What follows belongs to an exercise in optimizing a design on an open flow for small area and a short achievable clock period; a production flow would make more cautious choices. Where RTL was checked, it was by simulation tests only, not by an equivalence proof against the original. Not every run is shown, and edits may drop behaviour that the tests do not exercise. The RTL of run 8 was laid out without a check of its function. No driver is modelled on the clock port, so clocking that relies on it looks cheaper here than on a real chip.

==> design/flow/design.v <==
module mdu_sel (est, dk, p2, p1, m1, m2);
  input [6:0] est;
  input [3:0] dk;
  output p2, p1, m1, m2;
  reg [6:0] t2, t1, t0, tm;
  wire [6:0] eu = est ^ 7'h40;
  always @(*) begin
    case (dk)
      4'd0: begin t2 = 76; t1 = 68; t0 = 60; tm = 51; end
      4'd1: begin t2 = 77; t1 = 68; t0 = 59; tm = 50; end
      4'd2: begin t2 = 77; t1 = 68; t0 = 59; tm = 50; end
      4'd3: begin t2 = 78; t1 = 69; t0 = 59; tm = 49; end
      4'd4: begin t2 = 79; t1 = 69; t0 = 59; tm = 48; end
      4'd5: begin t2 = 80; t1 = 69; t0 = 59; tm = 48; end
      4'd6: begin t2 = 81; t1 = 69; t0 = 58; tm = 47; end
      4'd7: begin t2 = 82; t1 = 70; t0 = 58; tm = 46; end
      4'd8: begin t2 = 82; t1 = 70; t0 = 58; tm = 46; end
      4'd9: begin t2 = 83; t1 = 70; t0 = 57; tm = 45; end
      4'd10: begin t2 = 84; t1 = 70; t0 = 57; tm = 44; end
      4'd11: begin t2 = 84; t1 = 70; t0 = 57; tm = 43; end
      4'd12: begin t2 = 85; t1 = 71; t0 = 57; tm = 42; end
      4'd13: begin t2 = 86; t1 = 71; t0 = 56; tm = 41; end
      4'd14: begin t2 = 86; t1 = 71; t0 = 56; tm = 41; end
      default: begin t2 = 87; t1 = 72; t0 = 56; tm = 40; end
    endcase
  end
  wire g2 = eu >= t2;
  wire g1 = eu >= t1;
  wire g0 = eu >= t0;
  wire gm = eu >= tm;
  assign p2 = g2;
  assign p1 = g1 & ~g2;
  assign m1 = gm & ~g0;
  assign m2 = ~gm;
endmodule
module mdu (a, b, mul, prod, quo, rem);
  input [31:0] a, b;
  input mul;
  output [31:0] prod, quo, rem;
  wire z16 = ~|b[31:16];
  wire [31:0] b1 = z16 ? {b[15:0], 16'b0} : b;
  wire [63:0] a1 = z16 ? {16'b0, a, 16'b0} : {32'b0, a};
  wire z8 = ~|b1[31:24];
  wire [31:0] b2 = z8 ? {b1[23:0], 8'b0} : b1;
  wire [63:0] a2 = z8 ? {a1[55:0], 8'b0} : a1;
  wire z4 = ~|b2[31:28];
  wire [31:0] b3 = z4 ? {b2[27:0], 4'b0} : b2;
  wire [63:0] a3 = z4 ? {a2[59:0], 4'b0} : a2;
  wire z2 = ~|b3[31:30];
  wire [31:0] b4 = z2 ? {b3[29:0], 2'b0} : b3;
  wire [63:0] a4 = z2 ? {a3[61:0], 2'b0} : a3;
  wire z1 = ~b4[31];
  wire [31:0] dn = z1 ? {b4[30:0], 1'b0} : b4;
  wire [63:0] xn = z1 ? {a4[62:0], 1'b0} : a4;
  wire [4:0] s = {z16, z8, z4, z2, z1};
  wire [31:0] dm = mul ? a : dn;
  wire [63:0] x = mul ? 64'b0 : xn;
  wire [32:0] ws [0:17];
  wire [32:0] wc [0:17];
  wire [33:0] qp, qn;
  assign ws[0] = {3'b0, x[63:34]};
  assign wc[0] = 33'b0;
  wire [32:0] d1 = {1'b0, dm};
  wire [32:0] d2 = {dm, 1'b0};
  genvar j;
  generate
    for (j = 1; j <= 17; j = j + 1) begin : row
      wire [34:0] ts = {ws[j-1], x[35-2*j:34-2*j]};
      wire [34:0] tc = {wc[j-1], 2'b00};
      wire [6:0] est = ts[34:28] + tc[34:28];
      wire sp2, sp1, sm1, sm2;
      mdu_sel sel (.est(est), .dk(dm[30:27]), .p2(sp2), .p1(sp1), .m1(sm1), .m2(sm2));
      wire bh = (2*(17-j)+1 <= 31) ? b[(2*(17-j)+1 <= 31) ? 2*(17-j)+1 : 0] : 1'b0;
      wire bm = (2*(17-j) <= 31) ? b[(2*(17-j) <= 31) ? 2*(17-j) : 0] : 1'b0;
      wire bl = (j == 17) ? 1'b0 : b[(j == 17) ? 0 : 2*(17-j)-1];
      wire bp2 = bh & ~bm & ~bl;
      wire bp1 = bh & (bm ^ bl);
      wire bm1 = ~bh & (bm ^ bl);
      wire bm2 = ~bh & bm & bl;
      wire p2 = mul ? bp2 : sp2;
      wire p1 = mul ? bp1 : sp1;
      wire m1 = mul ? bm1 : sm1;
      wire m2 = mul ? bm2 : sm2;
      wire [32:0] o = ({33{p2}} & ~d2) | ({33{p1}} & ~d1) | ({33{m1}} & d1) | ({33{m2}} & d2);
      wire [32:0] t3s = ts[32:0];
      wire [32:0] t3c = tc[32:0];
      assign ws[j] = t3s ^ t3c ^ o;
      wire [32:0] cy = (t3s & t3c) | (t3s & o) | (t3c & o);
      assign wc[j] = {cy[31:0], p2 | p1};
      assign qp[2*(17-j)+1 : 2*(17-j)] = {p2, p1};
      assign qn[2*(17-j)+1 : 2*(17-j)] = {m2, m1};
    end
  endgenerate
  wire [32:0] w = ws[17] + wc[17];
  wire neg = w[32];
  wire [32:0] rs3 = ws[17] ^ wc[17] ^ d1;
  wire [32:0] rc3 = (ws[17] & wc[17]) | (ws[17] & d1) | (wc[17] & d1);
  wire [32:0] wd = rs3 + {rc3[31:0], 1'b0};
  wire [31:0] r = neg ? wd[31:0] : w[31:0];
  wire [31:0] q = qp[31:0] + ~qn[31:0] + {31'b0, ~neg};
  wire bz = ~|b;
  assign prod = w[31:0];
  assign quo = bz ? 32'hFFFFFFFF : q;
  assign rem = bz ? a : (r >> s);
endmodule
module outModule (v, show, out1, out2, out3, negative);
  input [7:0] v;
  input show;
  output [6:0] out1, out2, out3;
  output negative;
  wire [7:0] m = v[7] ? (~v + 8'd1) : v;
  wire [3:0] hun = (m >= 8'd100) ? 4'd1 : 4'd0;
  wire [6:0] r = (m >= 8'd100) ? m - 8'd100 : m;
  wire [3:0] ten = r / 7'd10;
  wire [3:0] uni = r % 7'd10;
  assign out1 = show ? seg(hun) : 7'b1111111;
  assign out2 = show ? seg(ten) : 7'b1111111;
  assign out3 = show ? seg(uni) : 7'b1111111;
  assign negative = ~(v[7] & show);
  function [6:0] seg;
    input [3:0] d;
    case (d)
      4'd0: seg = 7'b0000001;
      4'd1: seg = 7'b1001111;
      4'd2: seg = 7'b0010010;
      4'd3: seg = 7'b0000110;
      4'd4: seg = 7'b1001100;
      4'd5: seg = 7'b0100100;
      4'd6: seg = 7'b0100000;
      4'd7: seg = 7'b0001111;
      4'd8: seg = 7'b0000000;
      default: seg = 7'b0001100;
    endcase
  endfunction
endmodule
module bbtronenhancedCPU (clock, reset, switches, instr_addr, instr_data, wire_out1, wire_out2, wire_out3, wire_negative);
  input clock;
  input reset;
  input [15:0] switches;
  output [15:0] instr_addr;
  input [31:0] instr_data;
  output [6:0] wire_out1;
  output [6:0] wire_out2;
  output [6:0] wire_out3;
  output wire_negative;
  reg [15:0] pc;
  reg [31:0] regBench [1:31];
  reg [31:0] RAM [0:31];
  wire [5:0] op = instr_data[31:26];
  wire [4:0] rs = instr_data[25:21];
  wire [4:0] rt = instr_data[20:16];
  wire [4:0] rd = instr_data[15:11];
  wire [4:0] sh = instr_data[10:6];
  wire [15:0] imm = instr_data[15:0];
  wire o_add  = op == 6'h00;
  wire o_sub  = op == 6'h01;
  wire o_and  = op == 6'h02;
  wire o_or   = op == 6'h03;
  wire o_xor  = op == 6'h04;
  wire o_slt  = op == 6'h05;
  wire o_mul  = op == 6'h06;
  wire o_div  = op == 6'h07;
  wire o_rem  = op == 6'h08;
  wire o_beq  = op == 6'h09;
  wire o_bne  = op == 6'h0A;
  wire o_addi = op == 6'h0B;
  wire o_subi = op == 6'h0C;
  wire o_inc  = op == 6'h0D;
  wire o_dec  = op == 6'h0E;
  wire o_lw   = op == 6'h0F;
  wire o_sw   = op == 6'h10;
  wire o_not  = op == 6'h11;
  wire o_sll  = op == 6'h12;
  wire o_srl  = op == 6'h13;
  wire o_lwi  = op == 6'h14;
  wire o_in   = op == 6'h15;
  wire o_out  = op == 6'h16;
  wire o_j    = op == 6'h17;
  wire o_halt = op == 6'h18;
  wire o_jal  = op == 6'h1A;
  wire o_jr   = op == 6'h1B;
  wire o_blt  = op == 6'h1C;
  wire o_ble  = op == 6'h1D;
  wire o_bgt  = op == 6'h1E;
  wire o_bge  = op == 6'h1F;
  wire o_mov  = op == 6'h20;
  wire o_la   = op == 6'h21;
  wire rtype = op <= 6'h08;
  wire wr = rtype | o_addi | o_subi | o_inc | o_dec | o_lw | o_not | o_sll | o_srl |
            o_lwi | o_in | o_jal | o_mov | o_la;
  wire [4:0] wa = (rtype | o_jal) ? rd : rt;
  wire [31:0] A = (rs == 5'd0) ? 32'd0 : regBench[rs];
  wire [31:0] B = (rt == 5'd0) ? 32'd0 : regBench[rt];
  wire cmp = o_sub | o_slt | o_beq | o_blt | o_ble | o_bgt | o_bge;
  wire [15:0] ins = o_in ? switches : imm;
  wire [31:0] simm = {{16{ins[15]}}, ins};
  wire useB = o_add | cmp;
  wire useI = o_addi | o_subi | o_lwi | o_in;
  wire inv = cmp | o_subi | o_dec;
  wire [31:0] y = ((useB ? B : 32'd0) | (useI ? simm : 32'd0)) ^ {32{inv}};
  wire [31:0] x = (o_inc | o_dec) ? B : A;
  wire cin = cmp | o_subi | o_inc;
  wire [32:0] sum = {1'b0, x} + {1'b0, y} + {32'd0, cin};
  wire lt = ~sum[32];
  wire eq = sum[31:0] == 32'd0;
  wire [31:0] prod, quo, remd;
  mdu u_mdu (.a(A), .b(B), .mul(o_mul), .prod(prod), .quo(quo), .rem(remd));
  wire [4:0] maddr = A[4:0] + imm[4:0];
  wire [31:0] mrd = RAM[maddr];
  wire [31:0] shl = A << sh;
  wire [31:0] shr = A >> sh;
  wire arith = o_add | o_sub | o_addi | o_subi | o_inc | o_dec | o_lwi | o_in;
  wire pass = o_jal | o_mov | o_la;
  wire [31:0] wdata =
      ({32{arith}} & sum[31:0]) |
      ({32{o_and}} & (A & B)) |
      ({32{o_or}}  & (A | B)) |
      ({32{o_xor}} & (A ^ B)) |
      ({32{o_not}} & ~A) |
      ({32{o_slt}} & {31'd0, lt}) |
      ({32{o_mul}} & prod) |
      ({32{o_div}} & quo) |
      ({32{o_rem}} & remd) |
      ({32{o_sll}} & shl) |
      ({32{o_srl}} & shr) |
      ({32{o_lw}}  & mrd) |
      ({32{pass}}  & A);
  wire [16:0] pc1 = {1'b0, pc} + 17'd1;
  integer i;
  always @(posedge clock) begin
    for (i = 1; i < 32; i = i + 1)
      if (wr && wa == i)
        regBench[i] <= wdata;
    if (o_jal)
      regBench[31] <= {15'd0, pc1};
    if (o_sw)
      RAM[maddr] <= B;
  end
  wire taken = o_bne | (o_beq & eq) | (o_blt & ~lt) | (o_ble & ~lt & ~eq) |
               (o_bgt & (lt | eq)) | (o_bge & lt);
  always @(posedge clock) begin
    if (reset)
      pc <= 16'd0;
    else if (o_halt)
      pc <= pc;
    else if (o_j | o_jal | taken)
      pc <= imm;
    else if (o_jr)
      pc <= A[15:0];
    else
      pc <= pc1[15:0];
  end
  assign instr_addr = pc;
  outModule u_out (.v(A[7:0]), .show(o_out), .out1(wire_out1), .out2(wire_out2), .out3(wire_out3), .negative(wire_negative));
endmodule
==> design/flow/config.mk <==
export PLATFORM = sky130hd
export DESIGN_NAME = bbtronenhancedCPU
export DESIGN_NICKNAME = bbtronenhancedCPU
export VERILOG_FILES = /design/flow/design.v
export SDC_FILE = /design/flow/constraint.sdc
export NUM_CORES = 4
export LEC_CHECK = 0
export ABC_AREA = 1
export CAP_MARGIN = 20
export CORE_MARGIN = 2
export CORE_UTILIZATION = 40
export PLACE_DENSITY = 0.6
export SLEW_MARGIN = 20
==> design/flow/run.sh <==
#!/bin/bash
# synth_recipe.tcl (not shown) runs the flow's synth.tcl, then flattens the netlist and writes it again
# the make line also repeats each setting of config.mk as NAME=value (left out here)
make -C /OpenROAD-flow-scripts/flow DESIGN_CONFIG=/design/flow/config.mk WORK_HOME=/design/flow/orfs CLKGATE_MAP_FILE= SYNTH_SCRIPT=/design/flow/synth_recipe.tcl finish
==> design/flow/constraint.sdc <==
create_clock -name core_clock -period 140.0 [get_ports {clock}]
set_input_delay 28.0000 -clock core_clock [delete_from_list [all_inputs] [get_ports {clock}]]
set_output_delay 28.0000 -clock core_clock [all_outputs]
set_load 0.01 [all_outputs]
==> flow_metrics.tcl, run 1 <==
set metrics [dict create \
    status "timing/DRC/antenna clean" \
    cts_repair_resize_count 0 \
    ant_nets 0 \
    numPortBuffers 86 \
    numCtsBuffers 212 \
    multi_input_area_share_pct 45.8 \
    cts_tree "done" \
    synthAdderAreaFrac_pct 13.1 \
    cts_max_level 4 \
    synth_edf_count 2001 \
    yosysUniqueCellTypes 100 \
    crit_path_top_delay_cell "clkdlybuf4s50_1" \
    fin_crit_sh_pct 82.1 \
    syn_area_mm2 0.143 \
    hold_violations 0 \
    nNonClkInverters 1600 \
    rows 219 \
    core_area_mm2 0.356 \
    skew_ns 0.108 \
    setup-tns-final_ns 0 \
    maxCapViolCount 0 \
    ys.flop_type "edfxtp_1" \
    dieWidth_um 602 \
    clk_pin_slew_ns 0.06 \
    vias 125871 \
    dr.pass1.iters 10 \
    n_tap_cell 4751 \
    totalWireLength_mm 685 \
    track_usage_pct 36.7 \
    dp.cells 19067 \
    drc 0 \
    min_period_ns 115.00 \
    synthMuxAreaShare_pct 0.217 \
    avgSynthCellArea_um2 9.71 \
    synth_compound_area_share_pct 18.0 \
    cp-end-kind "register" \
    critPathMaxFanout 76 \
    synth_top_family_by_area "compound AO/OA/AOI/OAI gates" \
    clock_buffers 265 \
    synth_xor_area_share_pct 1.54 \
    multiInputGateArea_mm2 0.0711 \
    dieHeight_um 602 \
]
[run 1: cells by family (layout without fill, tap and decap cells)]
kind of cell | after synthesis | after routing
AO/OA/AOI/OAI | 4027 | 4027
XOR/XNOR | 251 | 251
adder cells (fa/ha/maj) | 1181 | 1181
buffers and inverters | 2574 | 2542
flip-flops | 2032 | 2032
multiplexers | 29 | 29
other | 1 | 36
AND/OR/NAND/NOR | 4640 | 4640
[run 1: per-layer routing]
metal	wire (um)	track usage, %	vias up
met4	51100	22.7	36
met5	208	0	-
met2	289000	54.1	9288
met1	258000	47.4	61616
li1	-	-	52874
met3	86700	10.4	2057
[run 1: flip-flops by register name, summed over array words and instances, names as in the netlist]
name,flops
RAM,1024
pc,16
regBench,992
[run 1: through the flow]
step | cell area [um2] | worst slack (ns)
floorplan | 143000 | 41.85
global placement | 148000 | 26.60
detailed placement | 148000 | 26.02
CTS | 155000 | 26.72
global route | 155000 | 19.59
finish | 155000 | 25.00
[run 1: cells in the mapped netlist (80+ instances only)]
cell type  number  area, um2
nand2_2       241       1510
ha_1          648       8110
xnor2_1        82        718
o211ai_1       87        653
nor2_1        615       2310
a221oi_1      567       4970
clkbuf_1      560       2100
nand3_2       154       1540
nand2_1      2285       8580
nor2_2         99        619
nor3_1         80        400
a21oi_1       506       2530
nand3_1       657       3290
o21ai_0      1134       5680
xor2_1        169       1480
nand4_1       169       1060
a22o_1         96        841
edfxtp_1     2001      60100
buf_1         114        428
fa_1          533      10700
o2111ai_1      86        753
o22ai_1      1074       6720
clkbuf_8      163       2240
nand2_4       117       1320
inv_1        1523       5720
[run 1: worst paths after layout]
| check | start | end | depth (start not counted) |
|---|---|---|---|
| max | instr_data[16] | regBench[21][27]$_DFFE_PP_ | 385 |
| min | regBench[31][28]$_SDFFE_PP0P_ | regBench[31][28]$_SDFFE_PP0P_ | 2 |
| max reg2reg | regBench[15][25]$_DFFE_PP_ | regBench[21][27]$_DFFE_PP_ | 379 |
| min reg2reg | regBench[31][28]$_SDFFE_PP0P_ | regBench[31][28]$_SDFFE_PP0P_ | 2 |
**Run 1: routing congestion**

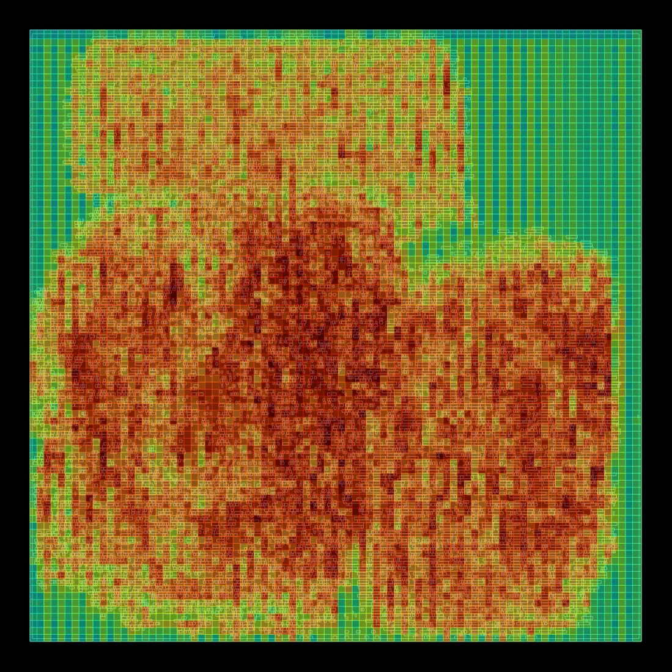
grt peak-use layer: met2
met1 Use GR: 47.4%
M2 GR Usage: 54.1%

**Run 1: the metal 1 layer**

Supply wires on this layer in gray.
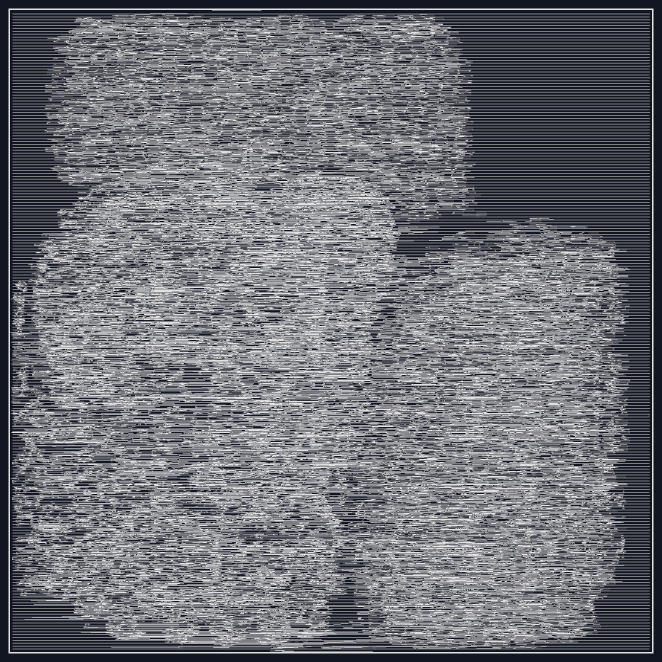
The longest straight run is 154 um. The wires run mostly horizontal. The layer carries 258 mm of wire. 14,807 nets have wire on it. The layer holds 38% of the routed length.

**Run 1: routed clock nets over the placement**

The bar under the picture is 200 um long.
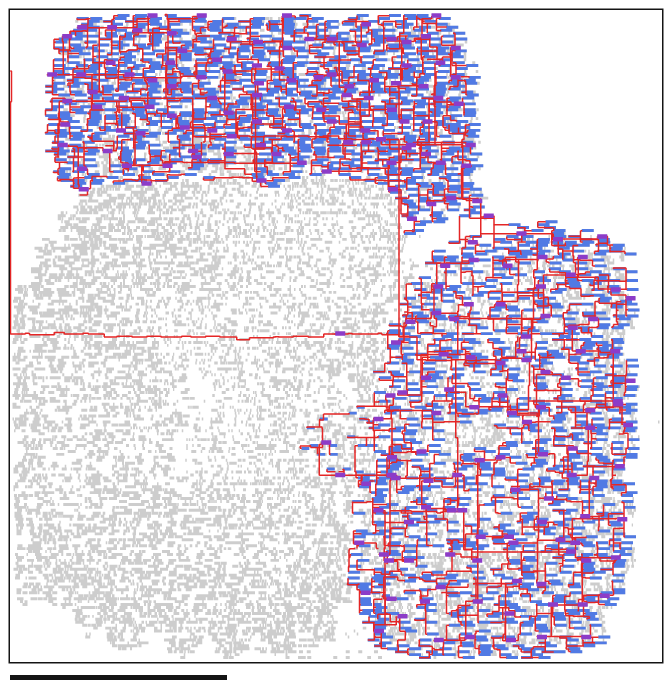
Key: blue = flip-flops [count 2,032]; purple = cells driving clock nets [count 212]; red = clock wires [length 25.1 mm]
Position of the flops: widely spread. There are 213 routed clock nets.

**Run 1: register map, names as in the netlist**

The bar under the picture is 200 um long.
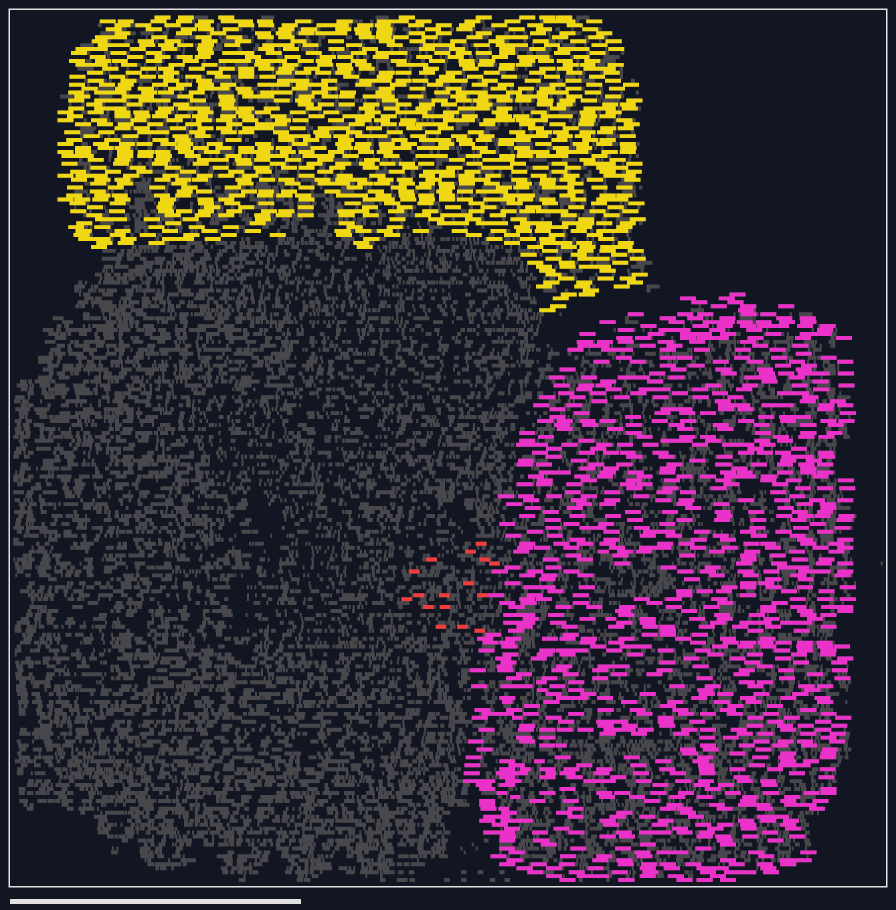
Key: yellow = RAM [placed flops 1,024]; red = pc [placed flops 16]; magenta = regBench [placed flops 992]

==> run 1 -> run 2 <==
--- a/design/flow/design.v
+++ b/design/flow/design.v
@@ -24,10 +24,24 @@
       default: begin t2 = 87; t1 = 72; t0 = 56; tm = 40; end
     endcase
   end
-  wire g2 = eu >= t2;
-  wire g1 = eu >= t1;
-  wire g0 = eu >= t0;
-  wire gm = eu >= tm;
+  wire [7:0] c2, c1, c0, cm;
+  assign c2[0] = 1'b1;
+  assign c1[0] = 1'b1;
+  assign c0[0] = 1'b1;
+  assign cm[0] = 1'b1;
+  genvar i;
+  generate
+    for (i = 0; i < 7; i = i + 1) begin : cmp
+      assign c2[i+1] = (eu[i] & ~t2[i]) | (eu[i] & c2[i]) | (~t2[i] & c2[i]);
+      assign c1[i+1] = (eu[i] & ~t1[i]) | (eu[i] & c1[i]) | (~t1[i] & c1[i]);
+      assign c0[i+1] = (eu[i] & ~t0[i]) | (eu[i] & c0[i]) | (~t0[i] & c0[i]);
+      assign cm[i+1] = (eu[i] & ~tm[i]) | (eu[i] & cm[i]) | (~tm[i] & cm[i]);
+    end
+  endgenerate
+  wire g2 = c2[7];
+  wire g1 = c1[7];
+  wire g0 = c0[7];
+  wire gm = cm[7];
   assign p2 = g2;
   assign p1 = g1 & ~g2;
   assign m1 = gm & ~g0;
@@ -144,8 +158,6 @@
   output [6:0] wire_out3;
   output wire_negative;
   reg [15:0] pc;
-  reg [31:0] regBench [1:31];
-  reg [31:0] RAM [0:31];
   wire [5:0] op = instr_data[31:26];
   wire [4:0] rs = instr_data[25:21];
   wire [4:0] rt = instr_data[20:16];
@@ -189,8 +201,19 @@
   wire wr = rtype | o_addi | o_subi | o_inc | o_dec | o_lw | o_not | o_sll | o_srl |
             o_lwi | o_in | o_jal | o_mov | o_la;
   wire [4:0] wa = (rtype | o_jal) ? rd : rt;
-  wire [31:0] A = (rs == 5'd0) ? 32'd0 : regBench[rs];
-  wire [31:0] B = (rt == 5'd0) ? 32'd0 : regBench[rt];
+  wire [31:0] rv [0:31];
+  wire [31:0] mv [0:31];
+  assign rv[0] = 32'd0;
+  reg [31:0] A, B, mrd;
+  integer k;
+  always @(*) begin
+    A = 32'd0;
+    B = 32'd0;
+    for (k = 1; k < 32; k = k + 1) begin
+      A = A | (rv[k] & {32{rs == k}});
+      B = B | (rv[k] & {32{rt == k}});
+    end
+  end
   wire cmp = o_sub | o_slt | o_beq | o_blt | o_ble | o_bgt | o_bge;
   wire [15:0] ins = o_in ? switches : imm;
   wire [31:0] simm = {{16{ins[15]}}, ins};
@@ -206,7 +229,11 @@
   wire [31:0] prod, quo, remd;
   mdu u_mdu (.a(A), .b(B), .mul(o_mul), .prod(prod), .quo(quo), .rem(remd));
   wire [4:0] maddr = A[4:0] + imm[4:0];
-  wire [31:0] mrd = RAM[maddr];
+  always @(*) begin
+    mrd = 32'd0;
+    for (k = 0; k < 32; k = k + 1)
+      mrd = mrd | (mv[k] & {32{maddr == k}});
+  end
   wire [31:0] shl = A << sh;
   wire [31:0] shr = A >> sh;
   wire arith = o_add | o_sub | o_addi | o_subi | o_inc | o_dec | o_lwi | o_in;
@@ -226,16 +253,26 @@
       ({32{o_lw}}  & mrd) |
       ({32{pass}}  & A);
   wire [16:0] pc1 = {1'b0, pc} + 17'd1;
-  integer i;
-  always @(posedge clock) begin
-    for (i = 1; i < 32; i = i + 1)
-      if (wr && wa == i)
-        regBench[i] <= wdata;
-    if (o_jal)
-      regBench[31] <= {15'd0, pc1};
-    if (o_sw)
-      RAM[maddr] <= B;
-  end
+  genvar g;
+  generate
+    for (g = 1; g < 32; g = g + 1) begin : rf
+      reg [31:0] r;
+      always @(posedge clock) begin
+        if (g == 31 && o_jal)
+          r <= {15'd0, pc1};
+        else if (wr && wa == g)
+          r <= wdata;
+      end
+      assign rv[g] = r;
+    end
+    for (g = 0; g < 32; g = g + 1) begin : dm
+      reg [31:0] m;
+      always @(posedge clock)
+        if (o_sw && maddr == g)
+          m <= B;
+      assign mv[g] = m;
+    end
+  endgenerate
   wire taken = o_bne | (o_beq & eq) | (o_blt & ~lt) | (o_ble & ~lt & ~eq) |
                (o_bgt & (lt | eq)) | (o_bge & lt);
   always @(posedge clock) begin
**Run 2: register map, names as in the netlist**

The bar under the picture is 200 um long.
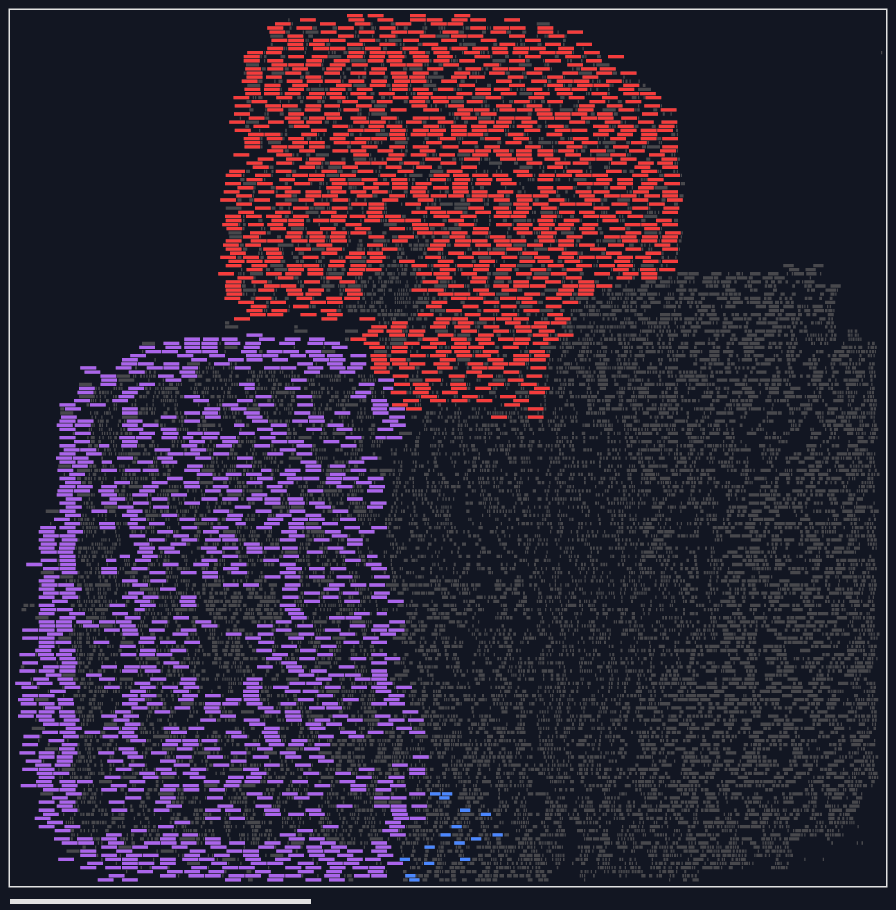
Key: red = dm.m [placed flops 1,024, where north]; blue = pc [placed flops 16, where south]; purple = rf.r [placed flops 992]

**Run 2: the metal 1 layer**

Supply wires on this layer in gray.
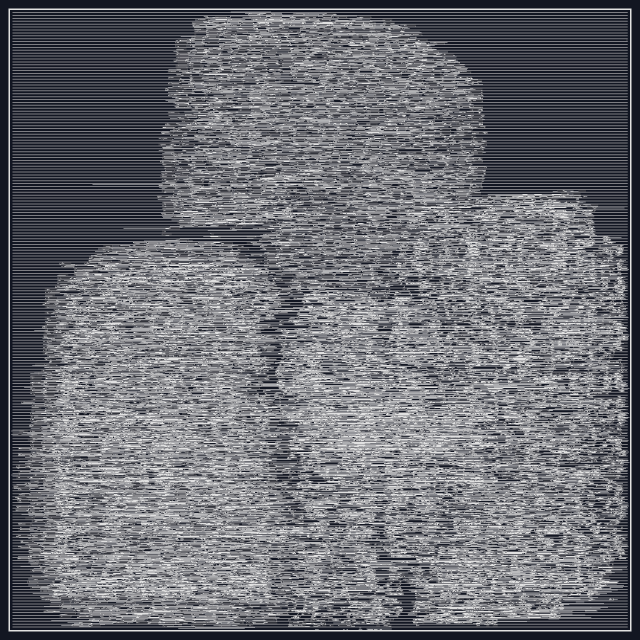
The longest straight run is 132 um. The layer holds 35% of the routed length.

==> run 2 against run 1 <==
Effect of this change:
- setup slack gained 4.0 ns
- sequential cell count is the same
- sequential share of layout area grew 2.1 points
- critical path depth grew 11
- synthesized cell count shrank 1.8%
- clock skew shrank 0.033 ns
- fmax grew 3.6%
- largest cell class unchanged
==> flow_metrics.tcl, run 2 <==
set metrics [dict create \
    status "timing/DRC/antenna clean" \
    yosysUniqueCellTypes 73 \
    regMostFlops "dm.m" \
    max_freq_mhz 9.01 \
    insertion_delay_ns 0.90 \
    arrival_ns 111.41 \
    dp_hpwl_mm 434 \
    antenna_found_initial 53 \
    ant_nets 0 \
    area_delta_synth_final_pct 10.4 \
    required_ns 140.41 \
    max_stage_delay_ns 1.00 \
    start_util_pct 40.1 \
    avgSynthCellArea_um2 9.23 \
    dieHeight_um 582 \
    async_flop_share_pct 0 \
    netlist.area_leader.share_pct 45.0 \
    totalWireLength_mm 644 \
    dieWidth_um 582 \
    crit_path_top_delay_cell "nand2_2" \
    drive_gt1_share_pct 7.81 \
    wl_met1_mm 225 \
    crit_type "in -> reg" \
    hp-start "rf[31].r[23]$_SDFFE_PP0P_" \
    hold_class "reg -> reg" \
    numCtsBuffers 202 \
    synth_edf_count 2001 \
    dr.pass1.iters 13 \
    cts_repair_resize_count 0 \
    topRoutingLayerUsed "met5" \
    final_cell_mix "nand2_1 (3,331), edfxtp_1 (2,001), inv_1 (1,308), nand3_1 (798), o21ai_0 (745)" \
    largest_registers "dm.m (1024), rf.r (992), pc (16)" \
    slew_violations 0 \
    clk_pin_slew_ns 0.06 \
    io_pins 88 \
    setup_violations 0 \
    met3WireLength_mm 92.0 \
    synth.most_common_cell "nand2_1" \
    core_area_mm2 0.333 \
    rows 212 \
    route.met2.wl_mm 264 \
    r2r-start "rf[2].r[20]$_DFFE_PP_" \
    critPathMaxFanout 89 \
    fin_crit_sh_pct 79.3 \
    skew_ns 0.0748 \
    setup-tns-final_ns 0 \
    drt_iter0_drc 22265 \
    track_usage_pct 36.7 \
    cts_tree "done" \
    n_fill_cell 31939 \
    ys.flop_type "edfxtp_1" \
    cts_hold_buf 0 \
    worst_pin_slew_ns 1.28 \
    grt_pass1_vias 113982 \
    cts_max_level 4 \
    yosys-top-cells-area "edfxtp_1 (45%), nand2_1 (9.4%), fa_1 (8.0%)" \
    numPortBuffers 86 \
    met2_usage_pct 52.6 \
    synth_common_cells "nand2_1 (3,353), edfxtp_1 (2,001), inv_1 (1,327)" \
    final_common_cell "nand2_1" \
    vias 124179 \
    min_period_ns 111.01 \
    maxCapViolCount 0 \
    drc 0 \
    crit_path_start "instr_data[18]" \
    largest_reg_flops 1024 \
    postLayoutCoreUtil_pct 44.3 \
    overflow 0 \
    hold_violations 0 \
    grt_max_degree 99 \
    top_usage_layer "met2" \
    syn_nets 15422 \
    cp-end-kind "register" \
    crit_top_cell "inv_1" \
    met1_usage_pct 44.5 \
    yosysWarnings 4 \
    globalRouteMet3Util_pct 13.4 \
    syn_area_mm2 0.134 \
    r2r_setup_slack_ns 58.65 \
    synth_top_area_cell "edfxtp_1" \
    fin_nets 15227 \
]
==> run 2: logic make-up (layout without fill, tap and decap cells) <==
| family | after synthesis | count (layout) | share of synthesized area, % |
|---|---|---|---|
| compound gates | 3276 | 3276 | 16.4 |
| xor+xnor | 256 | 256 | 1.68 |
| fa+ha+maj | 916 | 916 | 11.6 |
| buf+inv | 2357 | 2318 | 6.86 |
| flops | 2032 | 2032 | 45.5 |
| mux | 46 | 46 | 0.346 |
| other cells | 1 | 47 | 0.00281 |
| simple gates | 5587 | 5587 | 17.7 |
==> run 2: final cells by class <==
class                           instances  area, um2  area share, %
Clock inverter                        111       1220          0.825
Sequential cell                      2032      60700           41.2
Tap cell                             4387       5490           3.72
Timing Repair Buffer                  560       4510           3.06
Multi-Input combinational cell      10082      64800           44.0
Antenna cell                           46        115         0.0781
Inverter                             1398       5250           3.56
Clock buffer                          249       5310           3.60
==> run 2: worst paths after layout <==
| path | end | cells past startpoint |
|---|---|---|
| worst min-delay path | rf[31].r[23]$_SDFFE_PP0P_ | 2 |
| worst max register to register | rf[26].r[27]$_DFFE_PP_ | 390 |
| worst max-delay path | rf[26].r[27]$_DFFE_PP_ | 396 |
| worst min register to register | rf[31].r[23]$_SDFFE_PP0P_ | 2 |
==> run 2: worst max-delay path: cells and delay by family <==
kind	cells	cell delay [ns]
xor gates and xnor gates	16	3.20
buffers and inverters	96	17.24
adders and majority gates	51	19.20
AOI/OAI and AO/OA	119	25.90
and+or+nand+nor	114	17.46
==> run 2: metrics by stage <==
| stage | instances | hold slack [ns] | instance area, um2 | setup WS, ns |
|---|---|---|---|---|
| global route | 18824 | 0.487 | 147000 | 22.55 |
| finish | 18865 | 0.475 | 147000 | 28.99 |
| floorplan | 14471 | 0.445 | 134000 | 47.25 |
| CTS | 18813 | 0.474 | 147000 | 30.86 |
| global placement | 18450 | 0.461 | 141000 | 31.22 |
| detailed placement | 18453 | 0.463 | 141000 | 29.98 |
**Run 2: routed clock nets over the placement**

The bar under the picture is 200 um long.
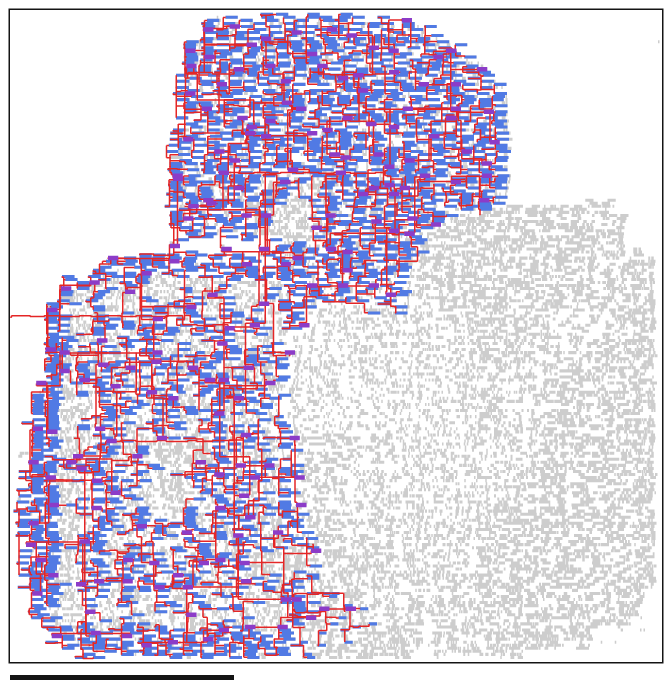

==> run 2 -> run 3 <==
==> design/flow/flow/run.sh (new file) <==
#!/bin/bash
# The standard layout (standard.sh) with one extra step: after clock tree
# synthesis, flow/post_cts.tcl runs a further setup repair pass (ORFS's
# POST_CTS_TCL hook). Each tool's output goes to a log file in this folder.
set -euo pipefail
here=$(pwd)
export POST_CTS_TCL="$here/flow/post_cts.tcl"
bash standard.sh synth > "$here/standard_synth.log" 2>&1
bash standard.sh > "$here/standard_layout.log" 2>&1
==> design/flow/flow/post_cts.tcl (new file) <==
# Extra setup repair after CTS. The design's clock period leaves positive
# slack, so ORFS's own repair pass stops at once; this one keeps resizing and
# buffering the critical paths until they gain the margin below (or no move
# helps), then legalises the placement again.
if { [env_var_exists_and_non_empty DONT_USE_CELLS] } {
  set_dont_use $::env(DONT_USE_CELLS)
}
estimate_parasitics -placement
report_worst_slack -max
repair_timing -setup -setup_margin 80 -repair_tns 0 -verbose
detailed_placement
check_placement -verbose
estimate_parasitics -placement
report_worst_slack -max
report_worst_slack -min
==> design/flow/standard.sh (new file) <==
#!/bin/bash
# synth_recipe.tcl (not shown) runs the flow's synth.tcl, then flattens the netlist and writes it again
# the make line also repeats each setting of config.mk as NAME=value (left out here)
make -C /OpenROAD-flow-scripts/flow DESIGN_CONFIG=/design/flow/config.mk WORK_HOME=/design/flow/orfs CLKGATE_MAP_FILE= SYNTH_SCRIPT=/design/flow/synth_recipe.tcl "${@:-finish}"
removed: design/flow/run.sh
**Run 3: routed clock nets over the placement**

The bar under the picture is 200 um long.
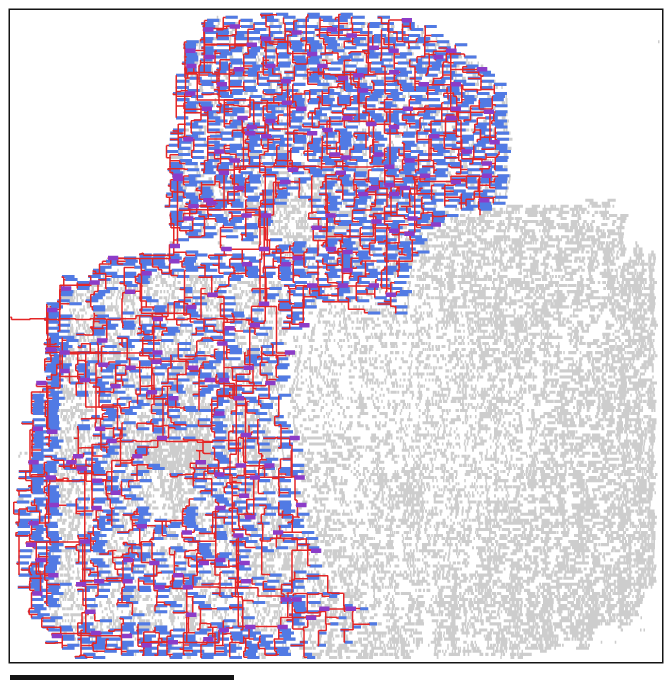
Key: blue = flip-flops [count 2,032]; red = clock wires [length 23.7 mm]; purple = cells driving clock nets [count 202]
There are 203 routed clock nets.

==> run 3 against run 2 <==
Effect of this change:
- highest routed layer unchanged
- via count up 3.5%
- fmax rose by 22%
- global-route usage increased by 1.7 points
- non-clock buffer count is 435 higher
- critical endpoint is now rf[1].r[24]$_DFFE_PP_
- largest cell class unchanged
- count of clock-buffer cells in the layout stayed put
- utilization up 2.5 points
==> flow_metrics.tcl, run 3 <==
set metrics [dict create \
    status "timing/DRC/antenna clean" \
    synth_top_area_cell "edfxtp_1" \
    ys_seq_area_share_pct 45.5 \
    ys_ff_latch 2032 \
    syn_nets 15422 \
    holdWs_ns 0.476 \
    skew_ns 0.0744 \
    insertion_delay_ns 0.90 \
    fin_nets 15702 \
    synth_common_cells "nand2_1 (3,353), edfxtp_1 (2,001), inv_1 (1,327)" \
    dp.cells 18453 \
    final_common_cell "nand2_1" \
    yosys-top-cells-area "edfxtp_1 (45%), nand2_1 (9.4%), fa_1 (8.0%)" \
    dp_hpwl_mm 434 \
    wl_per_cell_um 34.8 \
    place.gp.congestion 1.09 \
    overflow 0 \
    hold_violations 0 \
    drt_iter0_drc 23024 \
    start_util_pct 40.1 \
    clkSinkCount 2032 \
    arrival_ns 91.22 \
    hold_class "reg -> reg" \
    largest_reg_flops 1024 \
    async_flop_share_pct 0 \
    area_delta_synth_final_pct 16.5 \
    grt_pass1_wl_mm 922 \
    grt_max_degree 99 \
    vias_per_cell 6.65 \
    syn_area_mm2 0.134 \
    required_ns 140.60 \
    drc 0 \
    synthAdderAreaFrac_pct 11.6 \
    maxCapViolCount 0 \
    cp-start-kind "input port" \
    ys.flop_type "edfxtp_1" \
    synth_xor_area_share_pct 1.68 \
    grt_pass1_vias 118787 \
    final_cell_mix "nand2_1 (3,274), edfxtp_1 (2,001), inv_1 (1,265), nand3_1 (780), buf_4 (731)" \
    cp-end-kind "register" \
    avgSynthCellArea_um2 9.23 \
    synthMuxAreaShare_pct 0.346 \
    io_pins 88 \
    yosys.area_share.simple_pct 17.7 \
    synth_compound_area_share_pct 16.4 \
    setup_violations 0 \
    cts_tree "done" \
    netlist.area_leader.share_pct 45.0 \
    max_freq_mhz 11.0 \
    numPortBuffers 86 \
    rsz0062_at_grt "no" \
    yosysUniqueCellTypes 73 \
    fin_crit_sh_pct 64.7 \
    crit_path_top_delay_cell "nand3_1" \
    yosysWarnings 4 \
    antenna_found_initial 58 \
    dieArea_mm2 0.338 \
    synth_top_family_by_area "simple AND/OR/NAND/NOR gates" \
    vias 128525 \
    slew_headroom_pct 13.6 \
    rows 212 \
    max_stage_delay_ns 1.00 \
    worst_pin_slew_ns 1.30 \
    totalWireLength_mm 674 \
    crit_type "in -> reg" \
    place_ws_ns 29.98 \
    regMostFlops "dm.m" \
    largest_registers "dm.m (1024), rf.r (992), pc (16)" \
    core_area_mm2 0.333 \
    synth_edf_count 2001 \
    clk_pin_slew_ns 0.07 \
    fin_cells 19329 \
    dr.pass1.iters 8 \
    setup-tns-final_ns 0 \
    dieWidth_um 582 \
    synth.most_common_cell "nand2_1" \
    setup_ws_ns 49.37 \
    min_period_ns 90.63 \
    slew_violations 0 \
    track_usage_pct 38.4 \
    drive_gt1_share_pct 13.3 \
    critPathMaxFanout 31 \
    dieHeight_um 582 \
    ant_nets 0 \
    netlist_instances 14471 \
    postLayoutCoreUtil_pct 46.7 \
    crit_top_cell "inv_1" \
]
**Run 3: register map, names as in the netlist**

The bar under the picture is 200 um long.
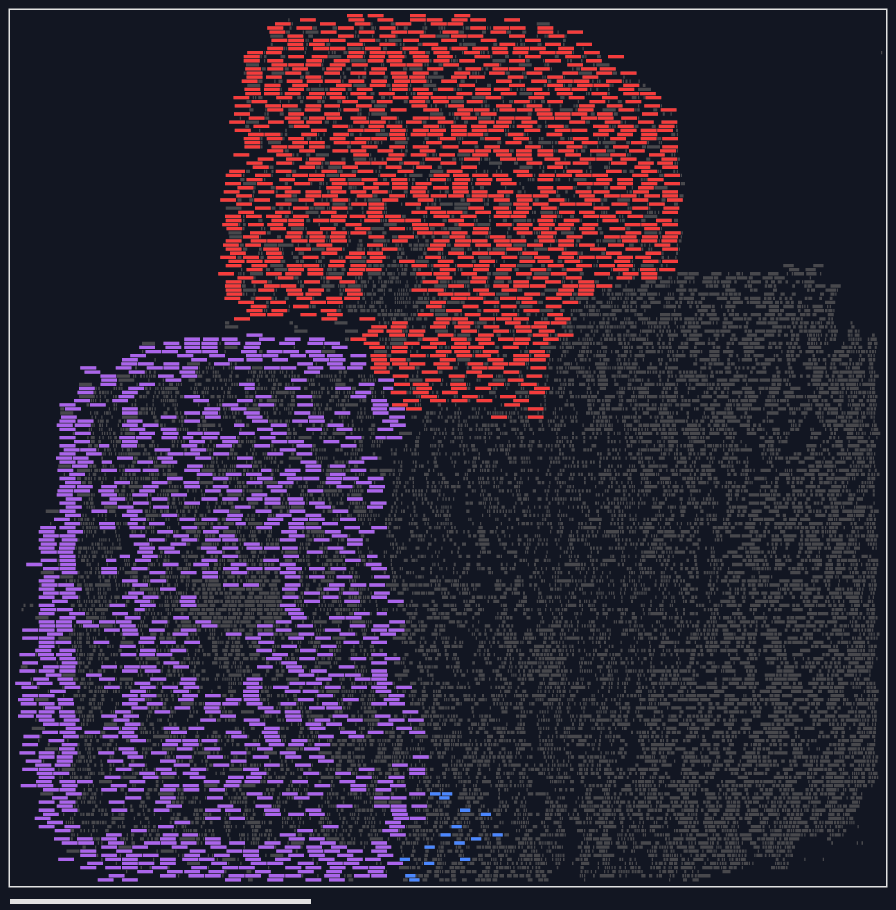
Key: red = dm.m [placed flops 1,024, where north]; purple = rf.r [placed flops 992]; blue = pc [placed flops 16, where south]

[run 3: worst paths after layout]
path	depth (start not counted)	endpoint	from	slack [ns]
setup / recovery	384	rf[1].r[24]$_DFFE_PP_	instr_data[19]	49.37
setup reg to reg	381	rf[1].r[24]$_DFFE_PP_	rf[19].r[19]$_DFFE_PP_	77.56
hold reg to reg	2	rf[31].r[25]$_SDFFE_PP0P_	rf[31].r[25]$_SDFFE_PP0P_	0.48
hold / removal	2	rf[31].r[25]$_SDFFE_PP0P_	rf[31].r[25]$_SDFFE_PP0P_	0.48
[run 3: cell type report]
class                      instances  area (um2)
sequential                      2032       60700
multi-input combinational      10108       67400
timing repair buffer             995        9800
fill                           31216      177000
timing repair inverter            14        92.6
inverter                        1398        5490
antenna                           35        87.6
clock inverter                   111        1220
tap                             4387        5490
clock buffer                     249        5310
[run 3: routing by layer]
metal  up-vias  global-route usage, %  wire, um
met5         -                  0.425       496
met4        42                   31.0     70200
met3      3430                   15.1    101000
met2     11051                   54.7    272000
met1     61512                   45.7    229000
li1      52490                      -         -
[run 3: logic make-up (layout without fill, tap and decap cells)]
group / Yosys count / after routing
compound gates: 3276 / 3281
xor+xnor: 256 / 256
fa+ha+maj: 916 / 916
buf+inv: 2357 / 2767
flops: 2032 / 2032
mux: 46 / 46
other cells: 1 / 36
simple gates: 5587 / 5608
[run 3: worst max-delay path, delay by kind of cell]
| kind | cells | cell delay, ns |
|---|---|---|
| buf+inv | 103 | 11.11 |
| simple gates | 105 | 12.86 |
| fa+ha+maj | 44 | 17.14 |
| xor+xnor | 16 | 3.15 |
| compound gates | 116 | 18.77 |
[run 3: stage by stage]
step,cell area (um2)
after floorplan,134000
after global placement,141000
after detailed placement,141000
after global routing,155000
final,156000
==> run 3 -> run 4 <==
==> design/flow/flow/post_cts.tcl (replaced) <==
# Extra setup repair after CTS. The design's clock period leaves positive
# slack, so ORFS's own repair pass stops at once; this one keeps resizing and
# buffering the critical paths until they gain the margin below (or no move
# helps), then legalises the placement again. Only resizing and buffering:
# no pin swaps, gate clones or buffer removal, so the netlist keeps the
# synthesized logic structure gate for gate.
if { [env_var_exists_and_non_empty DONT_USE_CELLS] } {
  set_dont_use $::env(DONT_USE_CELLS)
}
estimate_parasitics -placement
report_worst_slack -max
repair_timing -setup -setup_margin 80 -repair_tns 0 -skip_pin_swap -skip_gate_cloning -skip_buffer_removal -verbose
detailed_placement
check_placement -verbose
estimate_parasitics -placement
report_worst_slack -max
report_worst_slack -min
**Run 4: routing congestion**

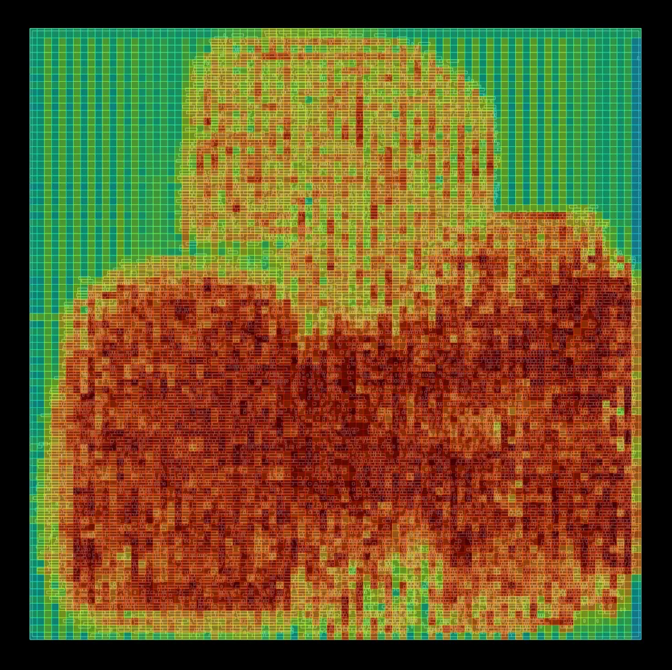
M2 GR Usage: 55.2%
total track usage: 39.2%
Util after Layout: 47.7%

**Run 4: routed clock nets over the placement**

The bar under the picture is 200 um long.
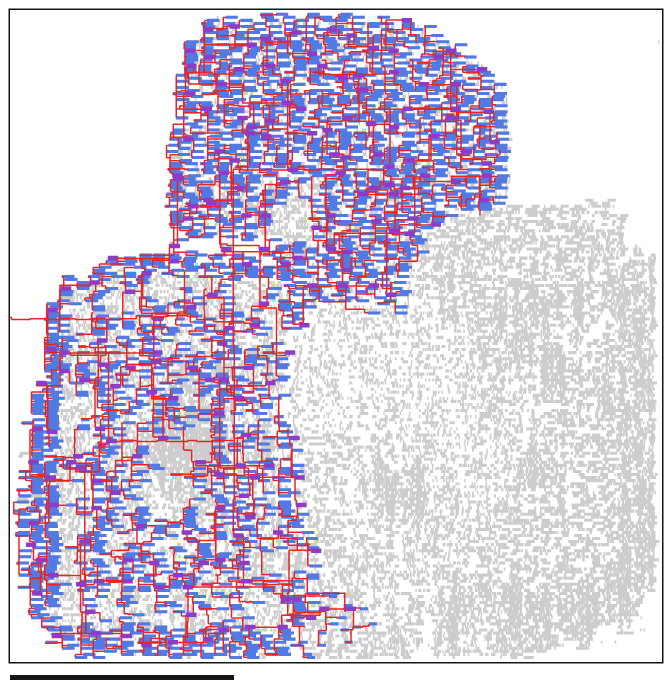
Key: blue = flip-flops [count 2,032]; red = clock wires [length 23.6 mm]; purple = cells driving clock nets [count 202]
There are 203 routed clock nets.

==> run 4 against run 3 <==
Effect of this change:
- synthesized cell count did not move
- critical endpoint is now rf[16].r[20]$_DFFE_PP_
- global-route usage rose by 0.79 points
- critical path depth fell by 9
- die area did not move
- cell count rose by 1.6%
- setup slack improved by 1.5 ns
- largest cell class unchanged
- via count rose by 1.9%
- hold slack got worse by 0.0036 ns
==> flow_metrics.tcl, run 4 <==
set metrics [dict create \
    max_freq_mhz 11.2 \
    rsz0062_at_grt "no" \
    syn_nets 15422 \
    maxCapViolCount 0 \
    largest_reg_flops 1024 \
    cp-start-kind "input port" \
    fin_nets 15974 \
    core_area_mm2 0.333 \
    synth_top_area_cell "edfxtp_1" \
    critPathMaxFanout 31 \
    dieHeight_um 582 \
    worstReg2RegEnd "rf[11].r[20]$_DFFE_PP_" \
    max_stage_delay_ns 0.78 \
    area_delta_synth_final_pct 19.0 \
    drt_iter0_drc 24020 \
    grt_pass1_vias 121462 \
    clk_pin_slew_ns 0.07 \
    drive_gt1_share_pct 15.9 \
    slew_headroom_pct 14.6 \
    cp-end-kind "register" \
    netlist.area_leader.share_pct 45.0 \
    hold_class "reg -> reg" \
    netlist_instances 14471 \
    yosysWarnings 4 \
    setup-tns-final_ns 0 \
    slew_violations 0 \
    grt_max_degree 99 \
    syn_area_mm2 0.134 \
    required_ns 140.28 \
    dr.pass1.iters 13 \
    synth.most_common_cell "nand2_1" \
    r2r-start "rf[24].r[28]$_DFFE_PP_" \
    vias 130908 \
    async_flop_share_pct 0 \
    hold_violations 0 \
    cts_tree "done" \
    largest_registers "dm.m (1024), rf.r (992), pc (16)" \
    ys_seq_area_share_pct 45.5 \
    status "timing/DRC/antenna clean" \
    overflow 0 \
    yosys-top-cells-area "edfxtp_1 (45%), nand2_1 (9.4%), fa_1 (8.0%)" \
    grt_pass1_wl_mm 940 \
    place.gp.congestion 1.09 \
    place_ws_ns 29.98 \
    clkSinkCount 2032 \
    vias_per_cell 6.66 \
    multiInputGateArea_mm2 0.0678 \
    dp.cells 18453 \
    ys.flop_type "edfxtp_1" \
    worstRegToRegCells 389 \
    regArea_mm2 0.0607 \
    numPortBuffers 86 \
    io_pins 88 \
    crit_type "in -> reg" \
    drc 0 \
    avgSynthCellArea_um2 9.23 \
    dp_hpwl_mm 434 \
    holdWs_ns 0.473 \
    yosysUniqueCellTypes 73 \
    arrival_ns 89.43 \
    wl_per_cell_um 34.9 \
    setup_ws_ns 50.84 \
    ys_ff_latch 2032 \
    antenna_found_initial 80 \
    final_cell_mix "nand2_1 (3,254), edfxtp_1 (2,001), inv_1 (1,226), buf_4 (931), nand3_1 (766)" \
    crit_top_cell "inv_1" \
    skew_ns 0.0742 \
    crit_path_top_delay_cell "nand2_1" \
    final_common_cell "nand2_1" \
    endpoint "rf[16].r[20]$_DFFE_PP_" \
]
run 4: how the worst min path moves through the flow:
stage	depth (start not counted)	start	to
after floorplan	2	rf[31].r[18]$_SDFFE_PP0P_	rf[31].r[18]$_SDFFE_PP0P_
after global placement	2	rf[31].r[20]$_SDFFE_PP0P_	rf[31].r[20]$_SDFFE_PP0P_
after detailed placement	2	rf[31].r[25]$_SDFFE_PP0P_	rf[31].r[25]$_SDFFE_PP0P_
after global routing	2	rf[31].r[17]$_SDFFE_PP0P_	rf[31].r[17]$_SDFFE_PP0P_
final	2	rf[31].r[25]$_SDFFE_PP0P_	rf[31].r[25]$_SDFFE_PP0P_
run 4: metrics by stage:
stage               util, %  instance area [um2]
finish                 47.7               159000
global route           47.7               159000
detailed placement     42.2               141000
global placement       42.2               141000
floorplan                 -               134000
run 4: kinds of logic (layout without fill, tap and decap cells):
| family | count (synthesis) | after routing | share of synthesized area [%] |
|---|---|---|---|
| muxes | 46 | 46 | 0.346 |
| other | 1 | 82 | 0.00281 |
| DFF | 2032 | 2032 | 45.5 |
| AOI/OAI and AO/OA | 3276 | 3276 | 16.4 |
| and+or+nand+nor | 5587 | 5587 | 17.7 |
| xor gates and xnor gates | 256 | 256 | 1.68 |
| adders and majority gates | 916 | 916 | 11.6 |
| buffers and inverters | 2357 | 3065 | 6.86 |
run 4: final cells by class:
class | count | share of cell area [%]
antenna | 81 | 0.128
clock buffer | 249 | 3.34
clock inverter | 111 | 0.765
inverter | 1398 | 3.49
multi-input combinational | 10082 | 42.7
sequential | 2032 | 38.2
tap | 4387 | 3.45
timing repair buffer | 1307 | 7.94
run 4: routing by layer:
layer	part of all wire [%]	GRT usage, %	vias up
li1	-	-	53043
met1	34	45.8	62271
met2	40	55.2	11635
met3	15	17.0	3913
met4	11	32.5	46
met5	0.14	1.35	-
run 4: critical path: cells and delay by family:
family | cells | cell delay, ns
adder cells (fa/ha/maj) | 43 | 16.49
AO/OA/AOI/OAI | 108 | 16.58
AND/OR/NAND/NOR | 91 | 12.09
buffers and inverters | 118 | 13.08
XOR/XNOR | 15 | 2.97
==> run 4 -> run 5 <==
--- a/design/flow/config.mk
+++ b/design/flow/config.mk
@@ -8,6 +8,6 @@
 export ABC_AREA = 1
 export CAP_MARGIN = 20
 export CORE_MARGIN = 2
-export CORE_UTILIZATION = 40
-export PLACE_DENSITY = 0.6
+export CORE_UTILIZATION = 45
+export PLACE_DENSITY = 0.65
 export SLEW_MARGIN = 20
**Run 5: the metal 1 layer**

Supply wires on this layer in gray.
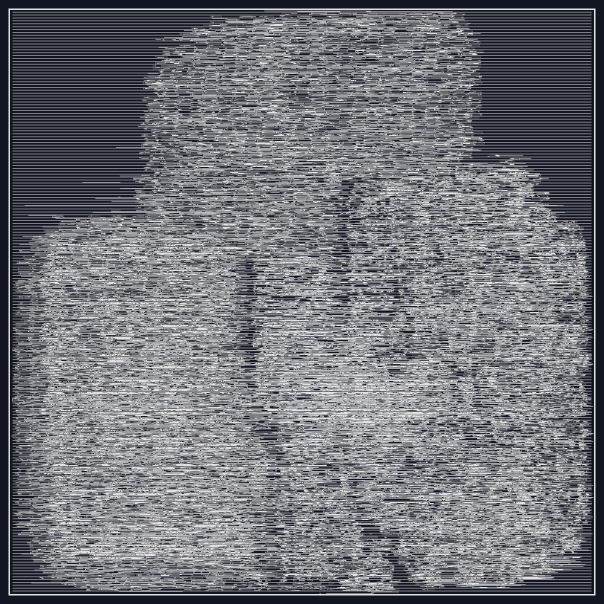
The longest straight run is 132 um. The layer holds 33% of the routed length.

**Run 5: routing congestion**

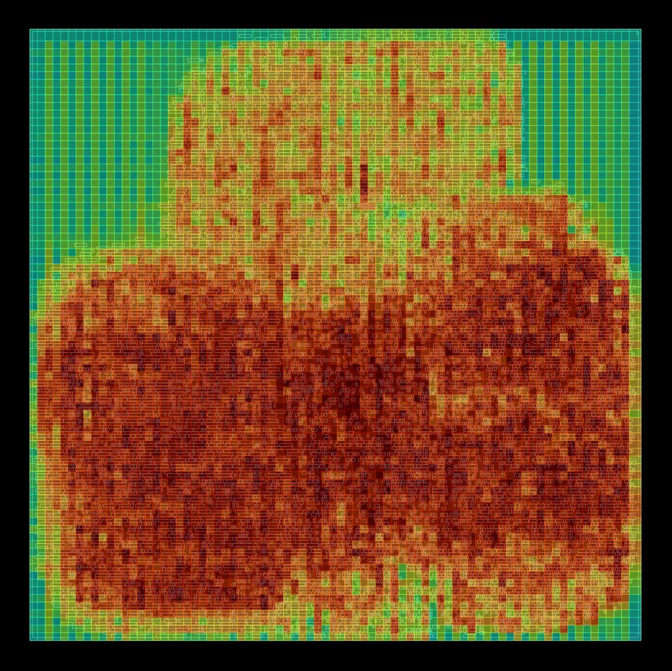
M2 GR Usage: 60.0%
met1 Use GR: 51.1%
met3 usage: 20.1%

==> run 5 against run 4 <==
Effect of this change:
- setup slack worse by 0.14 ns
- cell count down 3.0%
- synthesized area unchanged
- critical path depth up 2
- fmax down 0.16%
- die area down 11%
==> flow_metrics.tcl, run 5 <==
set metrics [dict create \
    dp_hpwl_mm 423 \
    vias_per_cell 6.93 \
    avgSynthCellArea_um2 9.23 \
    netlist.area_leader.share_pct 45.0 \
    async_flop_share_pct 0 \
    clk_pin_slew_ns 0.06 \
    ys.flop_type "edfxtp_1" \
    ys_seq_area_share_pct 45.5 \
    clkSinkCount 2032 \
    numPortBuffers 86 \
    io_pins 88 \
    skew_ns 0.112 \
    place.gp.congestion 1.14 \
    cp-start-kind "input port" \
    crit_top_cell "inv_1" \
    grt_pass1_vias 120794 \
    grt_max_degree 101 \
    dr.pass1.iters 13 \
    hold_violations 0 \
    yosysUniqueCellTypes 73 \
    max_freq_mhz 11.2 \
    area_delta_synth_final_pct 17.8 \
    yosys-top-cells-area "edfxtp_1 (45%), nand2_1 (9.4%), fa_1 (8.0%)" \
    ys_ff_latch 2032 \
    synth_top_area_cell "edfxtp_1" \
    largest_reg_flops 1024 \
    largest_registers "dm.m (1024), rf.r (992), pc (16)" \
    track_usage_pct 43.6 \
    drt_iter0_drc 26288 \
    final_common_cell "nand2_1" \
    rsz0062_at_grt "no" \
    setup-tns-final_ns 0 \
    cts_tree "done" \
    slew_violations 0 \
    arrival_ns 89.94 \
    syn_area_mm2 0.134 \
    maxCapViolCount 0 \
    fin_nets 15824 \
    status "timing/DRC/antenna clean" \
    place_ws_ns 30.07 \
    antenna_found_initial 79 \
    final_cell_mix "nand2_1 (3,269), edfxtp_1 (2,001), inv_1 (1,253), nand3_1 (779), buf_4 (779)" \
    crit_type "in -> reg" \
    grt_pass1_wl_mm 927 \
    yosysWarnings 4 \
    overflow 0 \
    critPathMaxFanout 31 \
    netlist_instances 14471 \
]
==> run 5: layer usage <==
metal  vias up  wire, um  track usage [%]
li1      52780         -                -
met1     62390    224000             51.1
met2     12635    264000             60.0
met3      4191    110000             20.1
met4        54     77400             37.0
met5         -      1190             2.64
==> run 5: logic make-up after synthesis <==
group | share of synthesized area, %
flip-flops | 45.5
AND/OR/NAND/NOR | 17.7
buffers and inverters | 6.86
multiplexers | 0.346
other | 0.00281
adder cells (fa/ha/maj) | 11.6
XOR/XNOR | 1.68
AO/OA/AOI/OAI | 16.4
==> run 5: metrics by stage <==
step,hold slack (ns),util (%),cells
2_1_floorplan,0.445,-,14471
3_3_place_gp,0.459,47.3,17992
3_5_place_dp,0.457,47.3,17994
5_1_grt,0.496,53.1,18983
6_report,0.478,53.2,19061
==> run 5: critical path: cells and delay by family <==
kind,cells,cell delay (ns)
adders and majority gates,48,17.80
xor gates and xnor gates,17,3.63
and+or+nand+nor,96,10.63
buffers and inverters,104,11.97
AOI/OAI and AO/OA,112,17.67
==> run 5: cell type report <==
cell class	instances	area, um2
well taps	3939	4930
repair buffers	1154	11600
inverters	1398	5580
flip-flops and latches	2032	60700
clock inverters	131	1390
clock buffers	240	5400
multi-input cells	10082	67500
diodes	85	213
fillers	26372	139000
==> run 5: worst paths after layout <==
path              slack [ns]                   endpoint                 startpoint  cells past startpoint
setup / recovery       50.70     rf[12].r[24]$_DFFE_PP_             instr_data[24]                    377
hold / removal          0.48  rf[31].r[18]$_SDFFE_PP0P_  rf[31].r[18]$_SDFFE_PP0P_                      2
setup reg to reg       78.25     rf[12].r[24]$_DFFE_PP_     rf[23].r[30]$_DFFE_PP_                    380
hold reg to reg         0.48  rf[31].r[18]$_SDFFE_PP0P_  rf[31].r[18]$_SDFFE_PP0P_                      2
==> run 5 -> run 6 <==
==> design/flow/flow/post_cts.tcl (replaced) <==
if { [env_var_exists_and_non_empty DONT_USE_CELLS] } {
  set_dont_use $::env(DONT_USE_CELLS)
}
estimate_parasitics -placement
report_worst_slack -max
repair_timing -setup -setup_margin 53 -repair_tns 0 -skip_pin_swap -skip_gate_cloning -skip_buffer_removal -verbose
detailed_placement
check_placement -verbose
estimate_parasitics -placement
report_worst_slack -max
report_worst_slack -min
--- a/design/flow/config.mk
+++ b/design/flow/config.mk
@@ -8,6 +8,6 @@
 export ABC_AREA = 1
 export CAP_MARGIN = 20
 export CORE_MARGIN = 2
-export CORE_UTILIZATION = 45
-export PLACE_DENSITY = 0.65
+export CORE_UTILIZATION = 40
+export PLACE_DENSITY = 0.6
 export SLEW_MARGIN = 20
**Run 6: register map, names as in the netlist**

The bar under the picture is 200 um long.
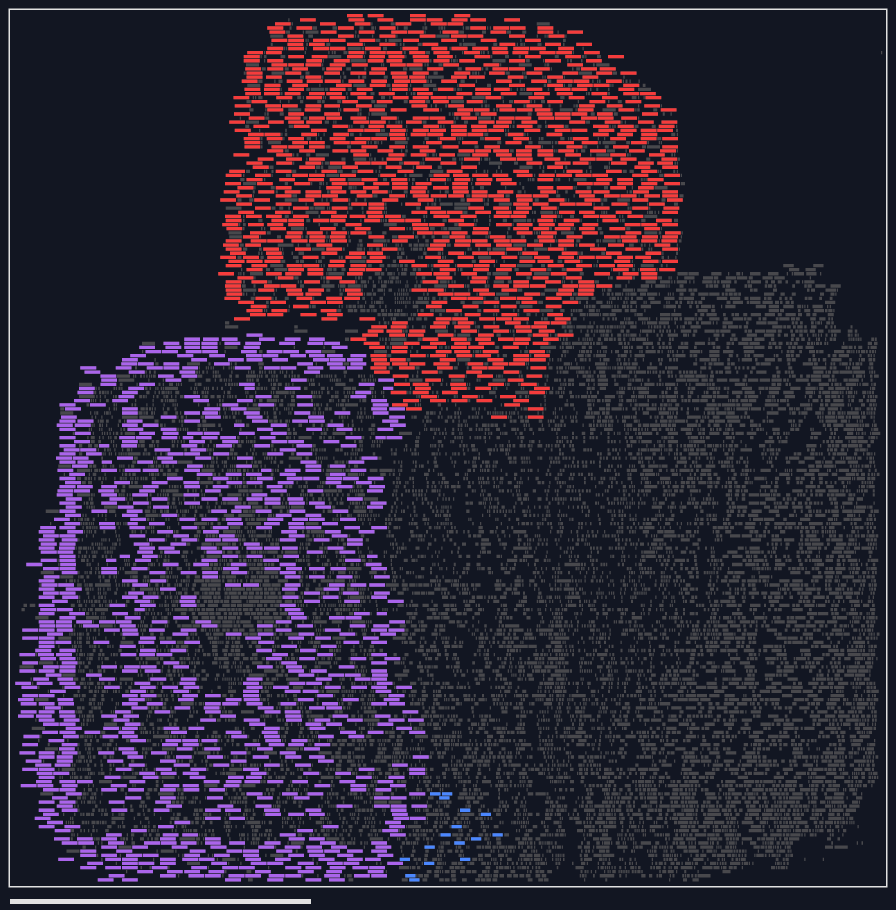
Key: red = dm.m [placed flops 1,024, where north]; blue = pc [placed flops 16, where south]; purple = rf.r [placed flops 992]

==> run 6 against run 5 <==
Effect of this change:
- still clean on timing, DRC and antenna
- critical path depth rose by 4
- routed wire length fell by 0.27%
- die area rose by 12%
- fmax fell by 0.22%
- critical path type unchanged
==> flow_metrics.tcl, run 6 <==
set metrics [dict create \
    status "timing/DRC/antenna clean" \
    rsz0062_at_grt "no" \
    dr.pass1.iters 8 \
    hold_class "reg -> reg" \
    cp-start-kind "input port" \
    synth_compound_area_share_pct 16.4 \
    vias_per_cell 6.65 \
    synthMuxAreaShare_pct 0.346 \
    ys_seq_area_share_pct 45.5 \
    final_common_cell "nand2_1" \
    crit_type "in -> reg" \
    slew_violations 0 \
    yosysWarnings 4 \
    area_delta_synth_final_pct 16.6 \
    synthAdderAreaFrac_pct 11.6 \
    synth.most_common_cell "nand2_1" \
    ys.flop_type "edfxtp_1" \
    largest_reg_flops 1024 \
    n_fill_cell 31098 \
    synth_top_family_by_area "simple AND/OR/NAND/NOR gates" \
    overflow 0 \
    critPathMaxFanout 31 \
    fin_nets 15724 \
    hold_violations 0 \
    crit_top_cell "inv_1" \
    holdWs_ns 0.477 \
    syn_area_mm2 0.134 \
    netlist_instances 14471 \
    netlist.area_leader.share_pct 45.0 \
    yosys-top-cells-area "edfxtp_1 (45%), nand2_1 (9.4%), fa_1 (8.0%)" \
    drive_gt1_share_pct 13.4 \
    cts_tree "done" \
    drt_iter0_drc 23194 \
    place.gp.congestion 1.09 \
    place_ws_ns 29.98 \
    required_ns 140.72 \
    clk_pin_slew_ns 0.06 \
    grt_max_degree 99 \
    io_pins 88 \
    yosys.area_share.simple_pct 17.7 \
    largest_registers "dm.m (1024), rf.r (992), pc (16)" \
    yosysUniqueCellTypes 73 \
    grt_pass1_vias 118847 \
    totalWireLength_mm 675 \
    ant_nets 0 \
    arrival_ns 90.21 \
    setup-tns-final_ns 0 \
    max_freq_mhz 11.2 \
    final_cell_mix "nand2_1 (3,281), edfxtp_1 (2,001), inv_1 (1,269), nand3_1 (784), buf_4 (737)" \
    fin_crit_sh_pct 63.9 \
    synth_xor_area_share_pct 1.68 \
    grt_pass1_wl_mm 923 \
    core_area_mm2 0.333 \
    async_flop_share_pct 0 \
    slew_headroom_pct 16.3 \
    skew_ns 0.0728 \
    cp-end-kind "register" \
    numPortBuffers 86 \
    maxCapViolCount 0 \
    ys_ff_latch 2032 \
    dp_hpwl_mm 434 \
    avgSynthCellArea_um2 9.23 \
    clkSinkCount 2032 \
    synth_top_area_cell "edfxtp_1" \
    antenna_found_initial 70 \
]
**Run 6: routing congestion**

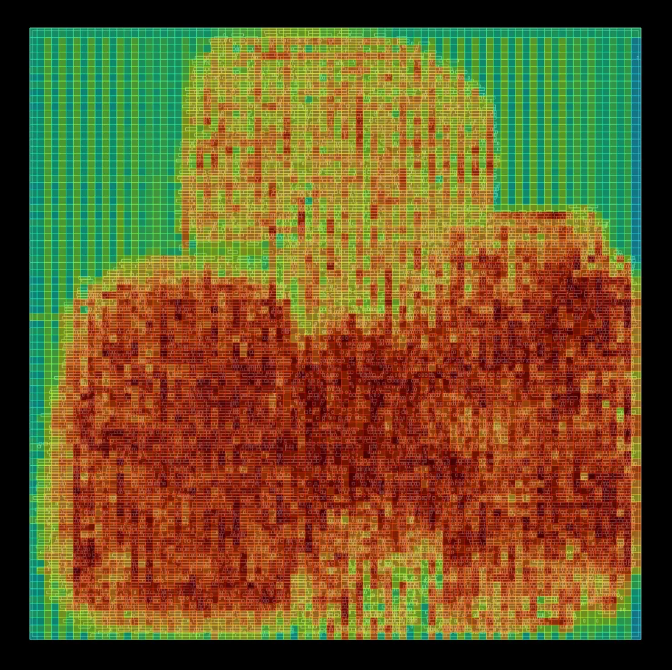
met3 usage: 15.6%
Util after Layout: 46.8%
met1 Use GR: 45.7%
total track usage: 38.5%

## run 6: final cells by class
class / instances / area [um2] / share of cell area, %
clock inverters: 111 / 1220 / 0.781
repair buffers: 1057 / 10300 / 6.63
diodes: 59 / 148 / 0.0948
multi-input cells: 10082 / 67000 / 43.0
flip-flops and latches: 2032 / 60700 / 39.0
inverters: 1398 / 5490 / 3.52
clock buffers: 249 / 5310 / 3.41
well taps: 4387 / 5490 / 3.53
## run 6: path summary, 6_finish.rpt
| check | startpoint | end | slack, ns | depth (start not counted) |
|---|---|---|---|---|
| setup / recovery | instr_data[23] | rf[8].r[30]$_DFFE_PP_ | 50.51 | 381 |
| hold / removal | rf[31].r[23]$_SDFFE_PP0P_ | rf[31].r[23]$_SDFFE_PP0P_ | 0.48 | 2 |
| setup reg to reg | rf[19].r[19]$_DFFE_PP_ | rf[8].r[30]$_DFFE_PP_ | 78.23 | 392 |
| hold reg to reg | rf[31].r[23]$_SDFFE_PP0P_ | rf[31].r[23]$_SDFFE_PP0P_ | 0.48 | 2 |
## run 6: per-layer routing
metal | wire (um) | global-route usage (%) | part of all wire [%] | vias up
met5 | 516 | 0.454 | 0.076 | -
met4 | 71000 | 31.2 | 11 | 44
met3 | 101000 | 15.6 | 15 | 3526
met2 | 272000 | 54.7 | 40 | 11276
met1 | 231000 | 45.7 | 34 | 61501
li1 | - | - | - | 52498
## run 6: critical path, delay by kind of cell
family          cells  cell delay (ns)
simple gates      100            12.10
compound gates    118            17.91
fa+ha+maj          41            15.98
buf+inv           107            12.89
xor+xnor           15             3.14
## run 6: cell families after synthesis
| logic type | after synthesis |
|---|---|
| mux | 46 |
| compound gates | 3276 |
| other cells | 1 |
| buf+inv | 2357 |
| flops | 2032 |
| fa+ha+maj | 916 |
| xor+xnor | 256 |
| simple gates | 5587 |
## run 6: stage by stage
step | instances | utilization (%) | cell area [um2]
floorplan | 14471 | - | 134000
global placement | 18450 | 42.2 | 141000
detailed placement | 18453 | 42.2 | 141000
global route | 19320 | 46.7 | 156000
finish | 19375 | 46.8 | 156000
==> run 6 -> run 7 <==
--- a/design/flow/design.v
+++ b/design/flow/design.v
@@ -51,22 +51,32 @@
   input [31:0] a, b;
   input mul;
   output [31:0] prod, quo, rem;
-  wire z16 = ~|b[31:16];
-  wire [31:0] b1 = z16 ? {b[15:0], 16'b0} : b;
-  wire [63:0] a1 = z16 ? {16'b0, a, 16'b0} : {32'b0, a};
-  wire z8 = ~|b1[31:24];
-  wire [31:0] b2 = z8 ? {b1[23:0], 8'b0} : b1;
-  wire [63:0] a2 = z8 ? {a1[55:0], 8'b0} : a1;
-  wire z4 = ~|b2[31:28];
-  wire [31:0] b3 = z4 ? {b2[27:0], 4'b0} : b2;
-  wire [63:0] a3 = z4 ? {a2[59:0], 4'b0} : a2;
-  wire z2 = ~|b3[31:30];
-  wire [31:0] b4 = z2 ? {b3[29:0], 2'b0} : b3;
-  wire [63:0] a4 = z2 ? {a3[61:0], 2'b0} : a3;
-  wire z1 = ~b4[31];
-  wire [31:0] dn = z1 ? {b4[30:0], 1'b0} : b4;
-  wire [63:0] xn = z1 ? {a4[62:0], 1'b0} : a4;
+  wire [15:0] pz;
+  wire [7:0] nz;
+  wire [3:0] yz;
+  genvar i;
+  generate
+    for (i = 0; i < 16; i = i + 1) begin : lz2
+      assign pz[i] = ~|b[2*i+1:2*i];
+    end
+    for (i = 0; i < 8; i = i + 1) begin : lz4
+      assign nz[i] = ~|b[4*i+3:4*i];
+    end
+    for (i = 0; i < 4; i = i + 1) begin : lz8
+      assign yz[i] = ~|b[8*i+7:8*i];
+    end
+  endgenerate
+  wire z16 = yz[3] & yz[2];
+  wire z8 = z16 ? yz[1] : yz[3];
+  wire [1:0] bi = {~z16, ~z8};
+  wire z4 = nz[{bi, 1'b1}];
+  wire [2:0] ni = {bi, ~z4};
+  wire z2 = pz[{ni, 1'b1}];
+  wire [3:0] pi = {ni, ~z2};
+  wire z1 = ~b[{pi, 1'b1}];
   wire [4:0] s = {z16, z8, z4, z2, z1};
+  wire [31:0] dn = b << s;
+  wire [63:0] xn = {32'b0, a} << s;
   wire [31:0] dm = mul ? a : dn;
   wire [63:0] x = mul ? 64'b0 : xn;
   wire [32:0] ws [0:17];
@@ -227,15 +237,16 @@
   wire lt = ~sum[32];
   wire eq = sum[31:0] == 32'd0;
   wire [31:0] prod, quo, remd;
-  mdu u_mdu (.a(A), .b(B), .mul(o_mul), .prod(prod), .quo(quo), .rem(remd));
+  wire shift = o_sll | o_srl;
+  wire [31:0] bsh = 32'd1 << sh;
+  wire [31:0] bm = shift ? bsh : B;
+  mdu u_mdu (.a(A), .b(bm), .mul(o_mul | o_sll), .prod(prod), .quo(quo), .rem(remd));
   wire [4:0] maddr = A[4:0] + imm[4:0];
   always @(*) begin
     mrd = 32'd0;
     for (k = 0; k < 32; k = k + 1)
       mrd = mrd | (mv[k] & {32{maddr == k}});
   end
-  wire [31:0] shl = A << sh;
-  wire [31:0] shr = A >> sh;
   wire arith = o_add | o_sub | o_addi | o_subi | o_inc | o_dec | o_lwi | o_in;
   wire pass = o_jal | o_mov | o_la;
   wire [31:0] wdata =
@@ -245,11 +256,9 @@
       ({32{o_xor}} & (A ^ B)) |
       ({32{o_not}} & ~A) |
       ({32{o_slt}} & {31'd0, lt}) |
-      ({32{o_mul}} & prod) |
-      ({32{o_div}} & quo) |
+      ({32{o_mul | o_sll}} & prod) |
+      ({32{o_div | o_srl}} & quo) |
       ({32{o_rem}} & remd) |
-      ({32{o_sll}} & shl) |
-      ({32{o_srl}} & shr) |
       ({32{o_lw}}  & mrd) |
       ({32{pass}}  & A);
   wire [16:0] pc1 = {1'b0, pc} + 17'd1;
==> design/flow/flow/post_cts.tcl (replaced) <==
# Extra setup repair after CTS. The design's clock period leaves positive
# slack, so ORFS's own repair pass stops at once; this one keeps resizing and
# buffering the critical paths until they gain the margin below (or no move
# helps), then legalises the placement again. Only resizing and buffering:
# no pin swaps, gate clones or buffer removal, so the netlist keeps the
# synthesized logic structure gate for gate.
if { [env_var_exists_and_non_empty DONT_USE_CELLS] } {
  set_dont_use $::env(DONT_USE_CELLS)
}
estimate_parasitics -placement
report_worst_slack -max
repair_timing -setup -setup_margin 80 -repair_tns 0 -skip_pin_swap -skip_gate_cloning -skip_buffer_removal -verbose
detailed_placement
check_placement -verbose
estimate_parasitics -placement
report_worst_slack -max
report_worst_slack -min
**Run 7: routing congestion**

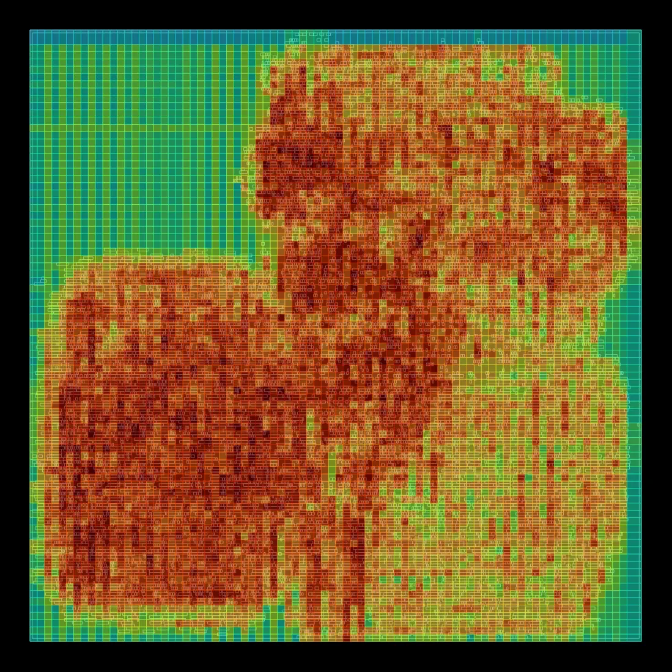
Routed wire per std cell: 34.5 um
met1 Use GR: 49.7%
total track usage: 38.0%

**Run 7: register map, names as in the netlist**

The bar under the picture is 200 um long.
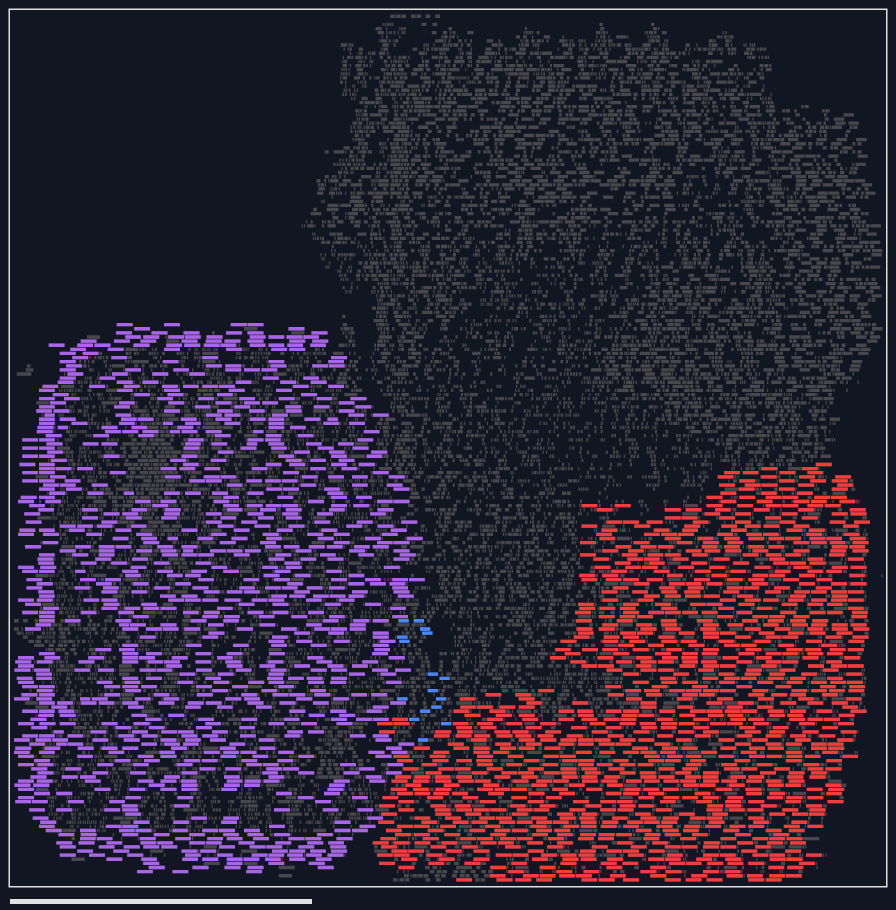
Key: blue = pc [placed flops 16, where south]; red = dm.m [placed flops 1,024]; purple = rf.r [placed flops 992]

==> run 7 against run 6 <==
Effect of this change:
- still clean on timing, DRC and antenna
- register-to-register slack lost 5.0 ns
- via count shrank 3.1%
- global-route usage shrank 0.49 points
==> flow_metrics.tcl, run 7 <==
set metrics [dict create \
    status "timing/DRC/antenna clean" \
    dp.cells 18251 \
    slew_violations 0 \
    fin_cells 19009 \
    cts_tree "done" \
    hold_violations 0 \
    drc 0 \
    final_cell_mix "nand2_1 (3,528), edfxtp_1 (2,001), inv_1 (1,246), nand3_1 (848), a221oi_1 (661)" \
    vias_per_cell 6.57 \
    core_area_mm2 0.330 \
    antenna_found_initial 68 \
    crit_top_cell "inv_1" \
    clk_pin_slew_ns 0.06 \
    crit_type "in -> reg" \
    numPortBuffers 86 \
    netlist.area_leader.share_pct 45.4 \
    critPathMaxFanout 35 \
    start_util_pct 40.1 \
    crit_path_top_delay_cell "fa_1" \
    grt_pass1_wl_mm 897 \
    synth_common_cells "nand2_1 (3,649), edfxtp_1 (2,001), inv_1 (1,274)" \
    setup_violations 0 \
    max_freq_mhz 10.6 \
    avgSynthCellArea_um2 9.27 \
    setup-tns-final_ns 0 \
    dp_hpwl_mm 426 \
    async_flop_share_pct 0 \
    grt_max_degree 83 \
    ys_ff_latch 2032 \
    synth_edf_count 2001 \
    yosysWarnings 4 \
    required_ns 140.54 \
    cp-start-kind "input port" \
    dr.pass1.iters 10 \
    worst_pin_slew_ns 1.26 \
    drt_iter0_drc 23137 \
    regMostFlops "dm.m" \
    fin_nets 15397 \
    slew_headroom_pct 15.2 \
    min_period_ns 94.49 \
    synth_top_area_cell "edfxtp_1" \
    syn_nets 15234 \
    met2_usage_pct 52.6 \
    max_stage_delay_ns 0.62 \
    cp-end-kind "register" \
    setup_ws_ns 45.51 \
    place_ws_ns 26.56 \
    grt_pass1_vias 113588 \
    fin_crit_sh_pct 67.5 \
    final_common_cell "nand2_1" \
    top_usage_layer "met2" \
    ys_seq_area_share_pct 45.8 \
    largest_registers "dm.m (1024), rf.r (992), pc (16)" \
    rows 211 \
    vias 124799 \
    holdWs_ns 0.481 \
    rsz0062_at_grt "no" \
    netlist_instances 14280 \
    globalRouteMet3Util_pct 13.7 \
    syn_area_mm2 0.132 \
    skew_ns 0.0878 \
    io_pins 88 \
    area_delta_synth_final_pct 14.8 \
    totalWireLength_mm 655 \
    drive_gt1_share_pct 11.8 \
    postLayoutCoreUtil_pct 46.1 \
    arrival_ns 95.03 \
    insertion_delay_ns 0.90 \
    yosys-top-cells-area "edfxtp_1 (45%), nand2_1 (10%), fa_1 (8.1%)" \
    hold_class "reg -> reg" \
    dieWidth_um 579 \
    ys.flop_type "edfxtp_1" \
    place.gp.congestion 1.05 \
    overflow 0 \
    synth.most_common_cell "nand2_1" \
    yosysUniqueCellTypes 72 \
    dieHeight_um 579 \
    maxCapViolCount 0 \
    largest_reg_flops 1024 \
    dieArea_mm2 0.336 \
    ant_nets 0 \
    clkSinkCount 2032 \
]
[run 7: changes by cell type in the layout (fill, tap and decap cells not counted), sizes merged, moves of 25 or more]
| cell | before | now |
|---|---|---|
| a21o | 4 | 29 |
| nor2 | 823 | 746 |
| a21oi | 500 | 396 |
| inv | 1345 | 1294 |
| a221oi | 721 | 693 |
| nand2 | 3404 | 3697 |
| buf | 959 | 805 |
| mux2i | 45 | 16 |
| o22ai | 711 | 634 |
| nand3 | 811 | 884 |
| o21ai | 781 | 657 |
| o221ai | 18 | 76 |
[run 7: final timing paths]
check                                               start                        end  depth (start not counted)  slack, ns
worst max-delay path                       instr_data[20]     rf[27].r[23]$_DFFE_PP_                        401      45.51
worst min-delay path            rf[31].r[21]$_SDFFE_PP0P_  rf[31].r[21]$_SDFFE_PP0P_                          2       0.48
worst max register to register     rf[31].r[12]$_DFFE_PP_     rf[27].r[23]$_DFFE_PP_                        394      73.19
worst min register to register  rf[31].r[21]$_SDFFE_PP0P_  rf[31].r[21]$_SDFFE_PP0P_                          2       0.48
[run 7: stage by stage]
| stage | area, um2 |
|---|---|
| 2_1_floorplan | 132000 |
| 3_5_place_dp | 139000 |
| 3_3_place_gp | 139000 |
| 6_report | 152000 |
| 5_1_grt | 152000 |
[run 7: kinds of logic after synthesis]
group,Yosys count,synth area share (%)
xor gates and xnor gates,267,1.77
other,1,0.00283
AOI/OAI and AO/OA,2956,15.2
DFF,2032,45.8
and+or+nand+nor,5828,18.5
buffers and inverters,2256,6.79
muxes,17,0.129
adders and majority gates,923,11.7
[run 7: worst max-delay path: cells and delay by family]
family | cells | cell delay [ns]
adders and majority gates | 51 | 21.21
AOI/OAI and AO/OA | 110 | 16.99
and+or+nand+nor | 120 | 13.73
buffers and inverters | 114 | 13.25
xor gates and xnor gates | 6 | 1.49
[run 7: final cells by class]
type,count,area [um2]
Clock inverter,108,967
Inverter,1329,5210
Antenna cell,50,125
Tap cell,4366,5460
Timing Repair Buffer,894,8710
Clock buffer,238,5050
Multi-Input combinational cell,9992,65800
Sequential cell,2032,60700
Fill cell,31336,178000
[run 7: layer usage]
| metal | up-vias | share of wire, % |
|---|---|---|
| met2 | 10831 | 40 |
| met5 | - | 0.073 |
| li1 | 51298 | - |
| met3 | 2531 | 16 |
| met1 | 60097 | 36 |
| met4 | 42 | 8.2 |
--- run 8: outline of the changes from run 7 ---
design/flow/design.v: 301 -> 881 lines; modules unchanged: 0
  ALU: new, 34 lines
  andmux: new, 14 lines
  controlUnity: new, 542 lines
  dataMemory: new, 12 lines
  registerBench: new, 24 lines
  programCounter: new, 19 lines
  muxPCScr: new, 12 lines
  muxJump: new, 15 lines
  muxALUScr: new, 12 lines
  muxInSignal: new, 12 lines
  muxMemtoReg: new, 12 lines
  muxRegDest: new, 12 lines
  signExtenderJ: new, 13 lines
  signExtenderR: new, 13 lines
  binToBCD: new, 36 lines
  display: new, 25 lines
  outModule: edited, 30 -> 12 lines
  bbtronenhancedCPU: edited, 142 -> 62 lines
  removed: mdu_sel, mdu
==> module ALU as of run 8 <==
module ALU (data1, data2, cu_aluOp, zero,   shamt, aluOut);
  input [31:0] data1;  
  input signed [31:0] data2;
  input [4:0] cu_aluOp;   
  input [4:0] shamt;  
  output reg [31:0] aluOut;  
  output zero;
  always @ (*) begin
    case(cu_aluOp[4:0])
      5'b00000: aluOut = data1;  
      5'b00001: aluOut = data1 + data2;  
      5'b00010: aluOut = data1 - data2;  
      5'b00011: aluOut = data2 + 1;  
      5'b00100: aluOut = data2 - 1;  
      5'b00101: aluOut = data1 & data2;  
      5'b00110: aluOut = data1 | data2;  
      5'b00111: aluOut = data1 ^ data2;  
      5'b01000: aluOut = ~ data1;  
      5'b01001: aluOut = data1 << shamt;  
      5'b01010: aluOut = data1 >> shamt;  
      5'b01011: aluOut = data1 < data2 ? 1 : 0;  
      5'b01100: aluOut = data1 * data2;  
      5'b01101: aluOut = (data2 == 0) ? 32'hFFFFFFFF : data1 / data2;  
      5'b01110: aluOut = (data2 == 0) ? data1 : data1 % data2;  
		5'b01111: aluOut = data2 + 0;  
		5'b10000: aluOut = data1 < data2 ? 1 : 0;  
		5'b10001: aluOut = data1 <= data2 ? 1 : 0;  
		5'b10010: aluOut = data1 > data2 ? 1 : 0;  
		5'b10011: aluOut = data1 >= data2 ? 1 : 0;  
		default: aluOut = 32'b0;
	endcase
  end
  assign zero = (aluOut == 0);  
endmodule  
==> module registerBench as of run 8 <==
module registerBench (readAddy1, readAddy2, writeAddy, writeData, data1, data2, data3, clock, cu_writeReg, cu_Jump, pC);
  input [4:0] readAddy1;   
  input [4:0] readAddy2;   
  input [4:0] writeAddy;   
  input [31:0] writeData;  
  input [32:0] pC;  
  input clock, cu_writeReg, cu_Jump;  
  output [31:0] data1;   
  output [31:0] data2;   
  output [31:0] data3;   
  reg [31:0] regBench [31:0];
  always @ (posedge clock) begin
    if(cu_writeReg)begin
      regBench[writeAddy] <= writeData;
	end
	if(cu_writeReg && cu_Jump)begin
      regBench[31] <= pC + 1;
	end
	 regBench[0] <= 32'b0;
  end
  assign data1 = (regBench[readAddy1]);
  assign data2 = (regBench[readAddy2]);
  assign data3 = (regBench[writeAddy]);
endmodule  
==> module muxMemtoReg as of run 8 <==
module muxMemtoReg (aluOut, dataRAMOutput, out, cu_memtoReg);
  input cu_memtoReg;
  input [31:0] aluOut;
  input [31:0] dataRAMOutput;
  output reg [31:0] out;
  always @ ( * ) begin
    if(cu_memtoReg)
      out = dataRAMOutput;
    else
      out = aluOut;
  end
endmodule  
==> module muxJump as of run 8 <==
module muxJump (muxPCScr, signExtenderJ, out, cu_Jump, data1);
  input [1:0] cu_Jump;
  input [31:0] muxPCScr;
  input [31:0] signExtenderJ;
  input [31:0] data1;
  output reg [31:0] out;
  always @ ( * ) begin
    if(cu_Jump == 2'b01)
      out = signExtenderJ;
    else if(cu_Jump == 2'b10)
      out = data1;
		else
			 out = muxPCScr;
  end
endmodule  
==> module signExtenderR as of run 8 <==
module signExtenderR (inputA, extenderOutputA);
  input [15:0] inputA;   
  output reg [31:0] extenderOutputA;
  always @ ( * ) begin  
        extenderOutputA = inputA;
        if(inputA[15]) begin
          extenderOutputA = {{16{1'b1}}, inputA};
          end
        else begin
          extenderOutputA = {{16{1'b0}}, inputA};
		  end
  end
endmodule  
==> module outModule as of run 8 <==
module outModule(in, out1, out2, out3, negative, cu_showDisplay);
	input [32:0] in;
	input cu_showDisplay;
	wire [3:0] centena, dezena, unidade;
	output wire negative;
	output wire [6:0] out1, out2, out3;
		binToBCD b2bcd(.in(in [7:0]), .centena(centena), .dezena(dezena), .unidade(unidade));
		assign negative = (in[7] && cu_showDisplay) ? 0 : 1;
		display d1(.Entrada(centena), .Saida(out1), .cu_showDisplay(cu_showDisplay));
		display d2(.Entrada(dezena), .Saida(out2), .cu_showDisplay(cu_showDisplay));
		display d3(.Entrada(unidade), .Saida(out3), .cu_showDisplay(cu_showDisplay));
endmodule
==> module muxInSignal as of run 8 <==
module muxInSignal (immediate, switches, out, cu_inSignal);
  input cu_inSignal;
  input [15:0] immediate;
  input [15:0] switches;
  output reg [15:0] out;
  always @ ( * ) begin
    if(cu_inSignal)
      out = switches;
    else
      out = immediate;
  end
endmodule  
==> module bbtronenhancedCPU as of run 8 <==
module bbtronenhancedCPU (clock, reset, switches, instr_addr, instr_data, wire_out1, wire_out2, wire_out3, wire_negative);
  input clock;
  input reset;
  input [15:0] switches;
  output [15:0] instr_addr;
  input [31:0] instr_data;
  wire wire_cu_writeReg;
  wire wire_cu_regDest;
  wire wire_cu_memtoReg;
  wire [1:0] wire_cu_Jump;
  wire wire_cu_inSignal;
  wire wire_cu_aluScr;
  wire wire_cu_writeEnable;
  wire wire_cu_readEnable;
  wire wire_cu_Branch;
  wire [4:0] wire_cu_aluOp;
  wire wire_cu_hlt;
  wire wire_cu_reset;
  wire wire_cu_showDisplay;
  wire [15:0] wire_outAddy;
  wire [31:0] wire_RAMOutput;
  wire [31:0] wire_extenderOutputA;
  wire [31:0] wire_extenderOutputB;
  wire [31:0] wire_data1;
  wire [31:0] wire_data2;
  wire [31:0] wire_data3;
  wire [31:0] wire_dataRAMOutput;
  wire [31:0] wire_aluOut;
  wire wire_zero;
  output wire [6:0] wire_out1;
  output wire [6:0] wire_out2;
  output wire [6:0] wire_out3;
  output wire wire_negative;
  wire [4:0] wire_out_regdest;
  wire [31:0] wire_out_memtoreg;
  wire [31:0] wire_out_jump;
  wire [15:0] wire_out_insignal;
  wire [31:0] wire_out_aluscr;
  wire wire_out_andmux;
  wire [31:0] wire_out_pcsrc;
  wire wire_enterFlag;
  wire wire_clock;
  assign wire_clock = clock;
  assign wire_RAMOutput = instr_data;
  assign instr_addr = wire_outAddy;
  assign wire_enterFlag = 1'b0;
  programCounter inst_programCounter(.inAddy(wire_out_jump [15:0]), .outAddy(wire_outAddy [15:0]), .hlt(wire_cu_hlt), .clock(wire_clock), .reset(reset));
  signExtenderR inst_signExtenderR(.inputA(wire_out_insignal [15:0]), .extenderOutputA(wire_extenderOutputA [31:0]));
  signExtenderJ inst_signExtenderJ(.inputB(wire_RAMOutput [25:0]), .extenderOutputB(wire_extenderOutputB [31:0]));
  registerBench inst_registerBench(.readAddy1(wire_RAMOutput [25:21]), .readAddy2(wire_RAMOutput [20:16]), .writeAddy(wire_out_regdest [4:0]), .writeData(wire_out_memtoreg [31:0]), .data1(wire_data1 [31:0]), .data2(wire_data2 [31:0]), .data3(wire_data3 [31:0]), .clock(wire_clock), .cu_writeReg(wire_cu_writeReg), .cu_Jump(wire_cu_Jump[0]), .pC({17'b0, wire_outAddy [15:0]}));
  controlUnity inst_controlUnity(.opcode(wire_RAMOutput [31:26]), .cu_writeReg(wire_cu_writeReg), .cu_regDest(wire_cu_regDest), .cu_memtoReg(wire_cu_memtoReg), .cu_Jump(wire_cu_Jump[1:0]), .cu_inSignal(wire_cu_inSignal), .cu_aluScr(wire_cu_aluScr), .cu_writeEnable(wire_cu_writeEnable), .cu_readEnable(wire_cu_readEnable), .cu_Branch(wire_cu_Branch), .cu_aluOp(wire_cu_aluOp[4:0]), .cu_hlt(wire_cu_hlt), .cu_reset(wire_cu_reset), .cu_showDisplay(wire_cu_showDisplay), .enterFlag(wire_enterFlag));
  dataMemory inst_dataMemory(.memoryAddy(wire_aluOut [4:0]), .writeData(wire_data2 [31:0]), .cu_writeEnable(wire_cu_writeEnable), .clock(wire_clock), .dataRAMOutput(wire_dataRAMOutput [31:0]), .cu_readEnable(wire_cu_readEnable));
  ALU inst_ALU(.data1(wire_data1 [31:0]), .data2(wire_out_aluscr [31:0]), .cu_aluOp(wire_cu_aluOp [4:0]), .zero(wire_zero), .shamt(wire_RAMOutput [10:6]), .aluOut(wire_aluOut [31:0]));
  outModule inst_outModule(.in({1'b0, wire_data1 [31:0]}), .out1(wire_out1 [6:0]), .out2(wire_out2 [6:0]), .out3(wire_out3 [6:0]), .negative(wire_negative), .cu_showDisplay(wire_cu_showDisplay));
  muxRegDest inst_muxRegDest(.readAddy2(wire_RAMOutput [20:16]), .writeAddy(wire_RAMOutput [15:11]), .out(wire_out_regdest [4:0]), .cu_regDest(wire_cu_regDest));
  muxMemtoReg inst_muxMemtoReg(.aluOut(wire_aluOut [31:0]), .dataRAMOutput(wire_dataRAMOutput [31:0]), .out(wire_out_memtoreg [31:0]), .cu_memtoReg(wire_cu_memtoReg));
  muxJump inst_muxJump(.muxPCScr(wire_out_pcsrc [31:0]), .signExtenderJ(wire_extenderOutputB [31:0]), .out(wire_out_jump[31:0]), .cu_Jump(wire_cu_Jump[1:0]), .data1(wire_data1[31:0]));
  muxInSignal inst_muxInSignal(.immediate(wire_RAMOutput [15:0]), .switches(switches), .out(wire_out_insignal [15:0]), .cu_inSignal(wire_cu_inSignal));
  muxALUScr inst_muxALUScr(.data2(wire_data2 [31:0]), .extenderOutputA(wire_extenderOutputA [31:0]), .out(wire_out_aluscr [31:0]), .cu_aluScr(wire_cu_aluScr));
  andmux inst_andmux(.zero(wire_zero), .cu_Branch(wire_cu_Branch), .pcScr(wire_out_andmux), .opcode(wire_RAMOutput [31:26]));
  muxPCScr inst_muxPCScr(.extenderOutputA(wire_extenderOutputA [31:0]), .outAddy(wire_outAddy [15:0]), .out(wire_out_pcsrc [31:0]), .pcScr(wire_out_andmux));
endmodule  
==> module muxPCScr as of run 8 <==
module muxPCScr (extenderOutputA, outAddy, out, pcScr);
  input pcScr;
  input [15:0] outAddy;
  input [31:0] extenderOutputA;
  output reg [31:0] out;
  always @ ( * ) begin
    if(pcScr)
      out = extenderOutputA;
    else
      out = outAddy + 1;
  end
endmodule  
==> module binToBCD as of run 8 <==
module binToBCD (in, centena, dezena, unidade, negative);
	input [7:0] in;
	reg [7:0] in2;
	output reg [3:0] centena, dezena, unidade;
	output reg negative;
	integer i ;
	always@(in)
		begin
			if(in[7])
				begin
					in2 = ~in + 1;
				end
			else
				begin
					in2 = in;
				end
		centena = 4'd0;
		dezena = 4'd0;
		unidade = 4'd0;
		for(i = 7; i >= 0; i = i - 1)
			begin
				if(centena >= 5)
					centena = centena + 4'd3;
				if(dezena >= 5)
					dezena = dezena + 4'd3;
				if(unidade >= 5)
					unidade = unidade + 4'd3;
				centena = centena << 1;
				centena [0] = dezena [3];
				dezena = dezena << 1;
				dezena [0] = unidade [3];
				unidade = unidade << 1;
				unidade [0] = in2 [i];
			end
	end
endmodule
==> module programCounter as of run 8 <==
module programCounter (inAddy, outAddy, hlt, clock, reset);
  input clock, reset;
  input [15:0] inAddy;
  input hlt;
  reg[15:0] novo;
  output reg [15:0] outAddy;
  always @ ( * ) begin
    novo = inAddy;
  end
  always @ (posedge clock) begin
    if(reset)begin
		outAddy <= 0;
    end  
    else if(hlt) begin
		 end 
    else
      outAddy <= novo;
  end
endmodule  
==> design/flow/run.sh (new file) <==
#!/bin/bash
# synth_recipe.tcl (not shown) runs the flow's synth.tcl, then flattens the netlist and writes it again
# the make line also repeats each setting of config.mk as NAME=value (left out here)
make -C /OpenROAD-flow-scripts/flow DESIGN_CONFIG=/design/flow/config.mk WORK_HOME=/design/flow/orfs CLKGATE_MAP_FILE= SYNTH_SCRIPT=/design/flow/synth_recipe.tcl finish
--- a/design/flow/config.mk
+++ b/design/flow/config.mk
@@ -6,5 +6,4 @@
 export NUM_CORES = 4
 export LEC_CHECK = 0
-export ABC_AREA = 1
 export CAP_MARGIN = 20
 export CORE_MARGIN = 2
removed: design/flow/flow/run.sh
removed: design/flow/flow/post_cts.tcl
removed: design/flow/standard.sh
**Run 8: register map, names as in the netlist**

The bar under the picture is 200 um long.
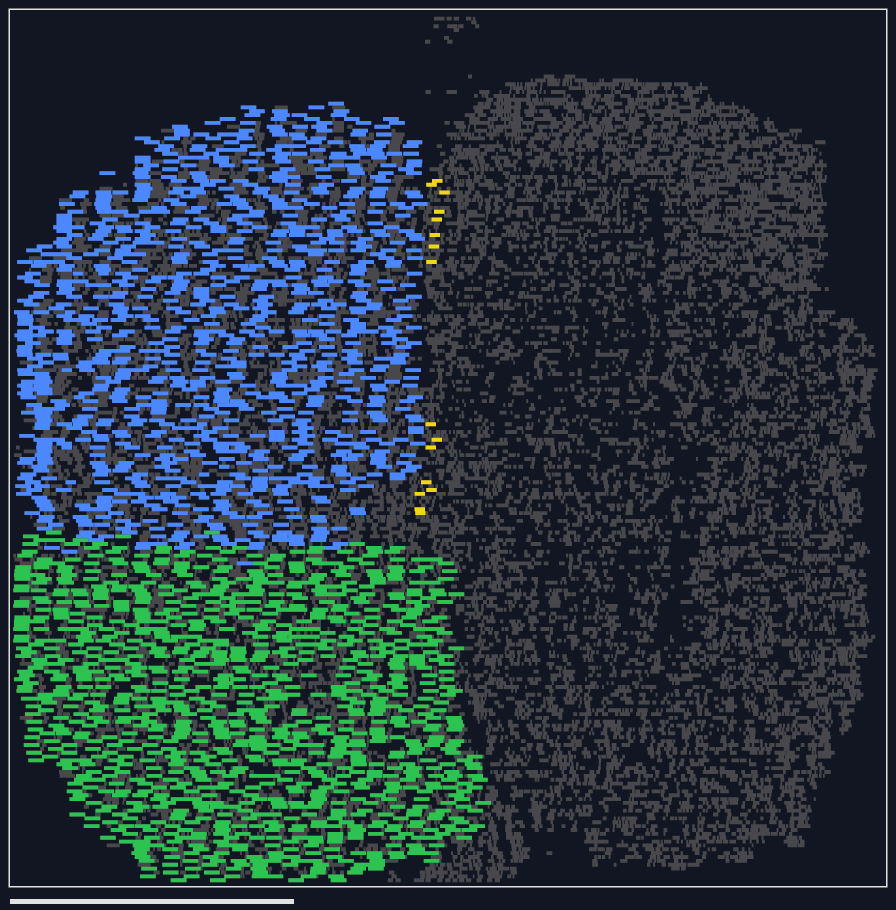
Key: blue = inst_registerBench.regBench [placed flops 992]; green = inst_dataMemory.RAM [placed flops 1,024]; yellow = inst_programCounter.outAddy [placed flops 16]

==> run 8 against run 7 <==
Effect of this change:
- highest routed layer unchanged
- via count up 4.0%
- routed wire length up 8.2%
- non-clock buffer count down 275
- clock skew down 0.022 ns
- global-route usage down 1.8 points
- critical path depth down 53
- critical path type unchanged
- first-iteration DRC count down 20%
- sequential cell count unchanged
==> flow_metrics.tcl, run 8 <==
set metrics [dict create \
    async_flop_share_pct 0 \
    grt_max_degree 148 \
    crit_type "in -> reg" \
    start_util_pct 40.3 \
    regMostFlops "inst_dataMemory.RAM" \
    grt_pass1_vias 122241 \
    syn_area_mm2 0.150 \
    critPathMaxFanout 112 \
    crit_top_cell "ha_1" \
    ys_ff_latch 2032 \
    crit_path_top_delay_cell "o41ai_4" \
    io_pins 88 \
    setup-tns-final_ns 0 \
    totalWireLength_mm 709 \
    multiInputGateArea_mm2 0.0844 \
    avgSynthCellArea_um2 10.5 \
    worstReg2RegEnd "inst_registerBench.regBench[31][6]$_DFFE_PP_" \
    numPortBuffers 87 \
    yosysUniqueCellTypes 126 \
    max_stage_delay_ns 1.06 \
    setup_violations 0 \
    netlist.area_leader.share_pct 40.0 \
    grt_pass1_wl_mm 975 \
    ant_nets 0 \
    worstRegToRegCells 345 \
    vias 129757 \
    drt_iter0_drc 18577 \
    holdWs_ns 0.502 \
    r2r_setup_slack_ns 37.05 \
    skew_ns 0.0658 \
    hold_depth 1 \
    final_cell_mix "edfxtp_1 (2,001), nand2_1 (1,395), nor2_1 (1,302), ha_1 (810), a21oi_1 (746)" \
    cts_tree "done" \
    required_ns 140.60 \
    arrival_ns 132.26 \
    dieWidth_um 617 \
    drc 0 \
    core_area_mm2 0.373 \
    max_freq_mhz 7.60 \
    yosys-top-cells-area "edfxtp_1 (40%), ha_1 (6.7%), fa_1 (5.5%)" \
    hold_class "reg -> reg" \
    crit_path_start "instr_data[16]" \
    synth_common_cells "edfxtp_1 (2,001), nand2_1 (1,398), nor2_1 (1,386)" \
    ys.flop_type "edfxtp_1" \
    stdcell_area_mm2 0.165 \
    antenna_found_initial 62 \
    dr.pass1.iters 6 \
    slew_headroom_pct 11.4 \
    vias_per_cell 6.66 \
    wl_per_cell_um 36.4 \
    dieArea_mm2 0.380 \
    synth_edf_count 2001 \
    placed_area_mm2 0.159 \
    maxCapViolCount 0 \
    largest_reg_flops 1024 \
    r2r-start "inst_registerBench.regBench[29][22]$_DFFE_PP_" \
    overflow 0 \
    status "timing/DRC/antenna clean" \
    place.gp.congestion 1.09 \
    hp-start "inst_registerBench.regBench[31][29]$_SDFFE_PP0P_" \
    drive_gt1_share_pct 11.8 \
    worst_pin_slew_ns 1.31 \
    clkSinkCount 2032 \
    ys_seq_area_share_pct 40.4 \
    dp.cells 19098 \
    n_fill_cell 35001 \
    cp-start-kind "input port" \
    synth_top_area_cell "edfxtp_1" \
]
**Run 8: routing congestion**

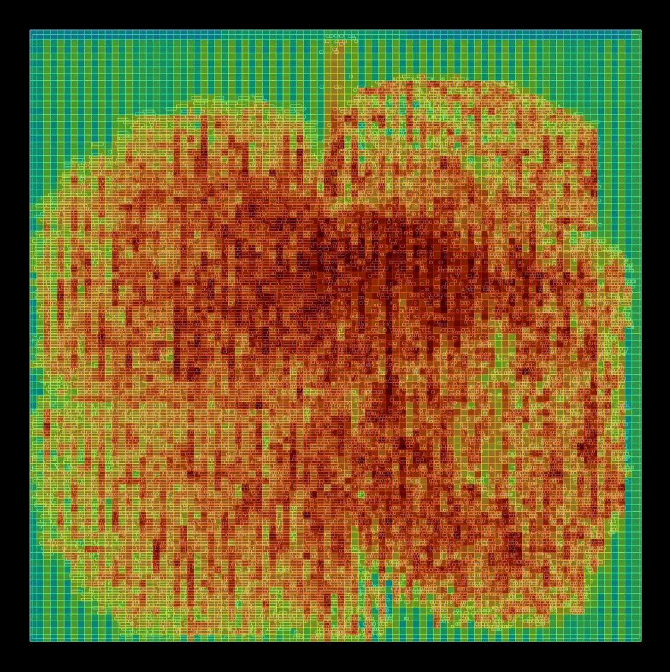
total track usage: 36.2%
met1 Use GR: 45.9%
Util after Layout: 44.3%
met3 usage: 10.1%

-- run 8: logic make-up after synthesis --
family,after synthesis,share of synthesized area (%)
AND/OR/NAND/NOR,4289,13.2
AO/OA/AOI/OAI,3519,16.1
flip-flops,2032,40.4
buffers and inverters,1560,4.30
adder cells (fa/ha/maj),1222,12.2
multiplexers,1208,10.7
XOR/XNOR,523,3.05
-- run 8: stage by stage --
| stage | setup slack, ns |
|---|---|
| global placement | 12.38 |
| detailed placement | 11.31 |
| finish | 8.34 |
| floorplan | 31.75 |
| global route | 3.67 |
| CTS | 11.90 |
-- run 8: per-layer routing --
metal	vias to the layer above	part of all wire (%)	track usage, %
li1	53809	-	-
met1	64622	37	45.9
met2	9066	43	53.9
met3	2224	12	10.1
met4	36	8.1	24.5
met5	-	0.053	0
-- run 8: how the worst max path moves through the flow --
stage	slack, ns	depth (start not counted)	end
after CTS	11.90	344	inst_registerBench.regBench[31][6]$_DFFE_PP_
after global placement	12.38	343	inst_registerBench.regBench[31][18]$_SDFFE_PP0P_
after global routing	3.67	349	inst_registerBench.regBench[31][6]$_DFFE_PP_
after detailed placement	11.31	344	inst_registerBench.regBench[31][6]$_DFFE_PP_
final	8.34	348	inst_registerBench.regBench[31][6]$_DFFE_PP_
after floorplan	31.75	370	inst_registerBench.regBench[10][1]$_DFFE_PP_
-- run 8: area by class of cell --
cell class,count,area share [%]
Multi-Input combinational cell,10761,51.1
Sequential cell,2032,36.8
Tap cell,4972,3.77
Clock buffer,236,3.08
Timing Repair Buffer,619,3.01
Inverter,716,1.63
Clock inverter,108,0.583
Antenna cell,32,0.0485
-- run 8: worst max-delay path, delay by kind of cell --
family                     cells  cell delay [ns]
adders and majority gates     31            10.27
and+or+nand+nor              118            33.63
muxes                          6             1.91
AOI/OAI and AO/OA            160            47.23
buffers and inverters         33            10.45

## what the ideal ports hide
No port has a modelled driver above. Below, the same layouts with a new extraction and two added sets of constraints. Step 1: set_driving_cell puts a clkbuf_16 on clock and a buf_2 on each other input, an assumption about the parent block. Step 2 also shifts input and output timing later by t, the mid clock arrival at the registers, as if the neighbouring blocks saw the same clock. Slacks: ideal ports / drivers / drivers and shift; pairs: ideal ports / drivers.
run | t, ns | slack for setup (ns) | worst hold slack (ns)
run 1 | 1.012 | 25.002 / 25.063 / 24.051 | 0.487 / 0.487 / 0.487
run 2 | 0.924 | 28.994 / 29.035 / 28.110 | 0.475 / 0.475 / 0.475
run 3 | 0.932 | 49.374 / 49.411 / 48.479 | 0.476 / 0.476 / 0.476
run 4 | 0.930 | 50.841 / 50.866 / 49.936 | 0.473 / 0.473 / 0.473
run 5 | 0.977 | 50.700 / 50.716 / 49.739 | 0.478 / 0.478 / 0.478
run 6 | 0.932 | 50.507 / 50.552 / 49.620 | 0.477 / 0.477 / 0.477
run 7 | 0.976 | 45.510 / 45.542 / 44.567 | 0.481 / 0.481 / 0.481
run 8 | 0.939 | 8.340 / 8.232 / 7.293 | 0.502 / 0.502 / 0.502
After both steps setup and hold are still met in every run listed. The setup slack of run 8, which loses most, moves by -0.108 ns with the drivers and by -1.047 ns with both steps.
